Source: an optimization exercise on an open RTL-to-GDS flow (aim: small area, a short achievable clock period and few clock cycles). Production flows keep margins and buffers that such runs may drop.
Where RTL was checked, it was by simulation tests only, not by an equivalence proof against the original.
The series may have gaps, and a smaller design here may also do less where the tests do not look.
For runs 2 to 6, 11 and 12, only the layout was checked, not whether the RTL still works.

==> run_1/clk_routes.png <==
Bar = 200 µm.
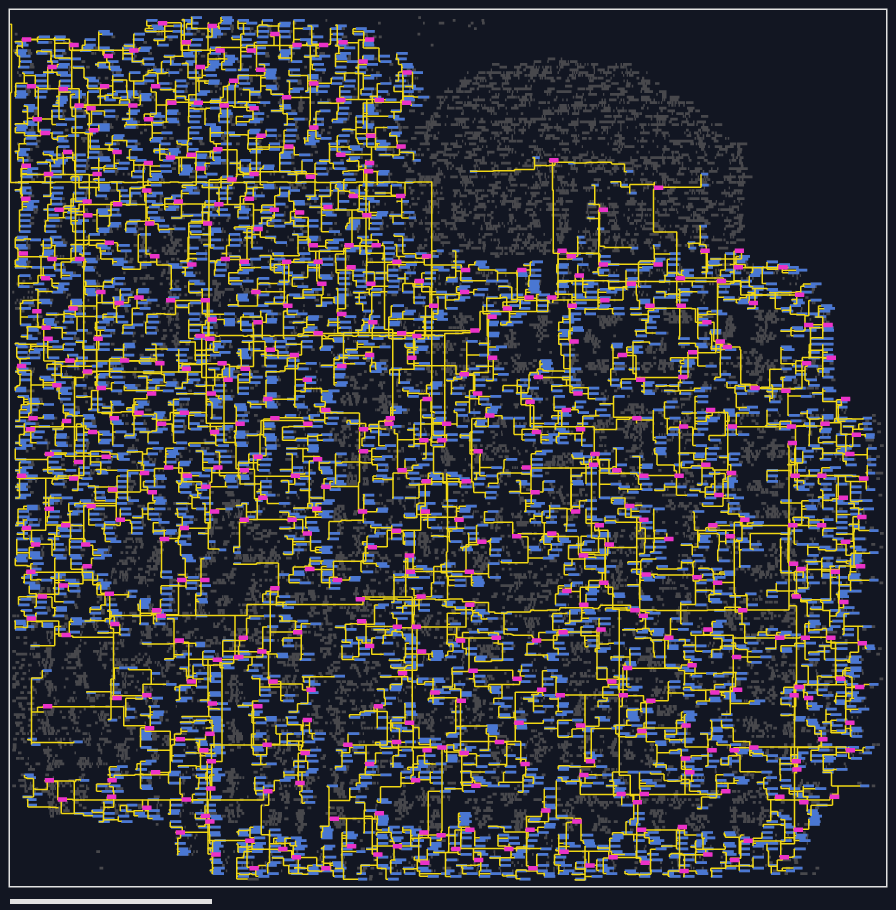
==> run_1/io_placement.png <==
Pins as bars across the die edge, other pins in grey.
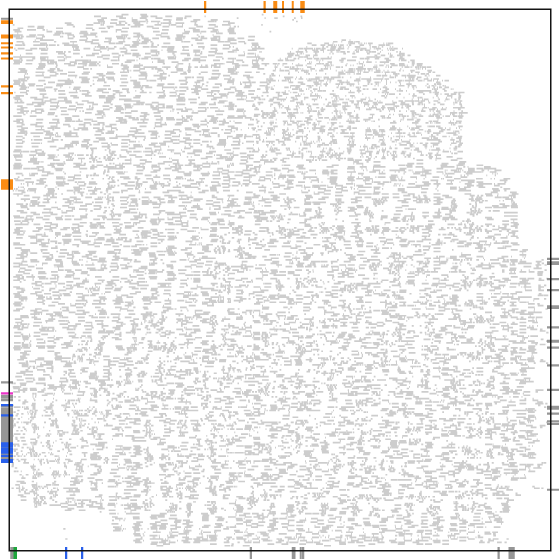
==> run_1/congestion.png <==
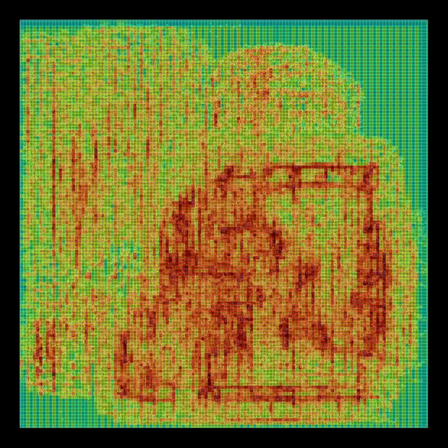
===== flow/design.v =====
module relu #(
    parameter DATA_WIDTH = 8
)(
    input  signed [DATA_WIDTH-1:0] in,
    output signed [DATA_WIDTH-1:0] out
);
    assign out = (in > 0) ? in : 0;
endmodule
module maxpool2 #(
    parameter DATA_WIDTH = 8
)(
    input  wire [4*DATA_WIDTH-1:0] in,
    output wire [DATA_WIDTH-1:0] out
);
    wire [DATA_WIDTH-1:0] in00 = in[0*DATA_WIDTH +: DATA_WIDTH];
    wire [DATA_WIDTH-1:0] in01 = in[1*DATA_WIDTH +: DATA_WIDTH];
    wire [DATA_WIDTH-1:0] in10 = in[2*DATA_WIDTH +: DATA_WIDTH];
    wire [DATA_WIDTH-1:0] in11 = in[3*DATA_WIDTH +: DATA_WIDTH];
    wire [DATA_WIDTH-1:0] max_ab;
    wire [DATA_WIDTH-1:0] max_cd;
    assign max_ab = (in00 > in01) ? in00 : in01;
    assign max_cd = (in10 > in11) ? in10 : in11;
    assign out = (max_ab > max_cd) ? max_ab : max_cd;
endmodule
module conv_for_nmcu #(
    parameter MAX_INPUT_DIM=4,
    parameter MAX_KERNEL_DIM=3,
    parameter DATABUS_WIDTH=32
)(
    input wire clk,
    input wire rst,
    input wire start,
    output reg done,
    input wire [$clog2(MAX_INPUT_DIM):0] input_width,
    input wire [$clog2(MAX_INPUT_DIM):0] input_height,
    input wire [$clog2(MAX_KERNEL_DIM):0] kernel_size,
    input wire [MAX_KERNEL_DIM*MAX_KERNEL_DIM*DATABUS_WIDTH-1:0] local_kernel,
    input wire [MAX_INPUT_DIM*MAX_INPUT_DIM*DATABUS_WIDTH-1:0] local_activation_in,
    output wire [MAX_INPUT_DIM*MAX_INPUT_DIM*DATABUS_WIDTH-1:0] local_activation_out
);
    localparam W  = DATABUS_WIDTH;
    localparam M  = MAX_INPUT_DIM;
    localparam KD = MAX_KERNEL_DIM;
    wire [DATABUS_WIDTH-1:0] local_kernel_a [0:MAX_KERNEL_DIM-1][0:MAX_KERNEL_DIM-1];
    wire [DATABUS_WIDTH-1:0] local_activation_in_a [0:MAX_INPUT_DIM-1][0:MAX_INPUT_DIM-1];
    (* mem2reg *) reg [DATABUS_WIDTH-1:0] local_activation_out_a [0:MAX_INPUT_DIM-1][0:MAX_INPUT_DIM-1];
    genvar gr, gc;
    generate
        for (gr = 0; gr < KD; gr = gr + 1) begin : UNPACK_K
            for (gc = 0; gc < KD; gc = gc + 1) begin : UNPACK_KC
                assign local_kernel_a[gr][gc] = local_kernel[(gr*KD + gc)*W +: W];
            end
        end
        for (gr = 0; gr < M; gr = gr + 1) begin : UNPACK_A
            for (gc = 0; gc < M; gc = gc + 1) begin : UNPACK_AC
                assign local_activation_in_a[gr][gc] = local_activation_in[(gr*M + gc)*W +: W];
                assign local_activation_out[(gr*M + gc)*W +: W] = local_activation_out_a[gr][gc];
            end
        end
    endgenerate
    wire [$clog2(MAX_INPUT_DIM):0] out_width  = input_width  - kernel_size + 1;
    wire [$clog2(MAX_INPUT_DIM):0] out_height = input_height - kernel_size + 1;
    reg [$clog2(MAX_KERNEL_DIM):0] i, j;
    reg [$clog2(MAX_INPUT_DIM):0] x, y;
    reg signed [DATABUS_WIDTH-1:0] acc;
    typedef enum logic [1:0] {
        IDLE,
        COMPUTE,
        NEXT,
        FINISHED
    } state_t;
    (* fsm_encoding = "none" *) state_t state;
    always @(posedge clk) begin
        if (rst) begin
            state     <= IDLE;
            x         <= 0;
            y         <= 0;
            i         <= 0;
            j         <= 0;
            acc       <= 0;
            done      <= 0;
        end else begin
            case (state)
                IDLE: begin
                    done      <= 0;
                    if (start) begin
                        x <= 0;
                        y <= 0;
                        acc <= 0;
                        state <= COMPUTE;
                    end
                end
                COMPUTE: begin
                    acc <= acc + local_activation_in_a[y+i][x+j] * local_kernel_a[i][j];
                    if (i == kernel_size-1 & j == kernel_size-1) begin
                        i <= 0;
                        j <= 0;
                        local_activation_out_a[y][x] <= acc + local_activation_in_a[y+i][x+j] * local_kernel_a[i][j];
                        state <= NEXT;
                    end else if (j == kernel_size-1) begin
                        i <= i + 1;
                        j <= 0;
                    end else begin
                        j <= j + 1;
                    end
                end
                NEXT: begin
                    acc <= 0;
                    if (x < out_width - 1) begin
                        x <= x + 1;
                        state <= COMPUTE;
                    end else begin
                        x <= 0;
                        if (y < out_height - 1) begin
                            y <= y + 1;
                            state <= COMPUTE;
                        end else begin
                            state <= FINISHED;
                        end
                    end
                end
                FINISHED: begin
                    done <= 1;
                end
            endcase
        end
    end
endmodule
module nmcu #(
    parameter ADDR_WIDTH = 16,
    parameter DATABUS_WIDTH = 32,
    parameter MAX_DESCS = 4,
    parameter MAX_INPUT_DIM=4,
    parameter MAX_KERNEL_DIM=3
) (
    input wire clk,
    input wire rst,
    input wire start,
    output reg done,
    input wire [ADDR_WIDTH-1:0] nmcu_desc,  
    input wire [ADDR_WIDTH-1:0] input_addr,  
    input wire [ADDR_WIDTH-1:0] output_addr,  
    input wire [$clog2(MAX_INPUT_DIM):0] full_input_width,
    input wire [$clog2(MAX_INPUT_DIM):0] full_input_height,
    input wire [$clog2(MAX_INPUT_DIM):0] full_output_width,
    input wire [$clog2(MAX_INPUT_DIM):0] full_output_height,
    output reg mem_w,
    output reg mem_sel,
    output wire [ADDR_WIDTH-1:0] address_bus,
    input wire [DATABUS_WIDTH-1:0] data_bus_in,
    output wire [DATABUS_WIDTH-1:0] data_bus_out,
    input wire ready
);
    localparam W  = DATABUS_WIDTH;
    localparam M  = MAX_INPUT_DIM;
    localparam KD = MAX_KERNEL_DIM;
    typedef enum logic [3:0] {
        IDLE,
        READ_DESCS,
        READ_INPUTS,
        READ_KERNELS,
        NOP,
        CONV,
        MAXP,
        RELU,
        FINISHED
    } state_t;
    typedef enum logic [1:0] {
        NOP_TYPE,
        CONV_TYPE,
        MAXP_TYPE,
        RELU_TYPE
    } layer_type_t;
    (* fsm_encoding = "none" *) state_t state;
    reg [31:0] descriptors [0:MAX_DESCS-1];
    reg [$clog2(MAX_DESCS):0] desc_iter;
    wire [31:0] curr_desc = descriptors[desc_iter];
    wire [1:0] layer_type = curr_desc[1:0];
    wire [3:0] inp_width = curr_desc[5:2];
    wire [3:0] inp_height = curr_desc[9:6];
    wire [2:0] kernel_size = curr_desc[12:10];
    wire [15:0] kernel_addr = curr_desc[31:16];
    wire [31:0] next_desc = descriptors[desc_iter+1];
    wire [1:0] next_layer_type = next_desc[1:0];
    wire [3:0] next_inp_width = next_desc[5:2];
    wire [3:0] next_inp_height = next_desc[9:6];
    wire [2:0] next_kernel_size = next_desc[12:10];
    wire [15:0] next_kernel_addr = next_desc[31:16];
    reg [$clog2(MAX_INPUT_DIM)-1:0] x, y;
    reg [$clog2(MAX_KERNEL_DIM)-1:0] i, j;
    reg mem_stall;
    reg [ADDR_WIDTH-1:0] address;
    assign address_bus = address;
    reg [DATABUS_WIDTH-1:0] data;
    assign data_bus_out = data;
    (* mem2reg *) reg [DATABUS_WIDTH-1:0] local_kernels [0:MAX_DESCS-1][0:MAX_KERNEL_DIM-1][0:MAX_KERNEL_DIM-1];
    reg local_activation_inp_ind;
    (* mem2reg *) reg [DATABUS_WIDTH-1:0] local_activations [0:1][0:MAX_INPUT_DIM-1][0:MAX_INPUT_DIM-1];
    reg conv_pe_rst;
    reg conv_pe_start;
    wire conv_pe_done;
    reg [$clog2(MAX_INPUT_DIM):0] conv_pe_input_width;
    reg [$clog2(MAX_INPUT_DIM):0] conv_pe_input_height;
    reg [$clog2(MAX_KERNEL_DIM):0] conv_pe_kernel_size;
    (* mem2reg *) reg [DATABUS_WIDTH-1:0] conv_pe_local_kernel [0:MAX_KERNEL_DIM-1][0:MAX_KERNEL_DIM-1];
    (* mem2reg *) reg [DATABUS_WIDTH-1:0] conv_pe_local_activation_in [0:MAX_INPUT_DIM-1][0:MAX_INPUT_DIM-1];
    wire [KD*KD*W-1:0] conv_pe_local_kernel_p;
    wire [M*M*W-1:0] conv_pe_local_activation_in_p;
    wire [M*M*W-1:0] conv_pe_local_activation_out;
    genvar gr, gc;
    generate
        for (gr = 0; gr < KD; gr = gr + 1) begin : PACK_K
            for (gc = 0; gc < KD; gc = gc + 1) begin : PACK_KC
                assign conv_pe_local_kernel_p[(gr*KD + gc)*W +: W] = conv_pe_local_kernel[gr][gc];
            end
        end
        for (gr = 0; gr < M; gr = gr + 1) begin : PACK_A
            for (gc = 0; gc < M; gc = gc + 1) begin : PACK_AC
                assign conv_pe_local_activation_in_p[(gr*M + gc)*W +: W] = conv_pe_local_activation_in[gr][gc];
            end
        end
    endgenerate
    conv_for_nmcu #(
        .MAX_INPUT_DIM(MAX_INPUT_DIM),
        .MAX_KERNEL_DIM(MAX_KERNEL_DIM),
        .DATABUS_WIDTH(DATABUS_WIDTH)
    ) conv_pe (
        .clk(clk),
        .rst(conv_pe_rst),
        .start(conv_pe_start),
        .done(conv_pe_done),
        .input_width(conv_pe_input_width),
        .input_height(conv_pe_input_height),
        .kernel_size(conv_pe_kernel_size),
        .local_kernel(conv_pe_local_kernel_p),
        .local_activation_in(conv_pe_local_activation_in_p),
        .local_activation_out(conv_pe_local_activation_out)
    );
    reg [4*DATABUS_WIDTH-1:0] maxp_pe_in;
    wire [DATABUS_WIDTH-1:0] maxp_pe_out;
    reg maxp_stall;
    maxpool2 #(
        .DATA_WIDTH(DATABUS_WIDTH)
    ) maxp_pe (
        .in(maxp_pe_in),
        .out(maxp_pe_out)
    );
    reg [DATABUS_WIDTH-1:0] relu_pe_in;
    wire [DATABUS_WIDTH-1:0] relu_pe_out;
    reg relu_stall;
    relu #(
        .DATA_WIDTH(DATABUS_WIDTH)
    ) relu_pe (
        .in(relu_pe_in),
        .out(relu_pe_out)
    );
    wire la_w_buf = (state == READ_INPUTS) ? local_activation_inp_ind : ~local_activation_inp_ind;
    wire [DATABUS_WIDTH-1:0] la_w_data = (state == READ_INPUTS) ? data_bus_in :
                                         (state == MAXP) ? maxp_pe_out : relu_pe_out;
    integer kd, ki, kj, xi, yj;
    always @(posedge clk or posedge rst) begin 
        if (rst) begin
            state <= IDLE;
            desc_iter <= 0;
            x <= 0;
            y <= 0;
            i <= 0;
            j <= 0;
            mem_sel <= 0;
            mem_w <= 0;
            mem_stall <= 0;
            address <= 0;
            data <= 0;
            local_activation_inp_ind <= 0;
            done <= 0;
            conv_pe_rst <= 0;
            conv_pe_start <= 0;
            maxp_stall <= 0;
            relu_stall <= 0;
       end else begin
            if (mem_stall) begin 
                mem_sel <= 0;
                mem_w <= 0;
                mem_stall <= 0;
            end else begin
                case (state)
                    IDLE: begin 
                        state <= IDLE;
                        done <= 0;
                        i <= 0;
                        if (start) begin 
                            i <= 0;
                            address <= nmcu_desc;
                            state <= READ_DESCS;
                        end
                    end
                    READ_DESCS: begin 
                        mem_sel <= 1;
                        mem_w <= 0;
                        if (ready) begin 
                            descriptors[desc_iter] <= data_bus_in;
                            mem_stall <= 1;
                            if (desc_iter == MAX_DESCS-1 || data_bus_in[1:0] == NOP_TYPE) begin
                                state <= READ_INPUTS;
                                desc_iter <= 0;
                                address <= input_addr;
                            end else begin
                                address <= address + 1;
                                desc_iter <= desc_iter + 1;
                            end
                        end
                    end
                    READ_INPUTS: begin 
                        mem_sel <= 1;
                        mem_w <= 0;
                        if (ready) begin
                            local_activations[la_w_buf][x][y] <= la_w_data;
                            mem_stall <= 1;
                            if (x == inp_height - 1 && y == inp_width - 1) begin
                                x <= 0;
                                y <= 0;
                                mem_sel <= 0;
                                mem_w <= 0;
                                address <= kernel_addr;
                                state <= READ_KERNELS;
                            end else if (y == inp_width - 1) begin
                                x <= x + 1;
                                y <= 0;
                                address <= address + (full_input_width - inp_width + 1);
                            end else begin 
                                y <= y+1;
                                address <= address + 1;
                            end
                        end
                    end
                    READ_KERNELS: begin 
                        if (layer_type == CONV_TYPE) begin 
                            mem_sel <= 1;
                            mem_w <= 0;
                            if (ready) begin
                                local_kernels[desc_iter][i][j] <= data_bus_in;
                                mem_stall <= 1;
                                if (i == kernel_size - 1 && j == kernel_size - 1) begin 
                                    i <= 0;
                                    j <= 0;
                                    mem_sel <= 0;
                                    mem_w <= 0;
                                    desc_iter <= desc_iter + 1;
                                    address <= next_kernel_addr;  
                                end else if (j == kernel_size - 1) begin 
                                    i <= i + 1;
                                    j <= 0;
                                    address <= address + 1;
                                end else begin 
                                    j <= j + 1;
                                    address <= address + 1;
                                end
                            end
                        end
                        if (layer_type == NOP_TYPE || desc_iter == MAX_DESCS-1) begin 
                            desc_iter <= 0;
                            mem_sel <= 0;
                            mem_w <= 0;
                            x <= 0;
                            y <= 0;
                            case (descriptors[0][1:0])
                                NOP_TYPE: begin 
                                    state <= NOP;
                                    address <= output_addr;
                                end
                                CONV_TYPE: state <= CONV;
                                MAXP_TYPE: state <= MAXP;
                                RELU_TYPE: state <= RELU;
                            endcase
                        end else if (layer_type != CONV_TYPE) begin 
                            desc_iter <= desc_iter + 1;
                            address <= next_kernel_addr;  
                        end
                    end
                    NOP: begin
                        mem_sel <= 1;
                        mem_w <= 1;
                        data <= local_activations[local_activation_inp_ind][x][y];
                        if (ready) begin 
                            mem_stall <= 1;
                            if (x == inp_height - 1 && y == inp_width - 1) begin 
                                x <= 0;
                                y <= 0;
                                state <= FINISHED;
                            end else if (y == inp_width - 1) begin 
                                x <= x + 1;
                                y <= 0;
                                address <= address + 1;
                            end else begin 
                                y <= y + 1;
                                address <= address + 1;
                            end
                        end
                    end
                    CONV: begin
                        conv_pe_input_width   <= inp_width;
                        conv_pe_input_height  <= inp_height;
                        conv_pe_kernel_size   <= kernel_size;
                        if (conv_pe_rst == 0  && conv_pe_start == 0) begin
                            for (kd = 0; kd < MAX_DESCS; kd = kd + 1) begin
                                for (ki = 0; ki < KD; ki = ki + 1) begin
                                    for (kj = 0; kj < KD; kj = kj + 1) begin
                                        if (desc_iter == kd && ki < kernel_size && kj < kernel_size)
                                            conv_pe_local_kernel[ki][kj] <=
                                                local_kernels[kd][ki][kj];
                                    end
                                end
                            end
                            for (xi = 0; xi < M; xi = xi + 1) begin
                                for (yj = 0; yj < M; yj = yj + 1) begin
                                    if (xi < inp_height && yj < inp_width)
                                        conv_pe_local_activation_in[xi][yj] <=
                                            local_activation_inp_ind ? local_activations[1][xi][yj]
                                                                     : local_activations[0][xi][yj];
                                end
                            end
                            conv_pe_rst   <= 1;
                            conv_pe_start <= 0;
                        end else if (conv_pe_rst == 1 && conv_pe_start == 0) begin 
                            conv_pe_rst   <= 0;
                            conv_pe_start <= 1;
                        end else if (conv_pe_rst == 0 && conv_pe_start == 1) begin
                            if (conv_pe_done == 1) begin 
                                for (xi = 0; xi < M; xi = xi + 1)
                                    for (yj = 0; yj < M; yj = yj + 1)
                                        if (local_activation_inp_ind)
                                            local_activations[0][xi][yj] <=
                                                conv_pe_local_activation_out[(xi*M + yj)*W +: W];
                                        else
                                            local_activations[1][xi][yj] <=
                                                conv_pe_local_activation_out[(xi*M + yj)*W +: W];
                                local_activation_inp_ind <= ~local_activation_inp_ind;
                                conv_pe_start <= 0;
                                desc_iter <= desc_iter + 1;
                                x <= 0;
                                y <= 0;
                                case (next_layer_type)
                                    NOP_TYPE: begin 
                                        state <= NOP;
                                        address <= output_addr;
                                    end
                                    CONV_TYPE: state <= CONV;
                                    MAXP_TYPE: state <= MAXP;
                                    RELU_TYPE: state <= RELU;
                                endcase
                            end
                        end
                    end
                    MAXP: begin 
                        if (maxp_stall == 0) begin
                            maxp_pe_in[0*W +: W] <= local_activations[local_activation_inp_ind][x << 1][y << 1];
                            maxp_pe_in[1*W +: W] <= local_activations[local_activation_inp_ind][x << 1][(y << 1) + 1];
                            maxp_pe_in[2*W +: W] <= local_activations[local_activation_inp_ind][(x << 1) + 1][y << 1];
                            maxp_pe_in[3*W +: W] <= local_activations[local_activation_inp_ind][(x << 1) + 1][(y << 1) + 1];
                            maxp_stall <= 1;
                        end else begin
                            local_activations[la_w_buf][x][y] <= la_w_data;
                            maxp_stall <= 0;
                            if (x == next_inp_height - 1 && y == next_inp_width - 1) begin 
                                local_activation_inp_ind <= ~local_activation_inp_ind;
                                desc_iter <= desc_iter + 1;
                                x <= 0;
                                y <= 0;
                                case (next_layer_type)
                                    NOP_TYPE: begin 
                                        state <= NOP;
                                        address <= output_addr;
                                    end
                                    CONV_TYPE: state <= CONV;
                                    MAXP_TYPE: state <= MAXP;
                                    RELU_TYPE: state <= RELU;
                                endcase
                            end else if (y == next_inp_width - 1) begin 
                                x <= x + 1;
                                y <= 0;
                            end else begin 
                                y <= y + 1;
                            end
                        end
                    end
                    RELU: begin 
                        if (relu_stall == 0) begin
                            relu_pe_in <= local_activations[local_activation_inp_ind][x][y];
                            relu_stall <= 1;
                        end else begin
                            local_activations[la_w_buf][x][y] <= la_w_data;
                            relu_stall <= 0;
                            if (x == next_inp_height - 1 && y == next_inp_width - 1) begin
                                local_activation_inp_ind <= ~local_activation_inp_ind;
                                desc_iter <= desc_iter + 1;
                                x <= 0;
                                y <= 0;
                                case (next_layer_type)
                                    NOP_TYPE: begin 
                                        state <= NOP;
                                        address <= output_addr;
                                    end
                                    CONV_TYPE: state <= CONV;
                                    MAXP_TYPE: state <= MAXP;
                                    RELU_TYPE: state <= RELU;
                                endcase
                            end else if (y == next_inp_width - 1) begin 
                                x <= x + 1;
                                y <= 0;
                            end else begin
                                y <= y + 1;
                            end
                        end
                    end
                    FINISHED: begin 
                        mem_sel <= 0;
                        mem_w <= 0;
                        done <= 1;
                    end
                endcase
            end
        end
    end
endmodule

===== flow/run.sh =====
#!/bin/bash
# synth_recipe.tcl (not shown) runs the flow's synth.tcl, then flattens the netlist and writes it again
# the make line also repeats each setting of config.mk as NAME=value (left out here)
make -C /OpenROAD-flow-scripts/flow DESIGN_CONFIG=/design/flow/config.mk WORK_HOME=/design/flow/orfs CLKGATE_MAP_FILE= SYNTH_SCRIPT=/design/flow/synth_recipe.tcl finish

===== flow/config.mk =====
export PLATFORM = sky130hd
export DESIGN_NAME = nmcu
export DESIGN_NICKNAME = nmcu
export VERILOG_FILES = /design/flow/design.v
export SDC_FILE = /design/flow/constraint.sdc
export NUM_CORES = 8
export LEC_CHECK = 0
export CAP_MARGIN = 20
export CORE_MARGIN = 2
export CORE_UTILIZATION = 25
export PLACE_DENSITY = 0.3
export SLEW_MARGIN = 20

===== flow/constraint.sdc =====
create_clock -name core_clock -period 16.0 [get_ports {clk}]
set_input_delay 3.2000 -clock core_clock [delete_from_list [all_inputs] [get_ports {clk}]]
set_output_delay 3.2000 -clock core_clock [all_outputs]
set_load 0.01 [all_outputs]

==> impl_metrics.env, run 1 <==
export IMPL_status="finished clean"
export IMPL_io_pins=147
export IMPL_hold_path_class="reg2reg"
export IMPL_yosys_mux_area_fraction_pct=6.22
export IMPL_holdBufCountCts=0
export IMPL_cts_tree="done"
export IMPL_clkCellAreaFrac_pct=6.83
export IMPL_synth_seq_area_share_pct=62.1
export IMPL_grt_pass1_vias=139000
export IMPL_crit_path_end_kind="register"
export IMPL_cts_root_buf="clkbuf_16"
export IMPL_regArea_um2=116000
export IMPL_required_ns=16.78
export IMPL_wl_met1_mm=475
export IMPL_final_cell_mix="3,773 x edfxtp_1, 1,117 x nand2_1, 1,067 x a22oi_1, 953 x o21ai_0, 719 x buf_4"
export IMPL_hold_path_end="conv_pe.acc[2]"
export IMPL_maxCapViolCount=0
export IMPL_yosysTopAreaCellShare_pct=60.6
export IMPL_drtIter0Drc=25000
export IMPL_cts_setup_buffers=0
export IMPL_synthFlopType="edfxtp_1"
export IMPL_critical_path_class="reg2reg"
export IMPL_reg2reg_setup_slack_ns=2.25
export IMPL_antenna_found_initial=190
export IMPL_final_nets=15300
export IMPL_seq_cell_count=3892
export IMPL_rows=317
export IMPL_drt_first_pass_iters=14
export IMPL_cp_depth=36
export IMPL_grt_use_total_pct=29.3
export IMPL_startpoint="conv_pe.i[1]"
export IMPL_setup_slack_ns=2.25
export IMPL_critPathMaxStageDelay_ns=0.96
export IMPL_num_vias=144000
export IMPL_worst_slew_pin_slew_ns=1.37
export IMPL_synth_xor_area_share_pct=0.825
export IMPL_placed_cell_area_um2=205000
export IMPL_clkTransAtPathRegs_ns=0.06
export IMPL_critical_path_buf_inv_count=9
export IMPL_yosysTopAreaCell="edfxtp_1"
export IMPL_hold_ws_ns=0.456
export IMPL_syn2layout_area_growth_pct=17.8
export IMPL_drv_slew=0
export IMPL_path_common_cell="fa_1"
export IMPL_r2r_cells=36
export IMPL_cp_max_fo=17
export IMPL_grt_use_met1_pct=39.2
export IMPL_reg_largest_list="local_kernels x1152, local_activations x1024"
export IMPL_drcViolationCount=0
export IMPL_min_path_cells=2
export IMPL_fmax_ghz=0.0728
export IMPL_fin_crit_sh_pct=85.9
export IMPL_core_area_um2=745000
export IMPL_cts_sinks=3892
export IMPL_vias_per_cell=5.80
export IMPL_worst_path_max_delay_cell="a222oi_1"
export IMPL_fin_area_um2=220000
Testbench counts for the RTL of run 1, summed over its fixed seeds: cycles 22,676.
Back to the opening pictures, clk_routes.png:
[magenta] clock drivers | count: 473
[yellow] clock wires | length: 61.4 mm
[blue] flip-flops | count: 3,892
routed clock nets: 474
Max Clock Skew: 0.177 ns
Worst-Skew Late Latency: 1.14 ns

Back to the opening pictures, io_placement.png:
[green] full_output_width | pins: 3 | direction: input | edge: bottom
[magenta] ready | pins: 1 | direction: input | edge: left
[orange] data_bus_in | pins: 32 | direction: input | edge: 21 left, 11 top
[blue] address_bus | pins: 16 | direction: output | edge: 14 left, 2 bottom
all pins by edge: 93 left, 23 bottom, 20 right, 11 top
port buffer count: 137
Die Ht: 868 µm

Back to the opening pictures, congestion.png:
Avg WL per Cell: 46.0 µm
met3 usage: 8.03%

==> run 2: a larger rewrite; changed files in full <==
==> flow/design.v <==
module relu #(
    parameter DATA_WIDTH = 32
)(
    input  wire                  en,
    input  wire [DATA_WIDTH-1:0] in,
    output wire [DATA_WIDTH-1:0] out
);
    assign out = (en && in[DATA_WIDTH-1]) ? {DATA_WIDTH{1'b0}} : in;
endmodule
module maxpool2 #(
    parameter DATA_WIDTH = 32
)(
    input  wire                  first,
    input  wire [DATA_WIDTH-1:0] acc,
    input  wire [DATA_WIDTH-1:0] in,
    output wire [DATA_WIDTH-1:0] out
);
    assign out = (first || in > acc) ? in : acc;
endmodule
module conv_for_nmcu #(
    parameter DATABUS_WIDTH = 32,
    parameter DIGIT = 8
)(
    input  wire [DATABUS_WIDTH-1:0] s_in,
    input  wire [DATABUS_WIDTH-1:0] c_in,
    input  wire [DATABUS_WIDTH-1:0] a,
    input  wire [DIGIT-1:0]         d,
    output wire [DATABUS_WIDTH-1:0] s_out,
    output wire [DATABUS_WIDTH-1:0] c_out
);
    localparam W = DATABUS_WIDTH;
    function automatic [2*W-1:0] csa(input [W-1:0] x, input [W-1:0] y, input [W-1:0] z);
        reg [W-1:0] maj;
        begin
            maj = (x & y) | (x & z) | (y & z);
            csa = {x ^ y ^ z, maj[W-2:0], 1'b0};
        end
    endfunction
    wire [W-1:0] pp [0:7];
    genvar g;
    generate
        for (g = 0; g < 8; g = g + 1) begin : PP
            assign pp[g] = (a << g) & {W{d[g]}};
        end
    endgenerate
    wire [W-1:0] a1, b1, a2, b2, a3, b3;
    assign {a1, b1} = csa(s_in, c_in, pp[0]);
    assign {a2, b2} = csa(pp[1], pp[2], pp[3]);
    assign {a3, b3} = csa(pp[4], pp[5], pp[6]);
    wire [W-1:0] c1, d1, c2, d2;
    assign {c1, d1} = csa(a1, b1, a2);
    assign {c2, d2} = csa(b2, a3, b3);
    wire [W-1:0] e1, f1;
    assign {e1, f1} = csa(c1, d1, c2);
    wire [W-1:0] g1, h1;
    assign {g1, h1} = csa(e1, f1, d2);
    assign {s_out, c_out} = csa(g1, h1, pp[7]);
endmodule
module nmcu #(
    parameter ADDR_WIDTH = 16,
    parameter DATABUS_WIDTH = 32,
    parameter MAX_DESCS = 4,
    parameter MAX_INPUT_DIM=4,
    parameter MAX_KERNEL_DIM=3
) (
    input wire clk,
    input wire rst,
    input wire start,
    output reg done,
    input wire [ADDR_WIDTH-1:0] nmcu_desc,
    input wire [ADDR_WIDTH-1:0] input_addr,
    input wire [ADDR_WIDTH-1:0] output_addr,
    input wire [$clog2(MAX_INPUT_DIM):0] full_input_width,
    input wire [$clog2(MAX_INPUT_DIM):0] full_input_height,
    input wire [$clog2(MAX_INPUT_DIM):0] full_output_width,
    input wire [$clog2(MAX_INPUT_DIM):0] full_output_height,
    output reg mem_w,
    output reg mem_sel,
    output wire [ADDR_WIDTH-1:0] address_bus,
    input wire [DATABUS_WIDTH-1:0] data_bus_in,
    output wire [DATABUS_WIDTH-1:0] data_bus_out,
    input wire ready
);
    localparam [2:0] S_IDLE  = 3'd0,
                     S_DESC  = 3'd1,    
                     S_KLOAD = 3'd2,    
                     S_CONV  = 3'd3,    
                     S_LOAD  = 3'd4,    
                     S_MAXP  = 3'd5,    
                     S_WB    = 3'd6,    
                     S_FIN   = 3'd7;
    localparam [1:0] T_NOP = 2'd0, T_CONV = 2'd1, T_MAXP = 2'd2, T_RELU = 2'd3;
    (* fsm_encoding = "none" *) reg [2:0] st;
    reg        got;        
    reg        l0;         
    reg  [1:0] typ;        
    reg  [2:0] hh, ww;     
    reg  [1:0] kk;         
    reg  [2:0] fiw;        
    reg        pend;       
    reg  [1:0] r, c, i, j;
    reg  [15:0] address, ptr;
    reg  [31:0] xin;       
    reg  [31:0] bd;        
    reg  [31:0] s, cy;     
    (* mem2reg *) reg [31:0] buf_q [0:15];
    reg        run;        
    reg  [1:0] stp;
    reg        mlast;      
    reg  [3:0] opos;       
    reg        fin;        
    reg  [3:0] wpos;
    reg        mx_v, mx_first, mx_last;
    reg  [3:0] mx_pos;
    assign address_bus  = address;
    assign data_bus_out = bd;
    wire [1:0] kb = (st == S_CONV || st == S_KLOAD) ? kk - 2'd1 :
                    (st == S_MAXP) ? 2'd1 : 2'd0;
    wire [2:0] hk = hh - {1'b0, kk};
    wire [2:0] wk = ww - {1'b0, kk};
    wire [1:0] rb = (st == S_CONV)  ? hk[1:0] :
                    (st == S_KLOAD) ? 2'd0 :
                    (st == S_MAXP)  ? hh[2:1] - 2'd1 : hh[1:0] - 2'd1;
    wire [1:0] cb = (st == S_CONV)  ? wk[1:0] :
                    (st == S_KLOAD) ? 2'd0 :
                    (st == S_MAXP)  ? ww[2:1] - 2'd1 : ww[1:0] - 2'd1;
    wire j_end = (j == kb);
    wire i_end = (i == kb);
    wire c_end = (c == cb);
    wire r_end = (r == rb);
    wire iter_end = j_end && i_end && c_end && r_end;
    wire [1:0] nj = j_end ? 2'd0 : j + 2'd1;
    wire [1:0] ni = j_end ? (i_end ? 2'd0 : i + 2'd1) : i;
    wire [1:0] nc = (j_end && i_end) ? (c_end ? 2'd0 : c + 2'd1) : c;
    wire [1:0] nr = (j_end && i_end && c_end) ? (r_end ? 2'd0 : r + 2'd1) : r;
    wire [3:0] k2 = (kk == 2'd1) ? 4'd1 : (kk == 2'd2) ? 4'd4 : 4'd9;
    wire kwalk = (st == S_KLOAD) || (st == S_CONV && !l0);
    wire [2:0] m = (st == S_WB) ? ww : fiw;
    wire [3:0] kbm = (kb == 2'd0) ? 4'd0 : (kb == 2'd1) ? {1'b0, m} : {m, 1'b0};
    wire [5:0] d_i = kwalk ? 6'd1 : {3'd0, m} - {4'd0, kb};
    wire [5:0] d_c = kwalk ? 6'd1 - {2'd0, k2} : 6'd1 - {2'd0, kbm} - {4'd0, kb};
    wire [5:0] d_r = kwalk ? 6'd1 - {2'd0, k2} : {3'd0, m} - {2'd0, kbm} - {4'd0, cb} - {4'd0, kb};
    wire [5:0] delta = !j_end ? 6'd1 : !i_end ? d_i : !c_end ? d_c : d_r;
    wire [15:0] addr_step = address + ((st == S_DESC) ? 16'd1 : {{10{delta[5]}}, delta});
    wire [3:0] kpos = 4'd0 - k2 + i * kk + j;
    wire [1:0] rrow = ((st == S_MAXP) ? {r[0], 1'b0} : r) + i;
    wire [1:0] rcol = ((st == S_MAXP) ? {c[0], 1'b0} : c) + j;
    wire [3:0] rpos = (st == S_CONV && l0) ? kpos : {rrow, rcol};
    wire [31:0] rd_raw = buf_q[rpos];
    wire [31:0] rd;
    relu #(.DATA_WIDTH(32)) u_relu (.en(pend), .in(rd_raw), .out(rd));
    wire step0    = (st == S_CONV) && got;
    wire stepping = step0 || run;
    wire mfirst0  = (i == 2'd0) && (j == 2'd0);
    wire gate     = step0 && mfirst0;
    wire [31:0] s_o, c_o;
    conv_for_nmcu u_mac (
        .s_in (gate ? 32'd0 : s),
        .c_in (gate ? 32'd0 : cy),
        .a    (xin),
        .d    (bd[7:0]),
        .s_out(s_o),
        .c_out(c_o)
    );
    wire [31:0] mx_o;
    maxpool2 #(.DATA_WIDTH(32)) u_max (.first(mx_first), .acc(s), .in(bd), .out(mx_o));
    wire [31:0] sum = s + cy;
    always @(posedge clk) begin
        if (ready)
            xin <= data_bus_in;
        else
            xin <= {xin[23:0], 8'd0};
        if (stepping && !(run && stp == 2'd3))
            bd <= {8'd0, bd[31:8]};
        else
            bd <= rd;
        if (stepping) begin
            s  <= s_o;
            cy <= c_o;
        end else if (mx_v) begin
            s  <= mx_o;
            cy <= 32'd0;
        end
        if (got && st == S_KLOAD)
            buf_q[kpos] <= xin;
        else if (got && st == S_LOAD)
            buf_q[{r, c}] <= xin;
        else if (fin)
            buf_q[wpos] <= sum;
    end
    always @(posedge clk or posedge rst) begin
        if (rst) begin
            st <= S_IDLE;
            done <= 1'b0;
            mem_sel <= 1'b0;
            mem_w <= 1'b0;
            got <= 1'b0;
            l0 <= 1'b1;
            typ <= T_NOP;
            hh <= 3'd0;
            ww <= 3'd0;
            kk <= 2'd0;
            fiw <= 3'd0;
            pend <= 1'b0;
            r <= 2'd0;
            c <= 2'd0;
            i <= 2'd0;
            j <= 2'd0;
            address <= 16'd0;
            ptr <= 16'd0;
            run <= 1'b0;
            stp <= 2'd0;
            mlast <= 1'b0;
            opos <= 4'd0;
            fin <= 1'b0;
            wpos <= 4'd0;
            mx_v <= 1'b0;
            mx_first <= 1'b0;
            mx_last <= 1'b0;
            mx_pos <= 4'd0;
        end else begin
            got <= mem_sel && ready;
            if (mem_sel && ready)
                mem_sel <= 1'b0;
            if (st == S_WB && mem_sel && ready && iter_end)
                done <= 1'b1;
            fin <= 1'b0;
            if (step0) begin
                run <= 1'b1;
                stp <= 2'd1;
                mlast <= i_end && j_end;
                opos <= {r, c};
            end else if (run) begin
                stp <= stp + 2'd1;
                if (stp == 2'd3) begin
                    run <= 1'b0;
                    if (mlast) begin
                        fin <= 1'b1;
                        wpos <= opos;
                    end
                end
            end
            mx_v <= 1'b0;
            if (mx_v && mx_last) begin
                fin <= 1'b1;
                wpos <= mx_pos;
            end
            case (st)
                S_IDLE: begin
                    if (start) begin
                        address <= nmcu_desc;
                        fiw <= full_input_width;
                        mem_sel <= 1'b1;
                        st <= S_DESC;
                    end
                end
                S_DESC: begin
                    if (got) begin
                        typ <= xin[1:0];
                        ww <= xin[4:2];
                        hh <= xin[8:6];
                        kk <= xin[11:10];
                        ptr <= addr_step;
                        r <= 2'd0;
                        c <= 2'd0;
                        i <= 2'd0;
                        j <= 2'd0;
                        if (xin[1:0] == T_CONV) begin
                            address <= xin[31:16];
                            mem_sel <= 1'b1;
                            st <= l0 ? S_KLOAD : S_CONV;
                        end else if (l0) begin
                            address <= input_addr;
                            mem_sel <= 1'b1;
                            st <= S_LOAD;
                            if (xin[1:0] == T_RELU)
                                pend <= 1'b1;
                        end else if (xin[1:0] == T_NOP) begin
                            address <= output_addr;
                            mem_w <= 1'b1;
                            mem_sel <= 1'b1;
                            st <= S_WB;
                        end else if (xin[1:0] == T_RELU) begin
                            pend <= 1'b1;
                            address <= addr_step;
                            mem_sel <= 1'b1;
                        end else begin
                            st <= S_MAXP;
                        end
                    end
                end
                S_KLOAD: begin
                    if (got) begin
                        mem_sel <= 1'b1;
                        if (iter_end) begin
                            address <= input_addr;
                            i <= 2'd0;
                            j <= 2'd0;
                            st <= S_CONV;
                        end else begin
                            address <= addr_step;
                            i <= ni;
                            j <= nj;
                        end
                    end
                end
                S_CONV: begin
                    if (got) begin
                        mem_sel <= 1'b1;
                        if (iter_end) begin
                            address <= ptr;
                            l0 <= 1'b0;
                            pend <= 1'b0;
                            st <= S_DESC;
                        end else begin
                            address <= addr_step;
                        end
                        r <= nr;
                        c <= nc;
                        i <= ni;
                        j <= nj;
                    end
                end
                S_LOAD: begin
                    if (got) begin
                        r <= nr;
                        c <= nc;
                        if (iter_end) begin
                            if (typ == T_MAXP) begin
                                st <= S_MAXP;
                            end else if (typ == T_NOP) begin
                                address <= output_addr;
                                mem_w <= 1'b1;
                                mem_sel <= 1'b1;
                                st <= S_WB;
                            end else begin
                                address <= ptr;
                                l0 <= 1'b0;
                                mem_sel <= 1'b1;
                                st <= S_DESC;
                            end
                        end else begin
                            address <= addr_step;
                            mem_sel <= 1'b1;
                        end
                    end
                end
                S_MAXP: begin
                    mx_v <= 1'b1;
                    mx_first <= (i == 2'd0) && (j == 2'd0);
                    mx_last <= i_end && j_end;
                    mx_pos <= {r, c};
                    r <= nr;
                    c <= nc;
                    i <= ni;
                    j <= nj;
                    if (iter_end) begin
                        address <= ptr;
                        l0 <= 1'b0;
                        pend <= 1'b0;
                        mem_sel <= 1'b1;
                        st <= S_DESC;
                    end
                end
                S_WB: begin
                    if (got) begin
                        r <= nr;
                        c <= nc;
                        address <= addr_step;
                        if (iter_end)
                            st <= S_FIN;
                        else
                            mem_sel <= 1'b1;
                    end
                end
                default: begin
                    mem_sel <= 1'b0;
                end
            endcase
        end
    end
endmodule
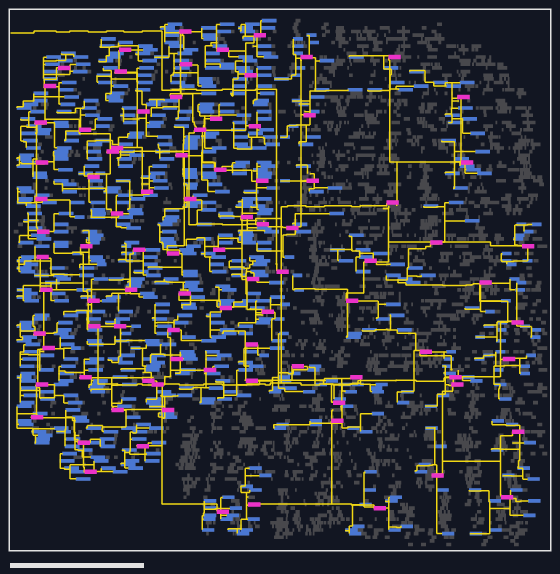
(run_2/clk_routes.png)
Bar = 100 µm.
[blue] flip-flops | count: 717
[magenta] clock drivers | count: 90
[yellow] clock wires | length: 11,800 µm
flops lie: all over the die
routed clock nets: 91
Worst-Skew Late Latency: 0.71 ns
Max Clock Skew: 0.0401 ns

==> impl_metrics.env, run 2 <==
export IMPL_use_met3_pct=2.48
export IMPL_layout_commonest_cell="edfxtp_1"
export IMPL_grt_use_total_pct=20.3
export IMPL_fin_area_um2=47100
export IMPL_num_vias=28400
export IMPL_die_y_um=404
export IMPL_reg2reg_setup_slack_ns=8.89
export IMPL_cp_max_fo=33
export IMPL_cts_root_buf="clkbuf_16"
export IMPL_vias_per_cell=4.98
export IMPL_seq_cell_count=717
export IMPL_drtIter0Drc=2096
export IMPL_drcViolationCount=0
export IMPL_antenna_found_initial=16
export IMPL_crit_path_end_kind="register"
export IMPL_drv_slew=0
export IMPL_yosys_mux_area_fraction_pct=1.92
export IMPL_io_pins=147
export IMPL_critical_path_buf_inv_count=3
export IMPL_setup_slack_ns=8.89
export IMPL_hold_ws_ns=0.483
export IMPL_cp_depth=21
export IMPL_cts_sinks=717
export IMPL_worst_path_max_delay_cell="mux2i_1"
export IMPL_syn2layout_area_growth_pct=17.9
export IMPL_holdBufCountCts=0
export IMPL_grt_use_met1_pct=29.2
export IMPL_hold_path_class="reg2reg"
export IMPL_fmax_ghz=0.141
export IMPL_hold_path_end="done"
export IMPL_required_ns=16.57
export IMPL_wl_met1_mm=79.9
export IMPL_grt_pass1_vias=29800
export IMPL_fin_crit_sh_pct=44.4
export IMPL_cts_tree="done"
export IMPL_wl_met2_mm=76.7
export IMPL_critical_path_class="reg2reg"
export IMPL_maxCapViolCount=0
export IMPL_rows=146
export IMPL_synthFlopType="edfxtp_1"
export IMPL_synthSimpleGateAreaFrac_pct=12.2
export IMPL_final_cell_mix="571 x edfxtp_1, 353 x nand2_1, 244 x inv_1, 220 x fa_1, 199 x a22oi_1"
export IMPL_worst_slew_pin_slew_ns=1.21
export IMPL_synth_xor_area_share_pct=1.81
export IMPL_status="finished clean"
export IMPL_yosysTopAreaCell="edfxtp_1"
export IMPL_yosysTopAreaCellShare_pct=42.9
export IMPL_critPathMaxStageDelay_ns=0.73
export IMPL_placed_cell_area_um2=44100
export IMPL_cts_setup_buffers=0
export IMPL_core_area_um2=159000
export IMPL_cts_max_level=3
export IMPL_path_common_cell="a21oi_1"
export IMPL_clkCellAreaFrac_pct=6.30
export IMPL_regArea_um2=20500
export IMPL_min_path_cells=1
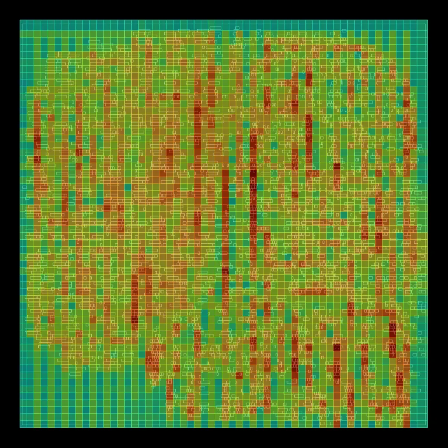
(run_2/congestion.png)
Avg WL per Cell: 29.1 µm
Layout Utilization: 29.7%
met2 Use GR: 33.0%
Top Usage Layer GRT: met2

==> run_2/logic_types.png <==
Bar = 100 µm.
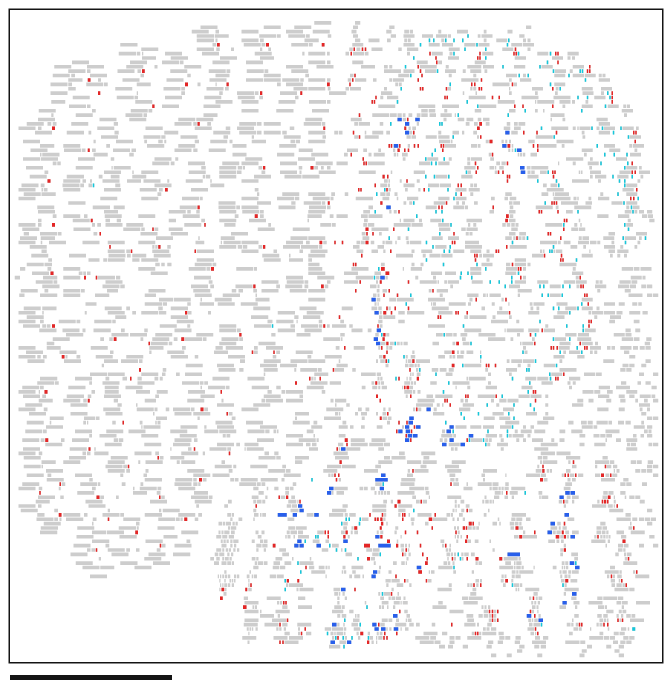

## Run 3: files that changed since run 2, shown whole
==> flow/design.v <==
module relu #(
    parameter DATA_WIDTH = 32
)(
    input  wire                  en,
    input  wire [DATA_WIDTH-1:0] in,
    output wire [DATA_WIDTH-1:0] out
);
    assign out = (en && in[DATA_WIDTH-1]) ? {DATA_WIDTH{1'b0}} : in;
endmodule
module maxpool2 #(
    parameter DATA_WIDTH = 32
)(
    input  wire                  first,
    input  wire [DATA_WIDTH-1:0] acc,
    input  wire [DATA_WIDTH-1:0] in,
    output wire [DATA_WIDTH-1:0] out
);
    assign out = (first || in > acc) ? in : acc;
endmodule
module conv_for_nmcu #(
    parameter DATABUS_WIDTH = 32,
    parameter DIGIT = 8
)(
    input  wire [DATABUS_WIDTH-1:0] s_in,
    input  wire [DATABUS_WIDTH-1:0] c_in,
    input  wire [DATABUS_WIDTH-1:0] a,
    input  wire [DIGIT-1:0]         d,
    output wire [DATABUS_WIDTH-1:0] s_out,
    output wire [DATABUS_WIDTH-1:0] c_out
);
    localparam W = DATABUS_WIDTH;
    function automatic [2*W-1:0] csa(input [W-1:0] x, input [W-1:0] y, input [W-1:0] z);
        reg [W-1:0] maj;
        begin
            maj = (x & y) | (x & z) | (y & z);
            csa = {x ^ y ^ z, maj[W-2:0], 1'b0};
        end
    endfunction
    wire [W-1:0] pp [0:7];
    genvar g;
    generate
        for (g = 0; g < 8; g = g + 1) begin : PP
            assign pp[g] = (a << g) & {W{d[g]}};
        end
    endgenerate
    wire [W-1:0] a1, b1, a2, b2, a3, b3;
    assign {a1, b1} = csa(s_in, c_in, pp[0]);
    assign {a2, b2} = csa(pp[1], pp[2], pp[3]);
    assign {a3, b3} = csa(pp[4], pp[5], pp[6]);
    wire [W-1:0] c1, d1, c2, d2;
    assign {c1, d1} = csa(a1, b1, a2);
    assign {c2, d2} = csa(b2, a3, b3);
    wire [W-1:0] e1, f1;
    assign {e1, f1} = csa(c1, d1, c2);
    wire [W-1:0] g1, h1;
    assign {g1, h1} = csa(e1, f1, d2);
    assign {s_out, c_out} = csa(g1, h1, pp[7]);
endmodule
module nmcu #(
    parameter ADDR_WIDTH = 16,
    parameter DATABUS_WIDTH = 32,
    parameter MAX_DESCS = 4,
    parameter MAX_INPUT_DIM=4,
    parameter MAX_KERNEL_DIM=3
) (
    input wire clk,
    input wire rst,
    input wire start,
    output reg done,
    input wire [ADDR_WIDTH-1:0] nmcu_desc,
    input wire [ADDR_WIDTH-1:0] input_addr,
    input wire [ADDR_WIDTH-1:0] output_addr,
    input wire [$clog2(MAX_INPUT_DIM):0] full_input_width,
    input wire [$clog2(MAX_INPUT_DIM):0] full_input_height,
    input wire [$clog2(MAX_INPUT_DIM):0] full_output_width,
    input wire [$clog2(MAX_INPUT_DIM):0] full_output_height,
    output reg mem_w,
    output reg mem_sel,
    output wire [ADDR_WIDTH-1:0] address_bus,
    input wire [DATABUS_WIDTH-1:0] data_bus_in,
    output wire [DATABUS_WIDTH-1:0] data_bus_out,
    input wire ready
);
    localparam [2:0] S_IDLE  = 3'd0,
                     S_DESC  = 3'd1,    
                     S_KLOAD = 3'd2,    
                     S_CONV  = 3'd3,    
                     S_LOAD  = 3'd4,    
                     S_MAXP  = 3'd5,    
                     S_WB    = 3'd6,    
                     S_FIN   = 3'd7;
    localparam [1:0] T_NOP = 2'd0, T_CONV = 2'd1, T_MAXP = 2'd2, T_RELU = 2'd3;
    (* fsm_encoding = "none" *) reg [2:0] st;
    reg        l0;         
    reg        pend;       
    reg        got;        
    reg  [1:0] typ;        
    reg  [2:0] hh, ww;     
    reg  [1:0] kk;         
    reg  [2:0] fiw;        
    reg  [1:0] r, c, i, j;
    reg  [15:0] address, ptr;
    reg  [31:0] xin;       
    reg  [31:0] bd;        
    reg  [31:0] s, cy;     
    (* mem2reg *) reg [31:0] buf_q [0:15];
    reg        step0;      
    reg        gate;       
    reg  [3:1] ph;         
    reg        mlast;      
    reg  [3:0] opos;       
    reg        mx_v, mx_first, mx_last;
    reg  [3:0] mx_pos;
    reg        we_q;       
    reg  [3:0] wa_q;
    reg  [5:0] delta_q;
    assign address_bus  = address;
    assign data_bus_out = bd;
    wire xfer = mem_sel && ready;
    wire [1:0] kb = (st == S_CONV || st == S_KLOAD) ? kk - 2'd1 :
                    (st == S_MAXP) ? 2'd1 : 2'd0;
    wire [2:0] hk = hh - {1'b0, kk};
    wire [2:0] wk = ww - {1'b0, kk};
    wire [1:0] rb = (st == S_CONV)  ? hk[1:0] :
                    (st == S_KLOAD) ? 2'd0 :
                    (st == S_MAXP)  ? hh[2:1] - 2'd1 : hh[1:0] - 2'd1;
    wire [1:0] cb = (st == S_CONV)  ? wk[1:0] :
                    (st == S_KLOAD) ? 2'd0 :
                    (st == S_MAXP)  ? ww[2:1] - 2'd1 : ww[1:0] - 2'd1;
    wire j_end = (j == kb);
    wire i_end = (i == kb);
    wire c_end = (c == cb);
    wire r_end = (r == rb);
    wire iter_end = j_end && i_end && c_end && r_end;
    wire [1:0] nj = j_end ? 2'd0 : j + 2'd1;
    wire [1:0] ni = j_end ? (i_end ? 2'd0 : i + 2'd1) : i;
    wire [1:0] nc = (j_end && i_end) ? (c_end ? 2'd0 : c + 2'd1) : c;
    wire [1:0] nr = (j_end && i_end && c_end) ? (r_end ? 2'd0 : r + 2'd1) : r;
    wire [3:0] k2 = (kk == 2'd1) ? 4'd1 : (kk == 2'd2) ? 4'd4 : 4'd9;
    wire kwalk = (st == S_KLOAD) || (st == S_CONV && !l0);
    wire [2:0] m = (st == S_WB) ? ww : fiw;
    wire [3:0] kbm = (kb == 2'd0) ? 4'd0 : (kb == 2'd1) ? {1'b0, m} : {m, 1'b0};
    wire [5:0] d_i = kwalk ? 6'd1 : {3'd0, m} - {4'd0, kb};
    wire [5:0] d_c = kwalk ? 6'd1 - {2'd0, k2} : 6'd1 - {2'd0, kbm} - {4'd0, kb};
    wire [5:0] d_r = kwalk ? 6'd1 - {2'd0, k2} : {3'd0, m} - {2'd0, kbm} - {4'd0, cb} - {4'd0, kb};
    wire [5:0] delta = (st == S_DESC || !j_end) ? 6'd1 : !i_end ? d_i : !c_end ? d_c : d_r;
    wire [15:0] addr_step = address + {{10{delta_q[5]}}, delta_q};
    wire [3:0] kpos = 4'd0 - k2 + i * kk + j;
    wire [1:0] rrow = ((st == S_MAXP) ? {r[0], 1'b0} : r) + i;
    wire [1:0] rcol = ((st == S_MAXP) ? {c[0], 1'b0} : c) + j;
    wire [3:0] rpos = (st == S_CONV && l0) ? kpos : {rrow, rcol};
    wire [31:0] rd_raw = buf_q[rpos];
    wire [31:0] rd;
    relu #(.DATA_WIDTH(32)) u_relu (.en(pend), .in(rd_raw), .out(rd));
    wire stepping = step0 || (|ph);
    wire [31:0] s_o, c_o;
    conv_for_nmcu u_mac (
        .s_in (gate ? 32'd0 : s),
        .c_in (gate ? 32'd0 : cy),
        .a    (xin),
        .d    (bd[7:0]),
        .s_out(s_o),
        .c_out(c_o)
    );
    wire [31:0] mx_o;
    maxpool2 #(.DATA_WIDTH(32)) u_max (.first(mx_first), .acc(s), .in(bd), .out(mx_o));
    wire [31:0] sum = s + cy;
    always @(posedge clk) begin
        got <= xfer;
        delta_q <= delta;
        if (ready)
            xin <= data_bus_in;
        else
            xin <= {xin[23:0], 8'd0};
        if (stepping && !ph[3])
            bd <= {8'd0, bd[31:8]};
        else
            bd <= rd;
        if (stepping) begin
            s  <= s_o;
            cy <= c_o;
        end else if (mx_v) begin
            s  <= mx_o;
            cy <= 32'd0;
        end
        if (we_q)
            buf_q[wa_q] <= (st == S_KLOAD || st == S_LOAD) ? xin : sum;
        step0 <= xfer && st == S_CONV;
        gate  <= xfer && st == S_CONV && i == 2'd0 && j == 2'd0;
        ph    <= {ph[2:1], step0};
        if (step0) begin
            mlast <= i_end && j_end;
            opos  <= {r, c};
        end
        mx_v     <= st == S_MAXP;
        mx_first <= (i == 2'd0) && (j == 2'd0);
        mx_last  <= i_end && j_end;
        mx_pos   <= {r, c};
        we_q <= 1'b0;
        if (xfer && st == S_KLOAD) begin
            we_q <= 1'b1;
            wa_q <= kpos;
        end else if (xfer && st == S_LOAD) begin
            we_q <= 1'b1;
            wa_q <= {r, c};
        end else if (ph[3] && mlast) begin
            we_q <= 1'b1;
            wa_q <= opos;
        end else if (mx_v && mx_last) begin
            we_q <= 1'b1;
            wa_q <= mx_pos;
        end
        case (st)
            S_IDLE: begin
                address <= nmcu_desc;
                fiw <= full_input_width;
            end
            S_DESC: begin
                if (got) begin
                    typ <= xin[1:0];
                    ww <= xin[4:2];
                    hh <= xin[8:6];
                    kk <= xin[11:10];
                    ptr <= addr_step;
                    r <= 2'd0;
                    c <= 2'd0;
                    i <= 2'd0;
                    j <= 2'd0;
                    if (xin[1:0] == T_CONV)
                        address <= xin[31:16];
                    else if (l0)
                        address <= input_addr;
                    else if (xin[1:0] == T_NOP)
                        address <= output_addr;
                    else
                        address <= addr_step;
                end
            end
            S_KLOAD: begin
                if (got) begin
                    i <= ni;
                    j <= nj;
                    address <= iter_end ? input_addr : addr_step;
                end
            end
            S_CONV: begin
                if (got) begin
                    r <= nr;
                    c <= nc;
                    i <= ni;
                    j <= nj;
                    address <= iter_end ? ptr : addr_step;
                end
            end
            S_LOAD: begin
                if (got) begin
                    r <= nr;
                    c <= nc;
                    address <= !iter_end ? addr_step :
                               (typ == T_NOP) ? output_addr : ptr;
                end
            end
            S_MAXP: begin
                r <= nr;
                c <= nc;
                i <= ni;
                j <= nj;
                if (iter_end)
                    address <= ptr;
            end
            S_WB: begin
                if (got) begin
                    r <= nr;
                    c <= nc;
                    address <= addr_step;
                end
            end
            default: ;
        endcase
    end
    always @(posedge clk or posedge rst) begin
        if (rst) begin
            st <= S_IDLE;
            done <= 1'b0;
            mem_sel <= 1'b0;
            mem_w <= 1'b0;
            l0 <= 1'b1;
            pend <= 1'b0;
        end else begin
            if (xfer)
                mem_sel <= 1'b0;
            if (st == S_WB && xfer && iter_end)
                done <= 1'b1;
            case (st)
                S_IDLE: begin
                    if (start) begin
                        mem_sel <= 1'b1;
                        st <= S_DESC;
                    end
                end
                S_DESC: begin
                    if (got) begin
                        if (xin[1:0] == T_CONV) begin
                            mem_sel <= 1'b1;
                            st <= l0 ? S_KLOAD : S_CONV;
                        end else if (l0) begin
                            mem_sel <= 1'b1;
                            st <= S_LOAD;
                            if (xin[1:0] == T_RELU)
                                pend <= 1'b1;
                        end else if (xin[1:0] == T_NOP) begin
                            mem_w <= 1'b1;
                            mem_sel <= 1'b1;
                            st <= S_WB;
                        end else if (xin[1:0] == T_RELU) begin
                            pend <= 1'b1;
                            mem_sel <= 1'b1;
                        end else begin
                            st <= S_MAXP;
                        end
                    end
                end
                S_KLOAD: begin
                    if (got) begin
                        mem_sel <= 1'b1;
                        if (iter_end)
                            st <= S_CONV;
                    end
                end
                S_CONV: begin
                    if (got) begin
                        mem_sel <= 1'b1;
                        if (iter_end) begin
                            l0 <= 1'b0;
                            pend <= 1'b0;
                            st <= S_DESC;
                        end
                    end
                end
                S_LOAD: begin
                    if (got) begin
                        if (iter_end) begin
                            if (typ == T_MAXP) begin
                                st <= S_MAXP;
                            end else if (typ == T_NOP) begin
                                mem_w <= 1'b1;
                                mem_sel <= 1'b1;
                                st <= S_WB;
                            end else begin
                                l0 <= 1'b0;
                                mem_sel <= 1'b1;
                                st <= S_DESC;
                            end
                        end else begin
                            mem_sel <= 1'b1;
                        end
                    end
                end
                S_MAXP: begin
                    if (iter_end) begin
                        l0 <= 1'b0;
                        pend <= 1'b0;
                        mem_sel <= 1'b1;
                        st <= S_DESC;
                    end
                end
                S_WB: begin
                    if (got) begin
                        if (iter_end)
                            st <= S_FIN;
                        else
                            mem_sel <= 1'b1;
                    end
                end
                default: ;
            endcase
        end
    end
endmodule
==> flow/config.mk <==
export PLATFORM = sky130hd
export DESIGN_NAME = nmcu
export DESIGN_NICKNAME = nmcu
export VERILOG_FILES = /design/flow/design.v
export SDC_FILE = /design/flow/constraint.sdc
export NUM_CORES = 8
export LEC_CHECK = 0
export ABC_CLOCK_PERIOD_IN_PS = 3500
export CAP_MARGIN = 20
export CORE_MARGIN = 2
export CORE_UTILIZATION = 25
export PLACE_DENSITY = 0.3
export SLEW_MARGIN = 20
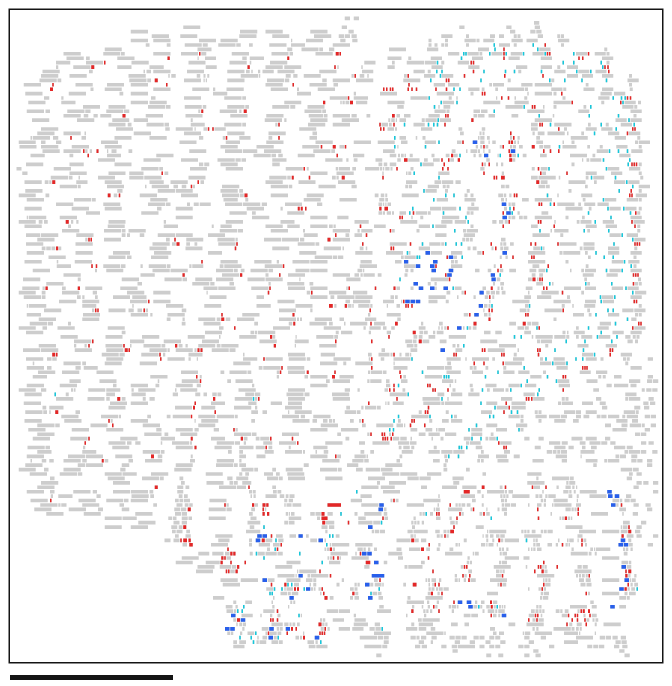
(run_3/logic_types.png)
Bar = 100 µm.
[cyan] inv cells | cells: 250
[red] nand cells | cells: 527 | where: all over the die
[blue] xor and xnor cells | cells: 71
commonest non-fill, non-tap cell in the layout: edfxtp_1
multi-input combinational area share: 36.7%

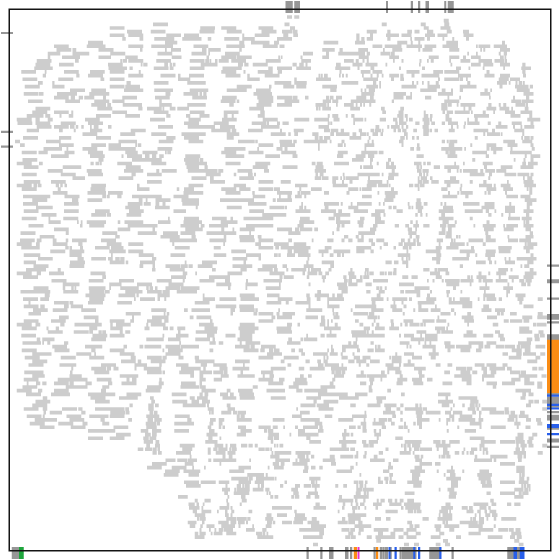
(run_3/io_placement.png)
Pins as bars across the die edge, other pins in grey.
[orange] data_bus_in | pins: 32 | direction: input | edge: 29 right, 3 bottom
[green] full_output_width | pins: 3 | direction: input | edge: bottom
[blue] address_bus | pins: 16 | direction: output | edge: 10 bottom, 6 right
[magenta] ready | pins: 1 | direction: input | edge: bottom
Die Wd: 401 µm
Die Ht: 401 µm

==> impl_metrics.env, run 3 <==
export IMPL_status="finished clean"
export IMPL_critical_path_class="reg2reg"
export IMPL_io_pins=147
export IMPL_use_met3_pct=2.26
export IMPL_yosys_mux_area_fraction_pct=1.96
export IMPL_critical_path_buf_inv_count=6
export IMPL_holdBufCountCts=0
export IMPL_setup_slack_ns=10.06
export IMPL_cts_root_buf="clkbuf_16"
export IMPL_antenna_found_initial=13
export IMPL_grt_use_total_pct=20.3
export IMPL_grt_met2_usage_pct=33.5
export IMPL_reg2reg_setup_slack_ns=10.06
export IMPL_crit_path_end_kind="register"
export IMPL_placed_cell_area_um2=43800
export IMPL_cts_tree="done"
export IMPL_drtIter0Drc=1965
export IMPL_yosysTopAreaCellShare_pct=48.3
export IMPL_regArea_um2=20900
export IMPL_drt_first_pass_iters=5
export IMPL_hold_path_end="ph[2]"
export IMPL_busiest_layer="met2"
export IMPL_yosysTopAreaCell="edfxtp_1"
export IMPL_final_cell_mix="633 x edfxtp_1, 400 x nand2_1, 246 x inv_1, 221 x fa_1, 195 x and2_1"
export IMPL_hold_path_class="reg2reg"
export IMPL_hold_ws_ns=0.374
export IMPL_clkTransAtPathRegs_ns=0.06
export IMPL_final_nets=3918
export IMPL_min_path_cells=0
export IMPL_maxCapViolCount=0
export IMPL_utilization_pct=30.0
export IMPL_wl_per_cell_um=29.1
export IMPL_cp_depth=19
export IMPL_cts_sinks=725
export IMPL_worst_slew_pin_slew_ns=1.18
export IMPL_cts_max_level=3
==> run_3/clk_routes.png <==
Bar = 100 µm.
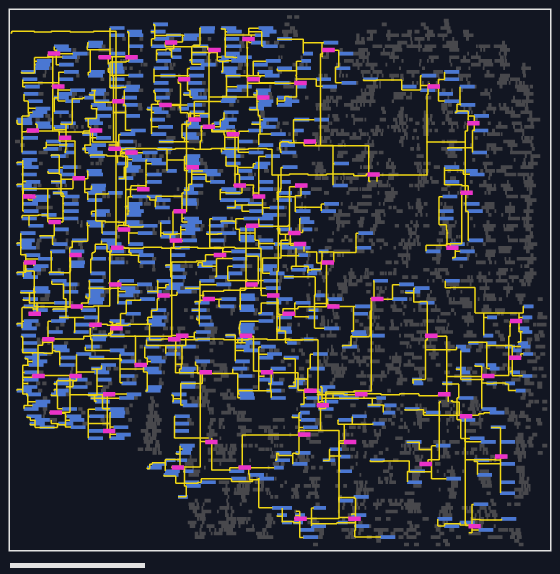

==> run 4, diff against run 3 <==
--- a/flow/config.mk
+++ b/flow/config.mk
@@ -8,6 +8,7 @@
 export ABC_CLOCK_PERIOD_IN_PS = 3500
 export CAP_MARGIN = 20
 export CORE_MARGIN = 2
-export CORE_UTILIZATION = 25
-export PLACE_DENSITY = 0.3
+export CORE_UTILIZATION = 55
+export CTS_BUF_LIST = sky130_fd_sc_hd__clkbuf_8
+export PLACE_DENSITY = 0.65
 export SLEW_MARGIN = 20
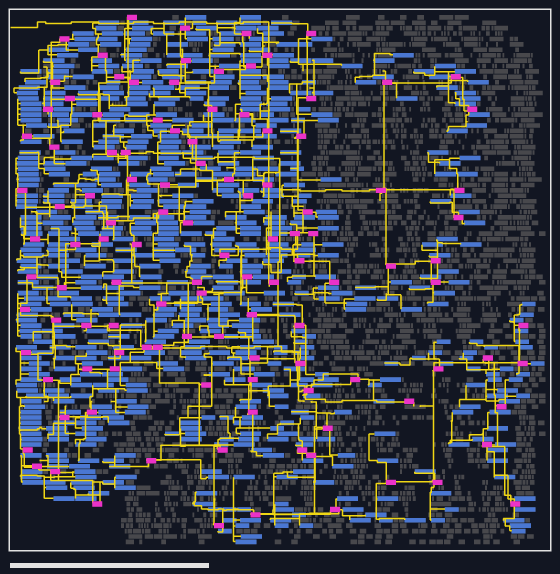
(run_4/clk_routes.png)
Bar = 100 µm.
[magenta] clock drivers | count: 115
[blue] flip-flops | count: 725
[yellow] clock wires | length: 9,140 µm
flops lie: all over the die

==> impl_metrics.env, run 4 <==
export IMPL_die_w_um=272
export IMPL_core_area_um2=71200
export IMPL_critical_path_class="reg2reg"
export IMPL_drt_first_pass_iters=8
export IMPL_busiest_layer="met2"
export IMPL_synthFlopType="edfxtp_1"
export IMPL_grt_met2_usage_pct=54.8
export IMPL_fin_area_um2=44700
export IMPL_clkCellAreaFrac_pct=5.39
export IMPL_cts_sinks=725
export IMPL_seq_cell_count=725
export IMPL_status="finished clean"
export IMPL_wl_met2_mm=58.7
export IMPL_portBuffers=137
export IMPL_worst_path_max_delay_cell="a21oi_4"
export IMPL_drtIter0Drc=3351
export IMPL_layout_commonest_cell="edfxtp_1"
export IMPL_hold_ws_ns=0.378
export IMPL_r2r_cells=18
export IMPL_wl_per_cell_um=27.8
export IMPL_fmax_ghz=0.165
export IMPL_utilization_pct=62.7
export IMPL_final_cell_mix="633 x edfxtp_1, 400 x nand2_1, 285 x inv_1, 221 x fa_1, 194 x and2_1"
export IMPL_use_met3_pct=5.48
export IMPL_grt_pass1_vias=28800
export IMPL_multi_input_area_share_pct=38.6
export IMPL_wl_met1_mm=51.1
export IMPL_cts_setup_buffers=0
export IMPL_yosys_mux_area_fraction_pct=1.96
export IMPL_setup_slack_ns=9.94
export IMPL_fin_crit_sh_pct=37.9
export IMPL_skew_ns=0.0786
export IMPL_critical_path_buf_inv_count=5
export IMPL_num_vias=28800
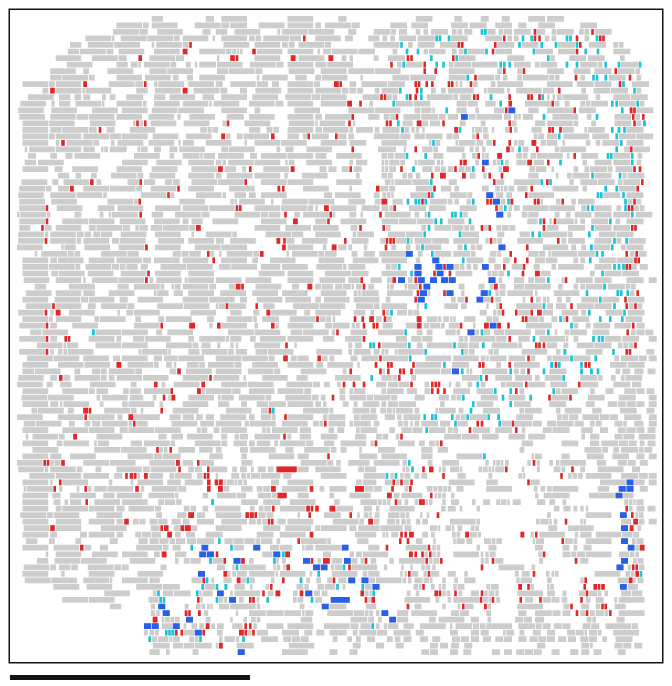
(run_4/logic_types.png)
Bar = 100 µm.
[cyan] inv cells | cells: 250
[red] nand cells | cells: 527 | where: all over the die
[blue] xor and xnor cells | cells: 71

==> run_4/sizes.png <==
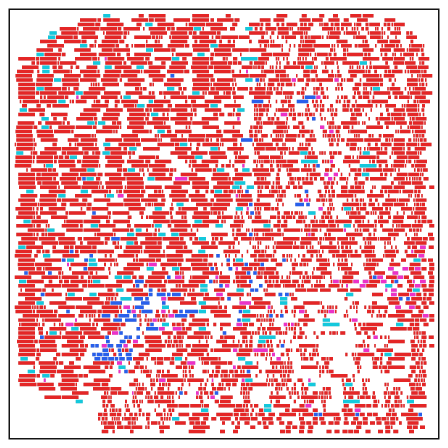

==> run 5, diff against run 4 <==
--- a/flow/design.v
+++ b/flow/design.v
@@ -109,24 +109,31 @@
     reg  [3:1] ph;         
     reg        mlast;      
     reg  [3:0] opos;       
+    reg        ma_v, ma_first, ma_last;
+    reg  [3:0] ma_pos;
     reg        mx_v, mx_first, mx_last;
     reg  [3:0] mx_pos;
+    reg        mgo;        
+    reg        mend;       
     reg        we_q;       
     reg  [3:0] wa_q;
     reg  [5:0] delta_q;
     assign address_bus  = address;
     assign data_bus_out = bd;
     wire xfer = mem_sel && ready;
-    wire [1:0] kb = (st == S_CONV || st == S_KLOAD) ? kk - 2'd1 :
-                    (st == S_MAXP) ? 2'd1 : 2'd0;
     wire [2:0] hk = hh - {1'b0, kk};
     wire [2:0] wk = ww - {1'b0, kk};
-    wire [1:0] rb = (st == S_CONV)  ? hk[1:0] :
-                    (st == S_KLOAD) ? 2'd0 :
-                    (st == S_MAXP)  ? hh[2:1] - 2'd1 : hh[1:0] - 2'd1;
-    wire [1:0] cb = (st == S_CONV)  ? wk[1:0] :
-                    (st == S_KLOAD) ? 2'd0 :
-                    (st == S_MAXP)  ? ww[2:1] - 2'd1 : ww[1:0] - 2'd1;
+    reg  [1:0] kb, rb, cb;
+    always @(posedge clk) begin
+        kb <= (st == S_CONV || st == S_KLOAD) ? kk - 2'd1 :
+              (st == S_MAXP) ? 2'd1 : 2'd0;
+        rb <= (st == S_CONV)  ? hk[1:0] :
+              (st == S_KLOAD) ? 2'd0 :
+              (st == S_MAXP)  ? hh[2:1] - 2'd1 : hh[1:0] - 2'd1;
+        cb <= (st == S_CONV)  ? wk[1:0] :
+              (st == S_KLOAD) ? 2'd0 :
+              (st == S_MAXP)  ? ww[2:1] - 2'd1 : ww[1:0] - 2'd1;
+    end
     wire j_end = (j == kb);
     wire i_end = (i == kb);
     wire c_end = (c == cb);
@@ -149,7 +156,10 @@
     wire [1:0] rrow = ((st == S_MAXP) ? {r[0], 1'b0} : r) + i;
     wire [1:0] rcol = ((st == S_MAXP) ? {c[0], 1'b0} : c) + j;
     wire [3:0] rpos = (st == S_CONV && l0) ? kpos : {rrow, rcol};
-    wire [31:0] rd_raw = buf_q[rpos];
+    reg  [3:0] rpos_q;
+    always @(posedge clk)
+        rpos_q <= rpos;
+    wire [31:0] rd_raw = buf_q[rpos_q];
     wire [31:0] rd;
     relu #(.DATA_WIDTH(32)) u_relu (.en(pend), .in(rd_raw), .out(rd));
     wire stepping = step0 || (|ph);
@@ -192,28 +202,25 @@
             mlast <= i_end && j_end;
             opos  <= {r, c};
         end
-        mx_v     <= st == S_MAXP;
-        mx_first <= (i == 2'd0) && (j == 2'd0);
-        mx_last  <= i_end && j_end;
-        mx_pos   <= {r, c};
-        we_q <= 1'b0;
-        if (xfer && st == S_KLOAD) begin
-            we_q <= 1'b1;
-            wa_q <= kpos;
-        end else if (xfer && st == S_LOAD) begin
-            we_q <= 1'b1;
-            wa_q <= {r, c};
-        end else if (ph[3] && mlast) begin
-            we_q <= 1'b1;
-            wa_q <= opos;
-        end else if (mx_v && mx_last) begin
-            we_q <= 1'b1;
-            wa_q <= mx_pos;
-        end
+        ma_v     <= st == S_MAXP && mgo;
+        mend     <= st == S_MAXP && mgo && iter_end;
+        ma_first <= (i == 2'd0) && (j == 2'd0);
+        ma_last  <= i_end && j_end;
+        ma_pos   <= {r, c};
+        mx_v     <= ma_v;
+        mx_first <= ma_first;
+        mx_last  <= ma_last;
+        mx_pos   <= ma_pos;
+        we_q <= (xfer && (st == S_KLOAD || st == S_LOAD)) ||
+                (ph[3] && mlast) || (mx_v && mx_last);
+        wa_q <= (st == S_KLOAD) ? kpos :
+                (st == S_LOAD)  ? {r, c} :
+                ph[3] ? opos : mx_pos;
         case (st)
             S_IDLE: begin
                 address <= nmcu_desc;
                 fiw <= full_input_width;
+                mgo <= 1'b0;
             end
             S_DESC: begin
                 if (got) begin
@@ -261,12 +268,17 @@
                 end
             end
             S_MAXP: begin
-                r <= nr;
-                c <= nc;
-                i <= ni;
-                j <= nj;
-                if (iter_end)
-                    address <= ptr;
+                mgo <= 1'b1;
+                if (mgo) begin
+                    r <= nr;
+                    c <= nc;
+                    i <= ni;
+                    j <= nj;
+                    if (iter_end) begin
+                        address <= ptr;
+                        mgo <= 1'b0;
+                    end
+                end
             end
             S_WB: begin
                 if (got) begin
@@ -287,6 +299,8 @@
             l0 <= 1'b1;
             pend <= 1'b0;
         end else begin
+            if (mend)
+                pend <= 1'b0;    
             if (xfer)
                 mem_sel <= 1'b0;
             if (st == S_WB && xfer && iter_end)
@@ -357,9 +371,8 @@
                     end
                 end
                 S_MAXP: begin
-                    if (iter_end) begin
+                    if (mgo && iter_end) begin
                         l0 <= 1'b0;
-                        pend <= 1'b0;
                         mem_sel <= 1'b1;
                         st <= S_DESC;
                     end
--- a/flow/config.mk
+++ b/flow/config.mk
@@ -9,6 +9,8 @@
 export CAP_MARGIN = 20
 export CORE_MARGIN = 2
 export CORE_UTILIZATION = 55
-export CTS_BUF_LIST = sky130_fd_sc_hd__clkbuf_8
+export CTS_BUF_LIST = sky130_fd_sc_hd__clkbuf_16
+export CTS_CLUSTER_DIAMETER = 80
+export CTS_CLUSTER_SIZE = 20
 export PLACE_DENSITY = 0.65
 export SLEW_MARGIN = 20
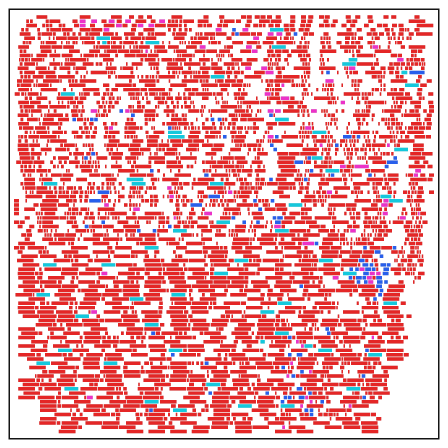
(run_5/sizes.png)
[cyan] _6 and larger | cells: 59 | share: 1.7%
[red] _0 and _1 cells | cells: 3,161 | share: 93%
[blue] _3 and _4 cells | cells: 110 | share: 3.2%
[magenta] _2 cells | cells: 80 | share: 2.3%
area grow syn2layout: 10.9%
setup ws final: 10.78 ns
Final Cell Area: 43,900 µm²
bufs w/o clock: 221

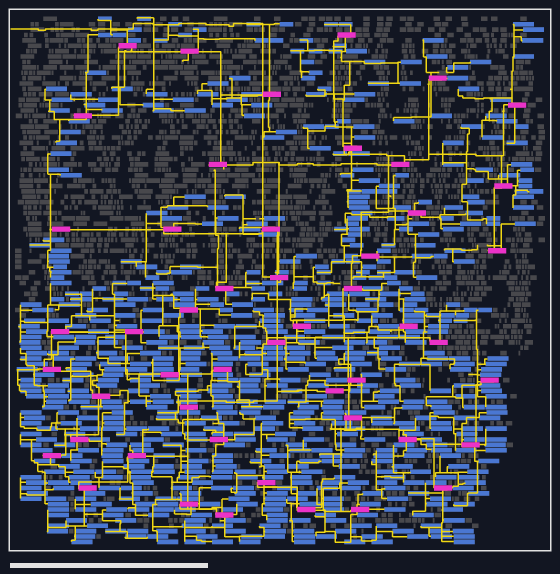
(run_5/clk_routes.png)
Bar = 100 µm.
[yellow] clock wires | length: 8,430 µm
[magenta] clock drivers | count: 49
[blue] flip-flops | count: 744
routed clock nets: 50

==> impl_metrics.env, run 5 <==
export IMPL_seq_cell_count=744
export IMPL_portBuffers=137
export IMPL_holdBufCountCts=0
export IMPL_fmax_ghz=0.191
export IMPL_cts_setup_buffers=0
export IMPL_min_path_cells=0
export IMPL_synthSimpleGateAreaFrac_pct=11.4
export IMPL_required_ns=12.80
export IMPL_fin_crit_sh_pct=32.7
export IMPL_die_w_um=272
export IMPL_use_met3_pct=5.79
export IMPL_cts_sinks=744
export IMPL_yosysTopAreaCell="edfxtp_1"
export IMPL_die_y_um=272
export IMPL_synth_xor_area_share_pct=1.52
export IMPL_layout_commonest_cell="edfxtp_1"
export IMPL_utilization_pct=61.5
export IMPL_cts_tree="done"
export IMPL_io_pins=147
export IMPL_maxCapViolCount=0
export IMPL_clkTransAtPathRegs_ns=0.08
export IMPL_grt_use_total_pct=33.4
export IMPL_wl_met1_mm=49.2
export IMPL_worst_slew_pin_slew_ns=1.11
export IMPL_reg2reg_setup_slack_ns=11.28
export IMPL_drtIter0Drc=3296
export IMPL_multi_input_area_share_pct=39.2
export IMPL_worst_path_max_delay_cell="clkdlybuf4s50_1"
export IMPL_crit_path_end_kind="output port"
export IMPL_r2r_cells=15
export IMPL_critical_path_class="reg2out"
export IMPL_drv_slew=0
export IMPL_core_area_um2=71400
export IMPL_final_cell_mix="630 x edfxtp_1, 265 x nand2_1, 222 x inv_1, 221 x fa_1, 190 x and2_1"
export IMPL_critical_path_buf_inv_count=2
export IMPL_clkCellAreaFrac_pct=3.50
export IMPL_grt_met2_usage_pct=53.0
export IMPL_yosys_mux_area_fraction_pct=2.05
export IMPL_startpoint="bd[0]"
export IMPL_status="finished clean"
export IMPL_hold_path_class="reg2reg"
export IMPL_busiest_layer="met2"
export IMPL_grt_pass1_vias=27900
export IMPL_drt_first_pass_iters=9
export IMPL_cp_max_fo=33
export IMPL_rows=98
==> run_5/io_placement.png <==
Pins as bars across the die edge, other pins in grey.
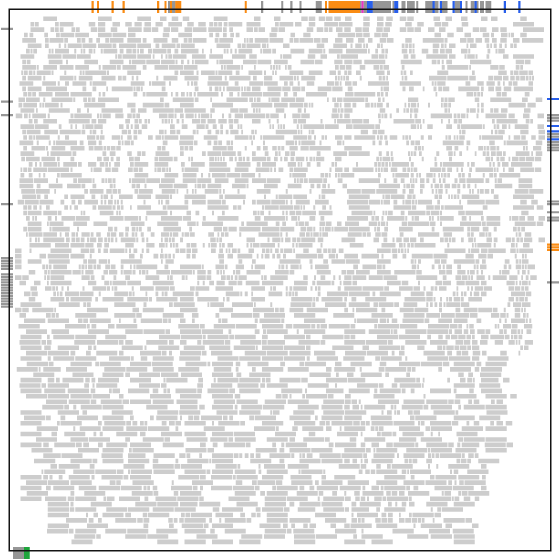

==> run 6, diff against run 5 <==
--- a/flow/config.mk
+++ b/flow/config.mk
@@ -9,8 +9,8 @@
 export CAP_MARGIN = 20
 export CORE_MARGIN = 2
 export CORE_UTILIZATION = 55
-export CTS_BUF_LIST = sky130_fd_sc_hd__clkbuf_16
-export CTS_CLUSTER_DIAMETER = 80
-export CTS_CLUSTER_SIZE = 20
+export CTS_BUF_LIST = sky130_fd_sc_hd__clkbuf_8
+export CTS_CLUSTER_DIAMETER = 60
+export CTS_CLUSTER_SIZE = 14
 export PLACE_DENSITY = 0.65
 export SLEW_MARGIN = 20
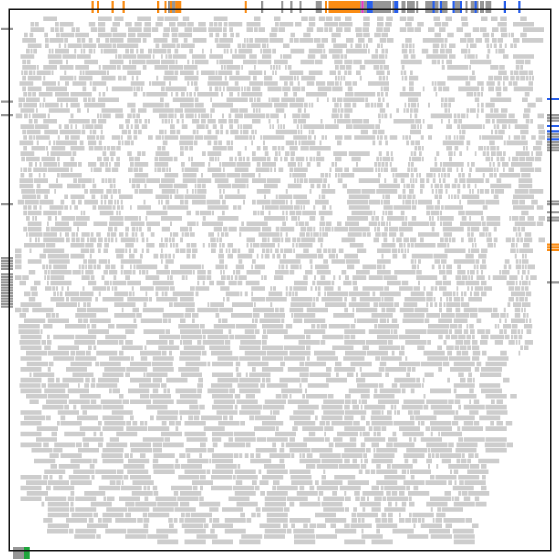
(run_6/io_placement.png)
Pins as bars across the die edge, other pins in grey.
[blue] address_bus | pins: 16 | direction: output | edge: 12 top, 4 right
[orange] data_bus_in | pins: 32 | direction: input | edge: 29 top, 3 right
[green] full_output_width | pins: 3 | direction: input | edge: bottom
[magenta] ready | pins: 1 | direction: input | edge: top
all pins by edge: 94 top, 22 right, 22 left, 9 bottom
Die Wd: 272 µm
Die Ht: 272 µm

==> impl_metrics.env, run 6 <==
export IMPL_cts_sinks=744
export IMPL_maxCapViolCount=0
export IMPL_core_area_um2=71400
export IMPL_synthFlopType="edfxtp_1"
export IMPL_synthSimpleGateAreaFrac_pct=11.4
export IMPL_clkCellAreaFrac_pct=3.35
export IMPL_use_met3_pct=6.21
export IMPL_multi_input_area_share_pct=39.2
export IMPL_critical_path_buf_inv_count=2
export IMPL_vias_per_cell=6.46
export IMPL_layout_commonest_cell="edfxtp_1"
export IMPL_hold_path_class="reg2reg"
export IMPL_rows=98
export IMPL_cts_tree="done"
export IMPL_critPathMaxStageDelay_ns=0.63
export IMPL_regArea_um2=21200
export IMPL_io_pins=147
export IMPL_r2r_cells=15
export IMPL_drv_slew=0
export IMPL_drt_first_pass_iters=6
export IMPL_reg2reg_setup_slack_ns=11.21
export IMPL_worst_slew_pin_slew_ns=1.14
export IMPL_drtIter0Drc=3358
export IMPL_setup_slack_ns=10.69
export IMPL_final_nets=3823
export IMPL_required_ns=12.80
export IMPL_worst_path_max_delay_cell="clkdlybuf4s50_1"
export IMPL_synth_xor_area_share_pct=1.52
export IMPL_placed_cell_area_um2=42300
export IMPL_buffers_excl_clock=222
export IMPL_clkTransAtPathRegs_ns=0.10
export IMPL_cp_depth=2
export IMPL_grt_pass1_vias=28300
export IMPL_cp_max_fo=34
export IMPL_syn2layout_area_growth_pct=10.7
export IMPL_synth_seq_area_share_pct=53.6
export IMPL_yosys_mux_area_fraction_pct=2.05
export IMPL_drcViolationCount=0
export IMPL_min_path_cells=0
export IMPL_hold_ws_ns=0.310
export IMPL_status="finished clean"
export IMPL_final_cell_mix="630 x edfxtp_1, 265 x nand2_1, 221 x fa_1, 215 x inv_1, 190 x and2_1"
export IMPL_wl_met1_mm=49.6
export IMPL_clock_latency_ns=0.73
export IMPL_wl_met2_mm=58.0
export IMPL_grt_use_total_pct=33.7
export IMPL_cts_max_level=3
export IMPL_holdBufCountCts=0
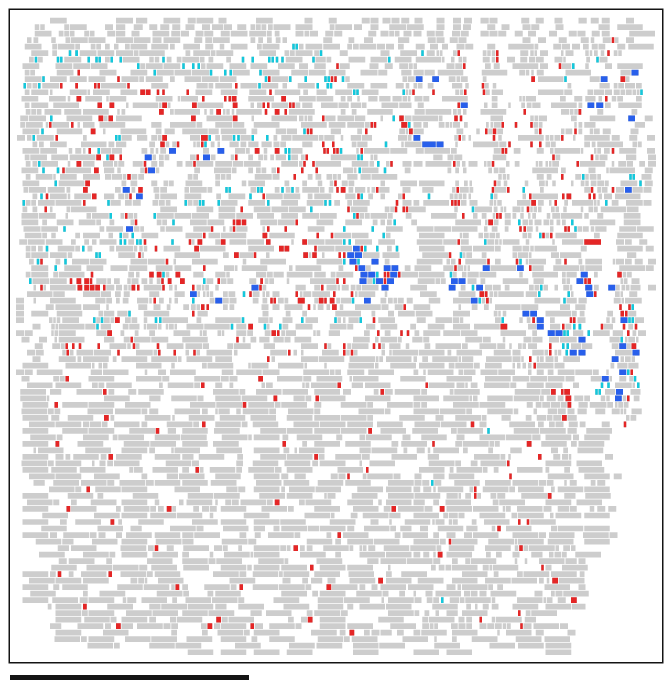
(run_6/logic_types.png)
Bar = 100 µm.
[blue] xor and xnor cells | cells: 68
[red] nand cells | cells: 406
[cyan] inv cells | cells: 198

==> run_6/clk_routes.png <==
Bar = 100 µm.
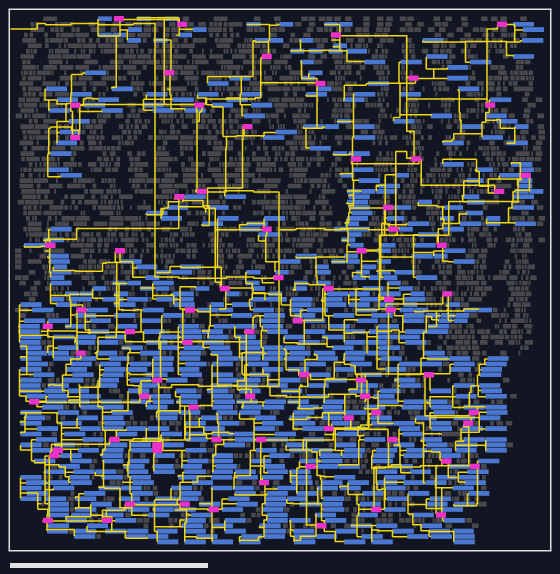

==> run 7, diff against run 6 <==
--- a/flow/design.v
+++ b/flow/design.v
@@ -156,10 +156,16 @@
     wire [1:0] rrow = ((st == S_MAXP) ? {r[0], 1'b0} : r) + i;
     wire [1:0] rcol = ((st == S_MAXP) ? {c[0], 1'b0} : c) + j;
     wire [3:0] rpos = (st == S_CONV && l0) ? kpos : {rrow, rcol};
-    reg  [3:0] rpos_q;
+    reg  [15:0] rsel;
     always @(posedge clk)
-        rpos_q <= rpos;
-    wire [31:0] rd_raw = buf_q[rpos_q];
+        rsel <= 16'd1 << rpos;
+    reg  [31:0] rd_raw;
+    integer q;
+    always @(*) begin
+        rd_raw = 32'd0;
+        for (q = 0; q < 16; q = q + 1)
+            rd_raw = rd_raw | (buf_q[q] & {32{rsel[q]}});
+    end
     wire [31:0] rd;
     relu #(.DATA_WIDTH(32)) u_relu (.en(pend), .in(rd_raw), .out(rd));
     wire stepping = step0 || (|ph);
--- a/flow/config.mk
+++ b/flow/config.mk
@@ -9,8 +9,8 @@
 export CAP_MARGIN = 20
 export CORE_MARGIN = 2
 export CORE_UTILIZATION = 55
-export CTS_BUF_LIST = sky130_fd_sc_hd__clkbuf_8
-export CTS_CLUSTER_DIAMETER = 60
-export CTS_CLUSTER_SIZE = 14
+export CTS_BUF_LIST = sky130_fd_sc_hd__clkbuf_16
+export CTS_CLUSTER_DIAMETER = 80
+export CTS_CLUSTER_SIZE = 20
 export PLACE_DENSITY = 0.65
 export SLEW_MARGIN = 20
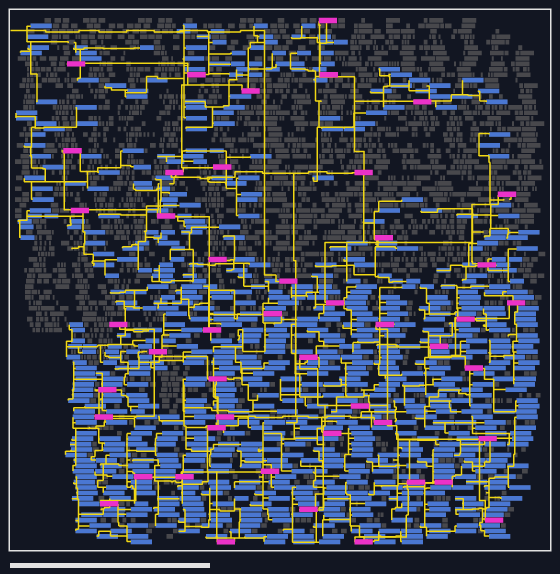
(run_7/clk_routes.png)
Bar = 100 µm.
[yellow] clock wires | length: 7,950 µm
[blue] flip-flops | count: 756
[magenta] clock drivers | count: 47
flops lie: all over the die
Worst-Skew Late Latency: 0.66 ns

==> impl_metrics.env, run 7 <==
export IMPL_hold_path_class="reg2reg"
export IMPL_antenna_found_initial=1
export IMPL_cp_depth=2
export IMPL_die_y_um=270
export IMPL_holdBufCountCts=0
export IMPL_crit_path_end_kind="output port"
export IMPL_grt_pass1_vias=27300
export IMPL_yosysTopAreaCellShare_pct=48.5
export IMPL_status="finished clean"
export IMPL_maxCapViolCount=0
export IMPL_cts_tree="done"
export IMPL_required_ns=12.80
export IMPL_layout_commonest_cell="edfxtp_1"
export IMPL_clkCellAreaFrac_pct=3.40
export IMPL_num_vias=27000
export IMPL_buffers_excl_clock=230
export IMPL_synth_xor_area_share_pct=1.75
export IMPL_io_pins=147
export IMPL_critPathMaxStageDelay_ns=0.63
export IMPL_critical_path_buf_inv_count=2
export IMPL_die_w_um=270
export IMPL_cts_max_level=2
Testbench counts for the RTL of run 7, summed over its fixed seeds: cycles 16,367.
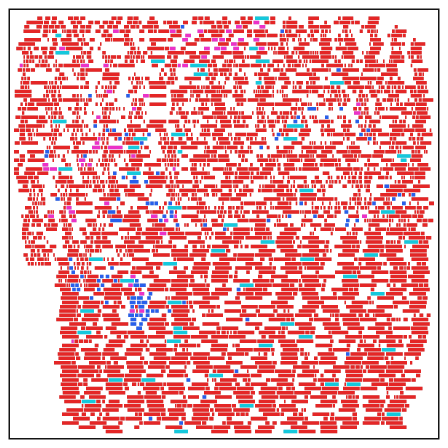
(run_7/sizes.png)
[magenta] _2 cells | cells: 61 | share: 1.9%
[cyan] _6 and larger | cells: 56 | share: 1.7%
[blue] _3 and _4 cells | cells: 113 | share: 3.4%
[red] _0 and _1 cells | cells: 3,064 | share: 93%

==> run_7/logic_types.png <==
Bar = 100 µm.
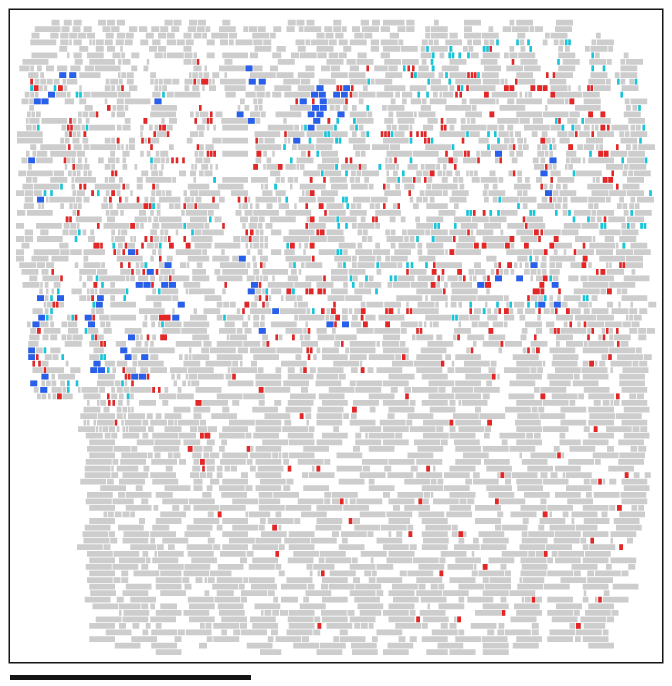

==> run 8, diff against run 7 <==
==> flow/flow/run.sh (new file) <==
#!/bin/bash
# Layout flow: the standard flow, with the port buffers chosen
# explicitly and timing repair aiming for more setup slack.
set -e
export BUFFER_PORTS_ARGS="-buffer_cell sky130_fd_sc_hd__buf_2"
bash standard.sh SETUP_SLACK_MARGIN=11.3 finish > standard.log 2>&1
==> flow/standard.sh (new file) <==
#!/bin/bash
# synth_recipe.tcl (not shown) runs the flow's synth.tcl, then flattens the netlist and writes it again
# the make line also repeats each setting of config.mk as NAME=value (left out here)
make -C /OpenROAD-flow-scripts/flow DESIGN_CONFIG=/design/flow/config.mk WORK_HOME=/design/flow/orfs CLKGATE_MAP_FILE= SYNTH_SCRIPT=/design/flow/synth_recipe.tcl "${@:-finish}"
removed: flow/run.sh
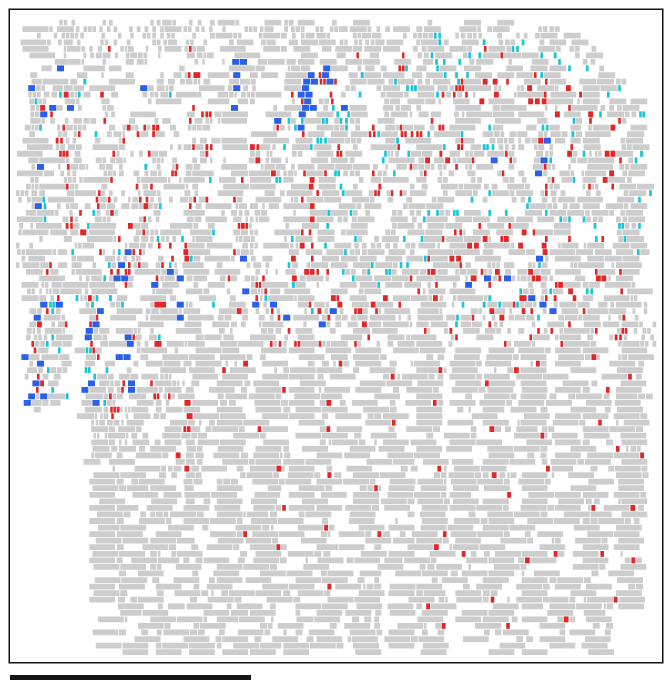
(run_8/logic_types.png)
Bar = 100 µm.
[blue] xor and xnor cells | cells: 78
[cyan] inv cells | cells: 188
[red] nand cells | cells: 389

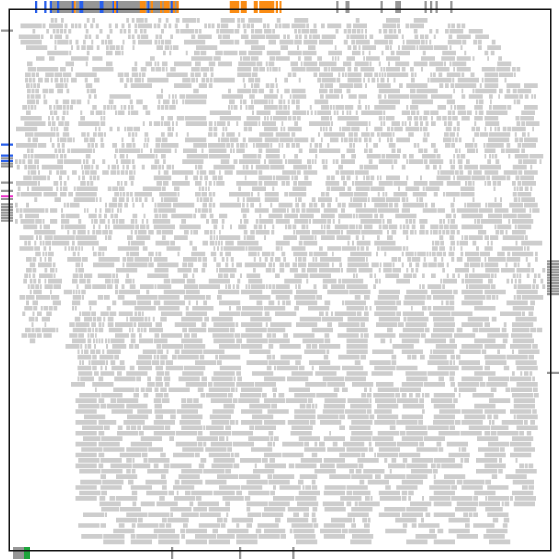
(run_8/io_placement.png)
Pins as bars across the die edge, other pins in grey.
[orange] data_bus_in | pins: 32 | direction: input | edge: top
[blue] address_bus | pins: 16 | direction: output | edge: 13 top, 3 left
[magenta] ready | pins: 1 | direction: input | edge: left
[green] full_output_width | pins: 3 | direction: input | edge: bottom
all pins by edge: 103 top, 18 left, 14 right, 12 bottom
Die Ht: 270 µm
Die Wd: 270 µm

==> impl_metrics.env, run 8 <==
export IMPL_critical_path_class="reg2out"
export IMPL_multi_input_area_share_pct=38.4
export IMPL_utilization_pct=60.8
export IMPL_reg2reg_setup_slack_ns=11.75
export IMPL_startpoint="bd[8]"
export IMPL_status="finished clean"
export IMPL_setup_slack_ns=11.29
export IMPL_drt_first_pass_iters=5
export IMPL_hold_path_end="mx_pos[3]"
export IMPL_cts_root_buf="clkbuf_16"
export IMPL_syn2layout_area_growth_pct=9.31
export IMPL_drtIter0Drc=2916
export IMPL_clkCellAreaFrac_pct=3.61
export IMPL_antenna_found_initial=4
export IMPL_grt_met2_usage_pct=50.3
export IMPL_synthFlopType="edfxtp_1"
export IMPL_maxCapViolCount=0
export IMPL_regArea_um2=21500
export IMPL_cts_sinks=756
export IMPL_num_vias=27000
export IMPL_wl_met2_mm=54.4
export IMPL_fin_crit_sh_pct=29.4
export IMPL_r2r_cells=12
export IMPL_rows=97
export IMPL_drv_slew=0
export IMPL_busiest_layer="met2"
export IMPL_buffers_excl_clock=225
export IMPL_fmax_ghz=0.212
export IMPL_worst_path_max_delay_cell="dfxtp_1"
export IMPL_grt_use_total_pct=31.6
export IMPL_use_met3_pct=4.70
export IMPL_cts_setup_buffers=0
export IMPL_yosysTopAreaCellShare_pct=48.5
export IMPL_clkTransAtPathRegs_ns=0.08
export IMPL_grt_use_met1_pct=44.2
export IMPL_synth_seq_area_share_pct=55.0
export IMPL_cp_depth=1
==> run_8/clk_routes.png <==
Bar = 100 µm.
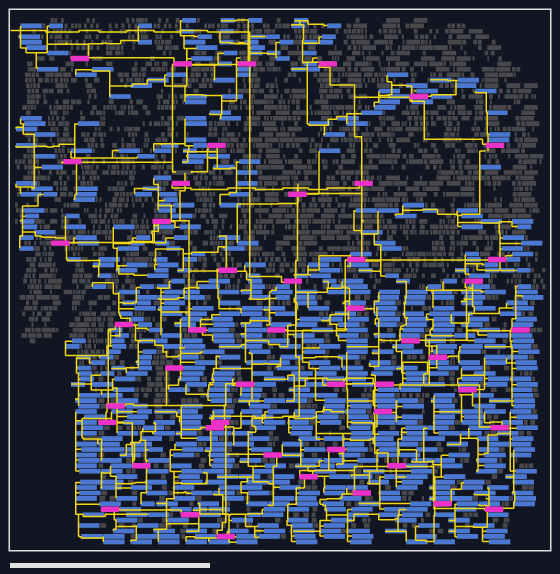

==> run 9, diff against run 8 <==
==> flow/flow/run.sh (replaced) <==
#!/bin/bash
# Layout flow: the standard flow, with the port buffers chosen
# explicitly and timing repair aiming for more setup slack.
set -e
export BUFFER_PORTS_ARGS="-buffer_cell sky130_fd_sc_hd__buf_2"
bash standard.sh SETUP_SLACK_MARGIN=11.8 finish > standard.log 2>&1
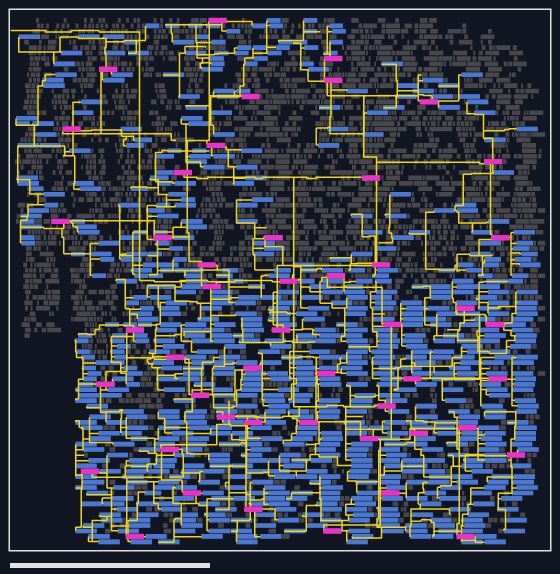
(run_9/clk_routes.png)
Bar = 100 µm.
[blue] flip-flops | count: 756
[magenta] clock drivers | count: 48
[yellow] clock wires | length: 8,160 µm
routed clock nets: 49
flops lie: all over the die

==> impl_metrics.env, run 9 <==
export IMPL_status="finished clean"
export IMPL_hold_path_end="mx_pos[2]"
export IMPL_drtIter0Drc=3153
export IMPL_portBuffers=137
export IMPL_syn2layout_area_growth_pct=12.1
export IMPL_crit_path_end_kind="output port"
export IMPL_grt_met2_usage_pct=53.5
export IMPL_drt_first_pass_iters=8
export IMPL_wl_met1_mm=46.6
export IMPL_yosysTopAreaCellShare_pct=48.5
export IMPL_drcViolationCount=0
export IMPL_hold_ws_ns=0.333
export IMPL_vias_per_cell=6.41
export IMPL_final_cell_mix="630 x edfxtp_1, 250 x nand2_1, 221 x fa_1, 210 x inv_1, 182 x nor2_1"
export IMPL_startpoint="address[4]"
export IMPL_clock_latency_ns=0.67
export IMPL_holdBufCountCts=0
export IMPL_multi_input_area_share_pct=37.5
export IMPL_die_y_um=270
export IMPL_hold_path_class="reg2reg"
export IMPL_cts_sinks=756
export IMPL_clkTransAtPathRegs_ns=0.09
export IMPL_maxCapViolCount=0
export IMPL_synth_xor_area_share_pct=1.75
export IMPL_r2r_cells=8
export IMPL_worst_slew_pin_slew_ns=1.13
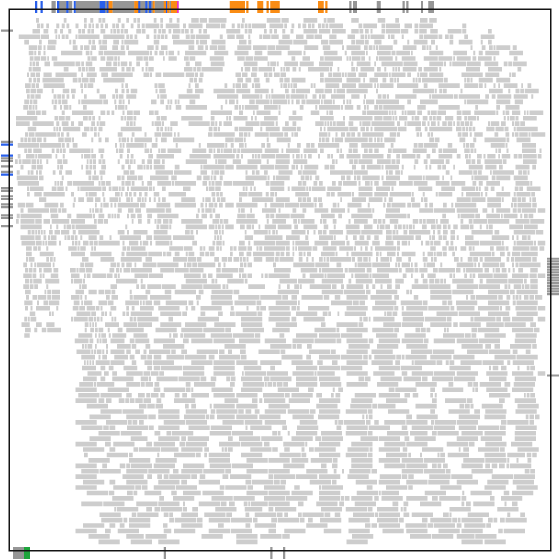
(run_9/io_placement.png)
Pins as bars across the die edge, other pins in grey.
[blue] address_bus | pins: 16 | direction: output | edge: 13 top, 3 left
[magenta] ready | pins: 1 | direction: input | edge: top
[orange] data_bus_in | pins: 32 | direction: input | edge: top
[green] full_output_width | pins: 3 | direction: input | edge: bottom
all pins by edge: 102 top, 18 left, 15 right, 12 bottom

==> run_9/sizes.png <==
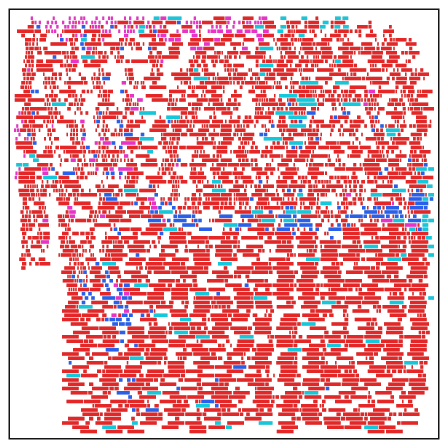

==> run 10, diff against run 9 <==
--- a/flow/design.v
+++ b/flow/design.v
@@ -173,8 +173,8 @@
     conv_for_nmcu u_mac (
         .s_in (gate ? 32'd0 : s),
         .c_in (gate ? 32'd0 : cy),
-        .a    (xin),
-        .d    (bd[7:0]),
+        .a    (bd),
+        .d    (xin[7:0]),
         .s_out(s_o),
         .c_out(c_o)
     );
@@ -187,9 +187,9 @@
         if (ready)
             xin <= data_bus_in;
         else
-            xin <= {xin[23:0], 8'd0};
+            xin <= {8'd0, xin[31:8]};
         if (stepping && !ph[3])
-            bd <= {8'd0, bd[31:8]};
+            bd <= {bd[23:0], 8'd0};
         else
             bd <= rd;
         if (stepping) begin
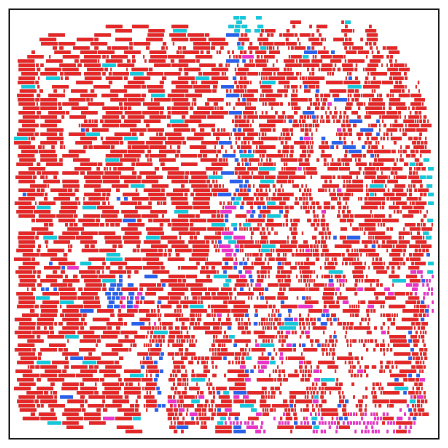
(run_10/sizes.png)
[blue] _3 and _4 cells | cells: 181 | share: 5.4%
[cyan] _6 and larger | cells: 103 | share: 3.1%
[magenta] _2 cells | cells: 180 | share: 5.4%
[red] _0 and _1 cells | cells: 2,870 | share: 86%
Final Cell Area: 43,300 µm²
area grow syn2layout: 11.2%

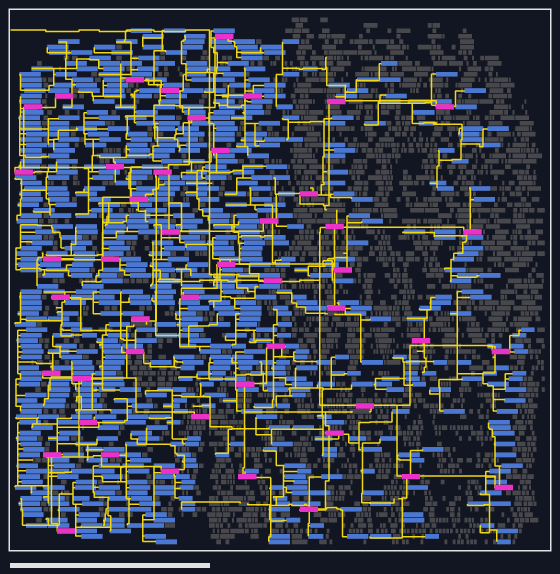
(run_10/clk_routes.png)
Bar = 100 µm.
[yellow] clock wires | length: 8,210 µm
[magenta] clock drivers | count: 47
[blue] flip-flops | count: 756
routed clock nets: 48

==> impl_metrics.env, run 10 <==
export IMPL_worst_path_max_delay_cell="edfxtp_1"
export IMPL_wl_met1_mm=48.7
export IMPL_layout_commonest_cell="edfxtp_1"
export IMPL_cp_max_fo=2
export IMPL_rows=97
export IMPL_setup_slack_ns=11.50
export IMPL_grt_pass1_vias=27300
export IMPL_hold_path_class="reg2reg"
export IMPL_num_vias=27200
export IMPL_io_pins=147
export IMPL_skew_ns=0.0505
export IMPL_seq_cell_count=756
export IMPL_min_path_cells=0
export IMPL_critical_path_buf_inv_count=1
export IMPL_cts_setup_buffers=52
export IMPL_multi_input_area_share_pct=37.6
export IMPL_drt_first_pass_iters=5
export IMPL_reg2reg_setup_slack_ns=11.99
export IMPL_clkCellAreaFrac_pct=3.41
export IMPL_die_w_um=270
export IMPL_fin_crit_sh_pct=28.1
export IMPL_cts_tree="done"
export IMPL_vias_per_cell=6.37
export IMPL_use_met3_pct=5.04
export IMPL_drtIter0Drc=2930
export IMPL_hold_path_end="mx_last"
export IMPL_fmax_ghz=0.222
export IMPL_placed_cell_area_um2=40900
export IMPL_cts_sinks=756
export IMPL_synthFlopType="edfxtp_1"
export IMPL_yosys_mux_area_fraction_pct=1.30
export IMPL_grt_met2_usage_pct=52.8
export IMPL_synthSimpleGateAreaFrac_pct=10.7
export IMPL_required_ns=12.80
export IMPL_buffers_excl_clock=283
export IMPL_regArea_um2=21600
export IMPL_synth_seq_area_share_pct=55.1
export IMPL_drv_slew=0
export IMPL_status="finished clean"
export IMPL_antenna_found_initial=2
export IMPL_grt_use_met1_pct=46.4
export IMPL_synth_xor_area_share_pct=1.71
export IMPL_die_y_um=270
export IMPL_r2r_cells=11
export IMPL_cp_depth=1
export IMPL_clock_latency_ns=0.66
export IMPL_critPathMaxStageDelay_ns=0.48
export IMPL_drcViolationCount=0
Testbench counts for the RTL of run 10, summed over its fixed seeds: cycles 16,367.
==> run_10/logic_types.png <==
Bar = 100 µm.
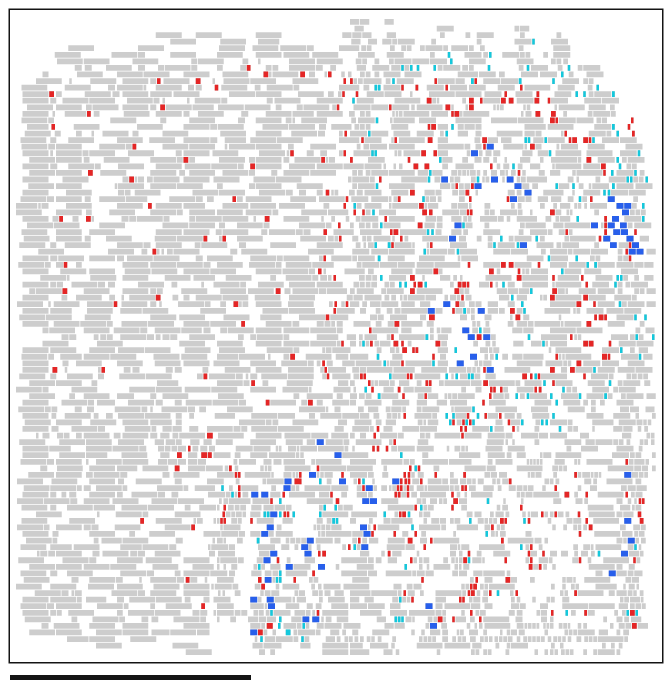

## Run 11: large edit since run 10, in outline
flow/design.v: 398 -> 524 lines; modules unchanged: 0
  relu: edited, 9 -> 9 lines
  maxpool2: edited, 10 -> 11 lines
  conv_for_nmcu: edited, 39 -> 43 lines
  nmcu: edited, 340 -> 461 lines
==> module maxpool2 as of run 11 <==
module maxpool2 #(
    parameter DATA_WIDTH = 8
)(
    input  wire                  first,
    input  wire                  gt_in,
    input  wire [DATA_WIDTH-1:0] acc,
    input  wire [DATA_WIDTH-1:0] in,
    output wire                  gt_out
);
    assign gt_out = (in > acc) || (in == acc && gt_in && !first);
endmodule
==> module conv_for_nmcu as of run 11 <==
module conv_for_nmcu #(
    parameter DATABUS_WIDTH = 32
)(
    input  wire [DATABUS_WIDTH-9:0] s_in,
    input  wire [DATABUS_WIDTH-9:0] c_in,
    input  wire [7:0]               p_in,
    input  wire [DATABUS_WIDTH-1:0] a,
    input  wire [7:0]               d,
    output wire [DATABUS_WIDTH-1:0] u,
    output wire [DATABUS_WIDTH-1:0] v
);
    localparam W = DATABUS_WIDTH;
    function automatic [2*W-1:0] csa(input [W-1:0] x, input [W-1:0] y, input [W-1:0] z);
        reg [W-1:0] maj;
        begin
            maj = (x & y) | (x & z) | (y & z);
            csa = {x ^ y ^ z, maj[W-2:0], 1'b0};
        end
    endfunction
    wire [W-1:0] pp [0:7];
    genvar g;
    generate
        for (g = 0; g < 8; g = g + 1) begin : PP
            assign pp[g] = (a << g) & {W{d[g]}};
        end
    endgenerate
    wire [W-1:0] rs = {8'd0, s_in};
    wire [W-1:0] rc = {8'd0, c_in};
    wire [W-1:0] rp = {{(W-8){1'b0}}, p_in};
    wire [W-1:0] a1, b1, a2, b2, a3, b3;
    assign {a1, b1} = csa(rs, rc, rp);
    assign {a2, b2} = csa(pp[0], pp[1], pp[2]);
    assign {a3, b3} = csa(pp[3], pp[4], pp[5]);
    wire [W-1:0] c1, d1, c2, d2;
    assign {c1, d1} = csa(a1, b1, a2);
    assign {c2, d2} = csa(b2, a3, b3);
    wire [W-1:0] e1, f1, e2, f2;
    assign {e1, f1} = csa(c1, d1, c2);
    assign {e2, f2} = csa(d2, pp[6], pp[7]);
    wire [W-1:0] g1, h1;
    assign {g1, h1} = csa(e1, f1, e2);
    assign {u, v} = csa(g1, h1, f2);
endmodule
==> module relu as of run 11 <==
module relu #(
    parameter DATA_WIDTH = 8
)(
    input  wire                  zero,
    input  wire [DATA_WIDTH-1:0] in,
    output wire [DATA_WIDTH-1:0] out
);
    assign out = zero ? {DATA_WIDTH{1'b0}} : in;
endmodule
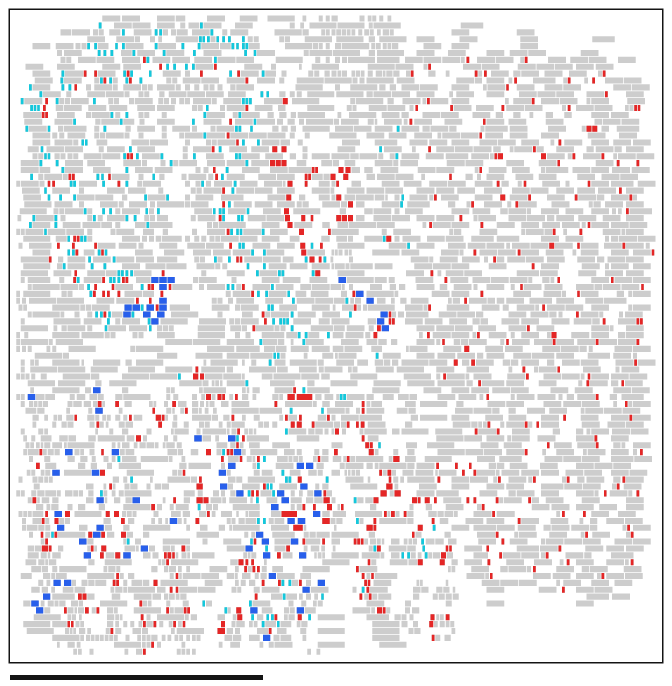
(run_11/logic_types.png)
Bar = 100 µm.
[red] nand cells | cells: 465 | where: all over the die
[blue] xor and xnor cells | cells: 71
[cyan] inv cells | cells: 281
Finished Layout Cells: 4,198
commonest non-fill, non-tap cell in the layout: dfxtp_1
multi-input combinational area share: 39.9%

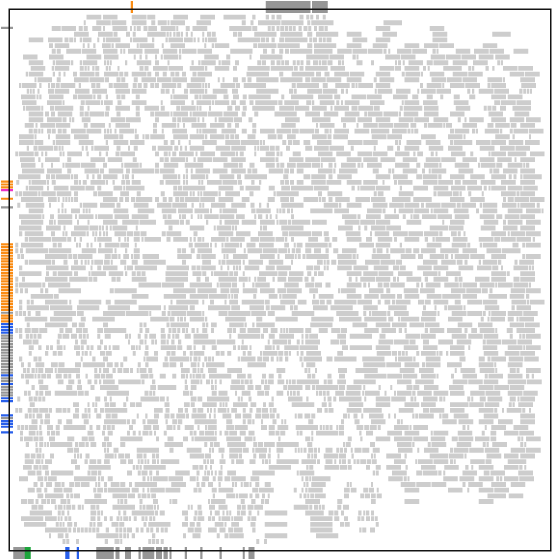
(run_11/io_placement.png)
Pins as bars across the die edge, other pins in grey.
[blue] address_bus | pins: 16 | direction: output | edge: 13 left, 3 bottom
[magenta] ready | pins: 1 | direction: input | edge: left
[green] full_output_width | pins: 3 | direction: input | edge: bottom
[orange] data_bus_in | pins: 32 | direction: input | edge: 31 left, 1 top
all pins by edge: 69 left, 46 bottom, 32 top
Die Wd: 258 µm
Die Ht: 258 µm

==> impl_metrics.env, run 11 <==
export IMPL_grt_use_total_pct=27.4
export IMPL_regArea_um2=18400
export IMPL_worst_slew_pin_slew_ns=1.15
export IMPL_synth_xor_area_share_pct=1.76
export IMPL_required_ns=12.80
export IMPL_drtIter0Drc=1854
export IMPL_synthFlopType="dfxtp_1"
export IMPL_final_cell_mix="670 x dfxtp_1, 347 x nand2_1, 286 x inv_1, 219 x fa_1, 208 x o21ai_0"
export IMPL_reg2reg_setup_slack_ns=11.92
export IMPL_placed_cell_area_um2=36900
export IMPL_drt_first_pass_iters=7
export IMPL_grt_use_met1_pct=36.2
export IMPL_holdBufCountCts=0
export IMPL_worst_path_max_delay_cell="edfxtp_1"
export IMPL_portBuffers=137
export IMPL_setup_slack_ns=11.46
export IMPL_antenna_found_initial=1
export IMPL_critPathMaxStageDelay_ns=0.48
export IMPL_min_path_cells=0
export IMPL_synth_seq_area_share_pct=51.8
export IMPL_cts_max_level=2
export IMPL_skew_ns=0.0723
export IMPL_fmax_ghz=0.220
export IMPL_cts_setup_buffers=31
export IMPL_final_nets=3727
export IMPL_critical_path_buf_inv_count=1
export IMPL_fin_area_um2=38800
export IMPL_drcViolationCount=0
export IMPL_synthSimpleGateAreaFrac_pct=13.5
export IMPL_clkCellAreaFrac_pct=4.16
export IMPL_clkTransAtPathRegs_ns=0.10
export IMPL_status="finished clean"
export IMPL_clock_latency_ns=0.67
export IMPL_use_met3_pct=3.80
export IMPL_drv_slew=0
export IMPL_grt_pass1_vias=24500
export IMPL_rows=93
export IMPL_vias_per_cell=5.65
==> run_11/sizes.png <==
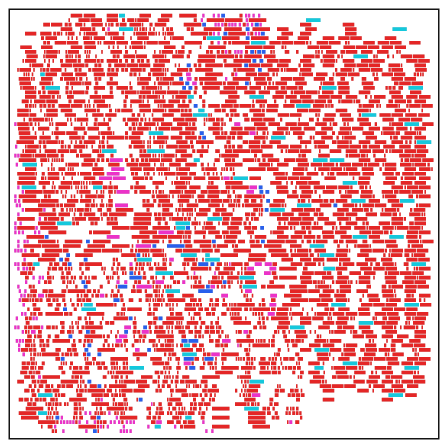

==> run 12, diff against run 11 <==
==> flow/flow/run.sh (replaced) <==
#!/bin/bash
# Layout flow: the standard flow, with the port buffers chosen
# explicitly and timing repair aiming for more setup slack.
set -e
export BUFFER_PORTS_ARGS="-buffer_cell sky130_fd_sc_hd__buf_2"
bash standard.sh SETUP_SLACK_MARGIN=11.8 SYNTH_ARGS=-noabc finish > standard.log 2>&1
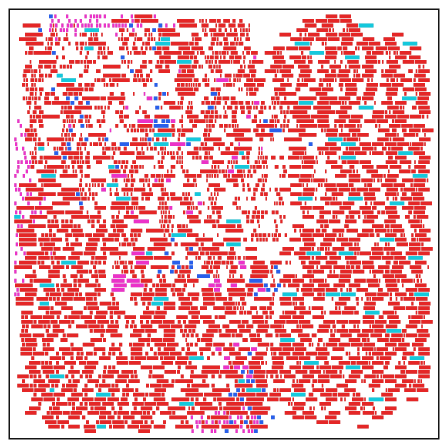
(run_12/sizes.png)
[cyan] _6 and larger | cells: 68 | share: 2.2%
[magenta] _2 cells | cells: 187 | share: 6.0%
[red] _0 and _1 cells | cells: 2,803 | share: 89%
[blue] _3 and _4 cells | cells: 78 | share: 2.5%

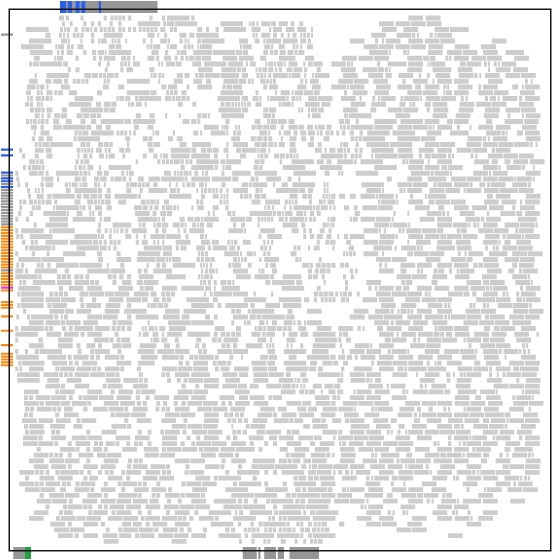
(run_12/io_placement.png)
Pins as bars across the die edge, other pins in grey.
[blue] address_bus | pins: 16 | direction: output | edge: 10 top, 6 left
[magenta] ready | pins: 1 | direction: input | edge: left
[orange] data_bus_in | pins: 32 | direction: input | edge: left
[green] full_output_width | pins: 3 | direction: input | edge: bottom
all pins by edge: 56 left, 50 top, 41 bottom
Die Wd: 255 µm
Die Ht: 255 µm

==> impl_metrics.env, run 12 <==
export IMPL_status="finished clean"
export IMPL_fin_cells=3982
export IMPL_regArea_um2=18300
export IMPL_grt_pass1_vias=23600
export IMPL_critPathMaxStageDelay_ns=0.49
export IMPL_startpoint="address[4]"
export IMPL_cp_max_fo=2
export IMPL_cts_max_level=2
export IMPL_grt_use_total_pct=28.0
export IMPL_fmax_ghz=0.221
export IMPL_rows=92
export IMPL_buffers_excl_clock=206
export IMPL_reg2reg_setup_slack_ns=11.96
export IMPL_wl_per_cell_um=23.0
export IMPL_yosys_mux_area_fraction_pct=1.67
export IMPL_worst_slew_pin_slew_ns=1.23
export IMPL_antenna_found_initial=2
export IMPL_grt_met2_usage_pct=46.4
export IMPL_clkCellAreaFrac_pct=3.95
export IMPL_placed_cell_area_um2=36200
export IMPL_wl_met1_mm=39.2
export IMPL_crit_path_end_kind="output port"
export IMPL_synthFlopType="dfxtp_1"
export IMPL_r2r_cells=8
export IMPL_layout_commonest_cell="dfxtp_1"
export IMPL_cts_root_buf="clkbuf_16"
export IMPL_vias_per_cell=5.79
export IMPL_wl_met2_mm=43.9
export IMPL_io_pins=147
export IMPL_synth_xor_area_share_pct=1.90
export IMPL_grt_use_met1_pct=37.6
export IMPL_setup_slack_ns=11.47
export IMPL_clkTransAtPathRegs_ns=0.08
export IMPL_drt_first_pass_iters=6
export IMPL_yosysTopAreaCellShare_pct=38.6
export IMPL_cts_setup_buffers=29
export IMPL_use_met3_pct=4.27
export IMPL_cts_tree="done"

## Gallery

Congestion heat map.
picture 1
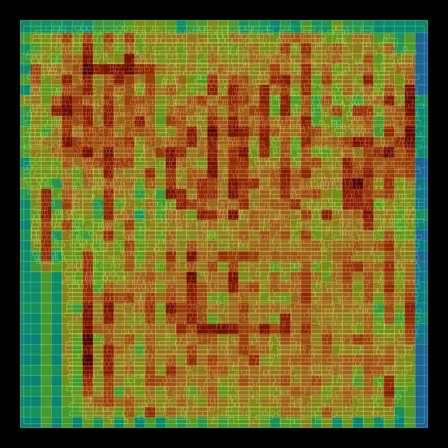
picture 2
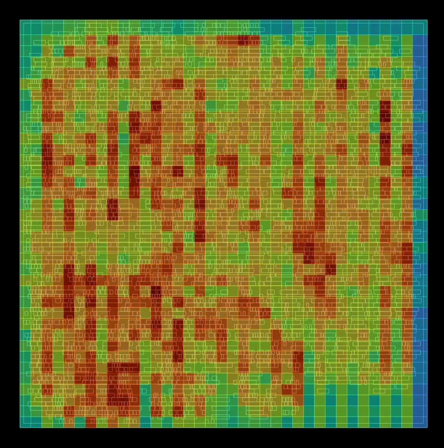
picture 3
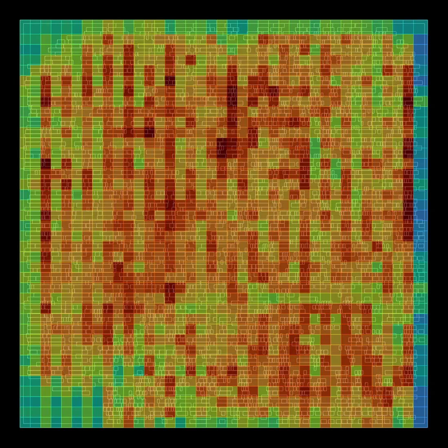
picture 4
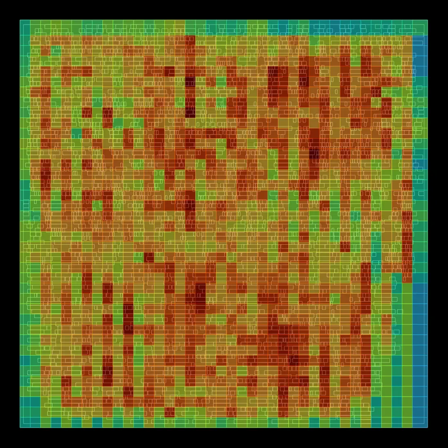
picture 5
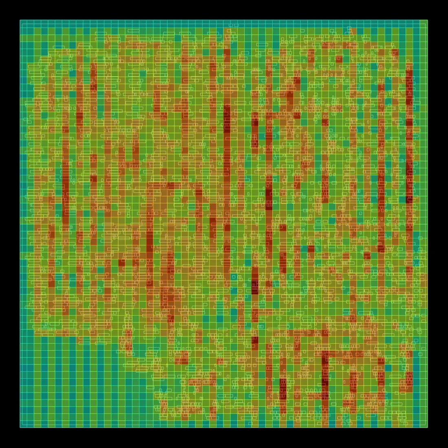
picture 6
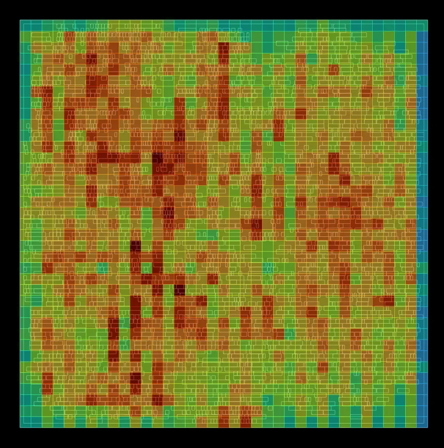
| from | picture |
|---|---|
| run 4 | picture 3 |
| run 6 | picture 4 |
| run 7 | picture 1 |
| run 11 | picture 2 |
| run 3 | picture 5 |
| run 12 | picture 6 |
Of these, lowest track usage: picture 5
Of these, lowest utilization: picture 5


==> screenshots <==
I/O pins on the die edge.
Pins as bars across the die edge, other pins in grey.
image #1
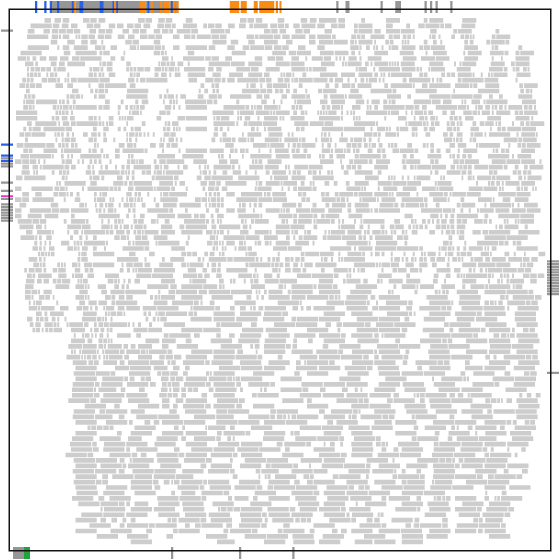
image #2
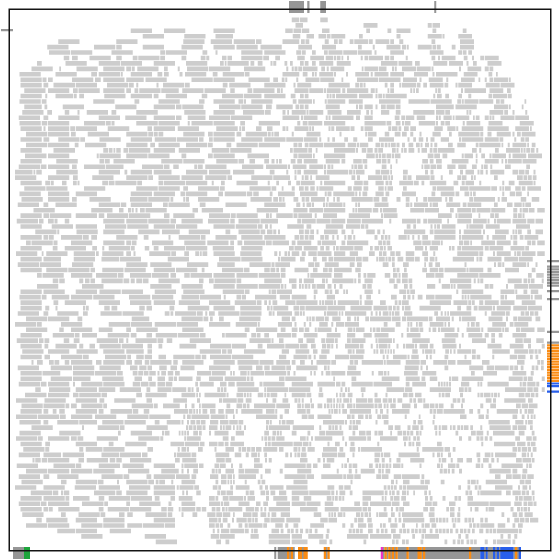
image #3
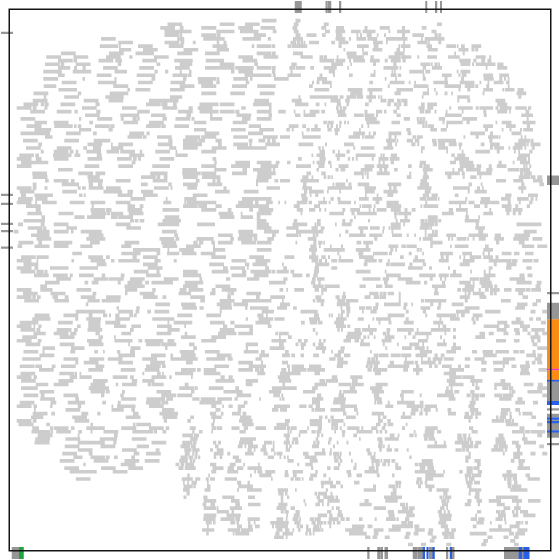
| from | picture |
|---|---|
| run 2 | image #3 |
| run 7 | image #1 |
| run 10 | image #2 |

[afterwards: timing with drivers on the ports]
In the flow no input, the clock included, has a driving cell. The finished layouts below were timed again as built, in two steps. Step 1: set_driving_cell puts a clkbuf_16 on clk and a buf_2 on each other input, an assumption about the parent block. Step 2, shift: input delay + t, output delay - t, t = (earliest + latest rising clock arrival at the registers) / 2. This alone moves slack from input paths to output paths. Slacks: no drivers / after step 1 / after step 2; pairs: no drivers / after step 1.
run | t (ns) | slack for setup (ns) | pins driven straight from the clock port
run 1 | 1.192 | 2.255 / 2.255 / 2.255 | 1
run 2 | 0.768 | 8.888 / 8.888 / 8.888 | 1
run 3 | 0.772 | 10.064 / 10.064 / 10.064 | 1
run 4 | 0.811 | 9.942 / 9.942 / 9.942 | 1
run 5 | 0.703 | 10.776 / 10.703 / 10.886 | 1
run 6 | 0.774 | 10.693 / 10.625 / 10.889 | 1
run 7 | 0.694 | 10.811 / 10.742 / 10.723 | 1
run 8 | 0.701 | 11.293 / 11.223 / 10.846 | 1
run 9 | 0.712 | 11.534 / 11.462 / 11.225 | 1
run 10 | 0.698 | 11.496 / 11.431 / 11.371 | 1
run 11 | 0.700 | 11.459 / 11.397 / 11.289 | 1
run 12 | 0.702 | 11.472 / 11.408 / 11.293 | 1
After both steps setup and hold are still met in every run listed. The setup slack of run 8, which loses most, moves by -0.070 ns with the drivers and by -0.447 ns with both steps.
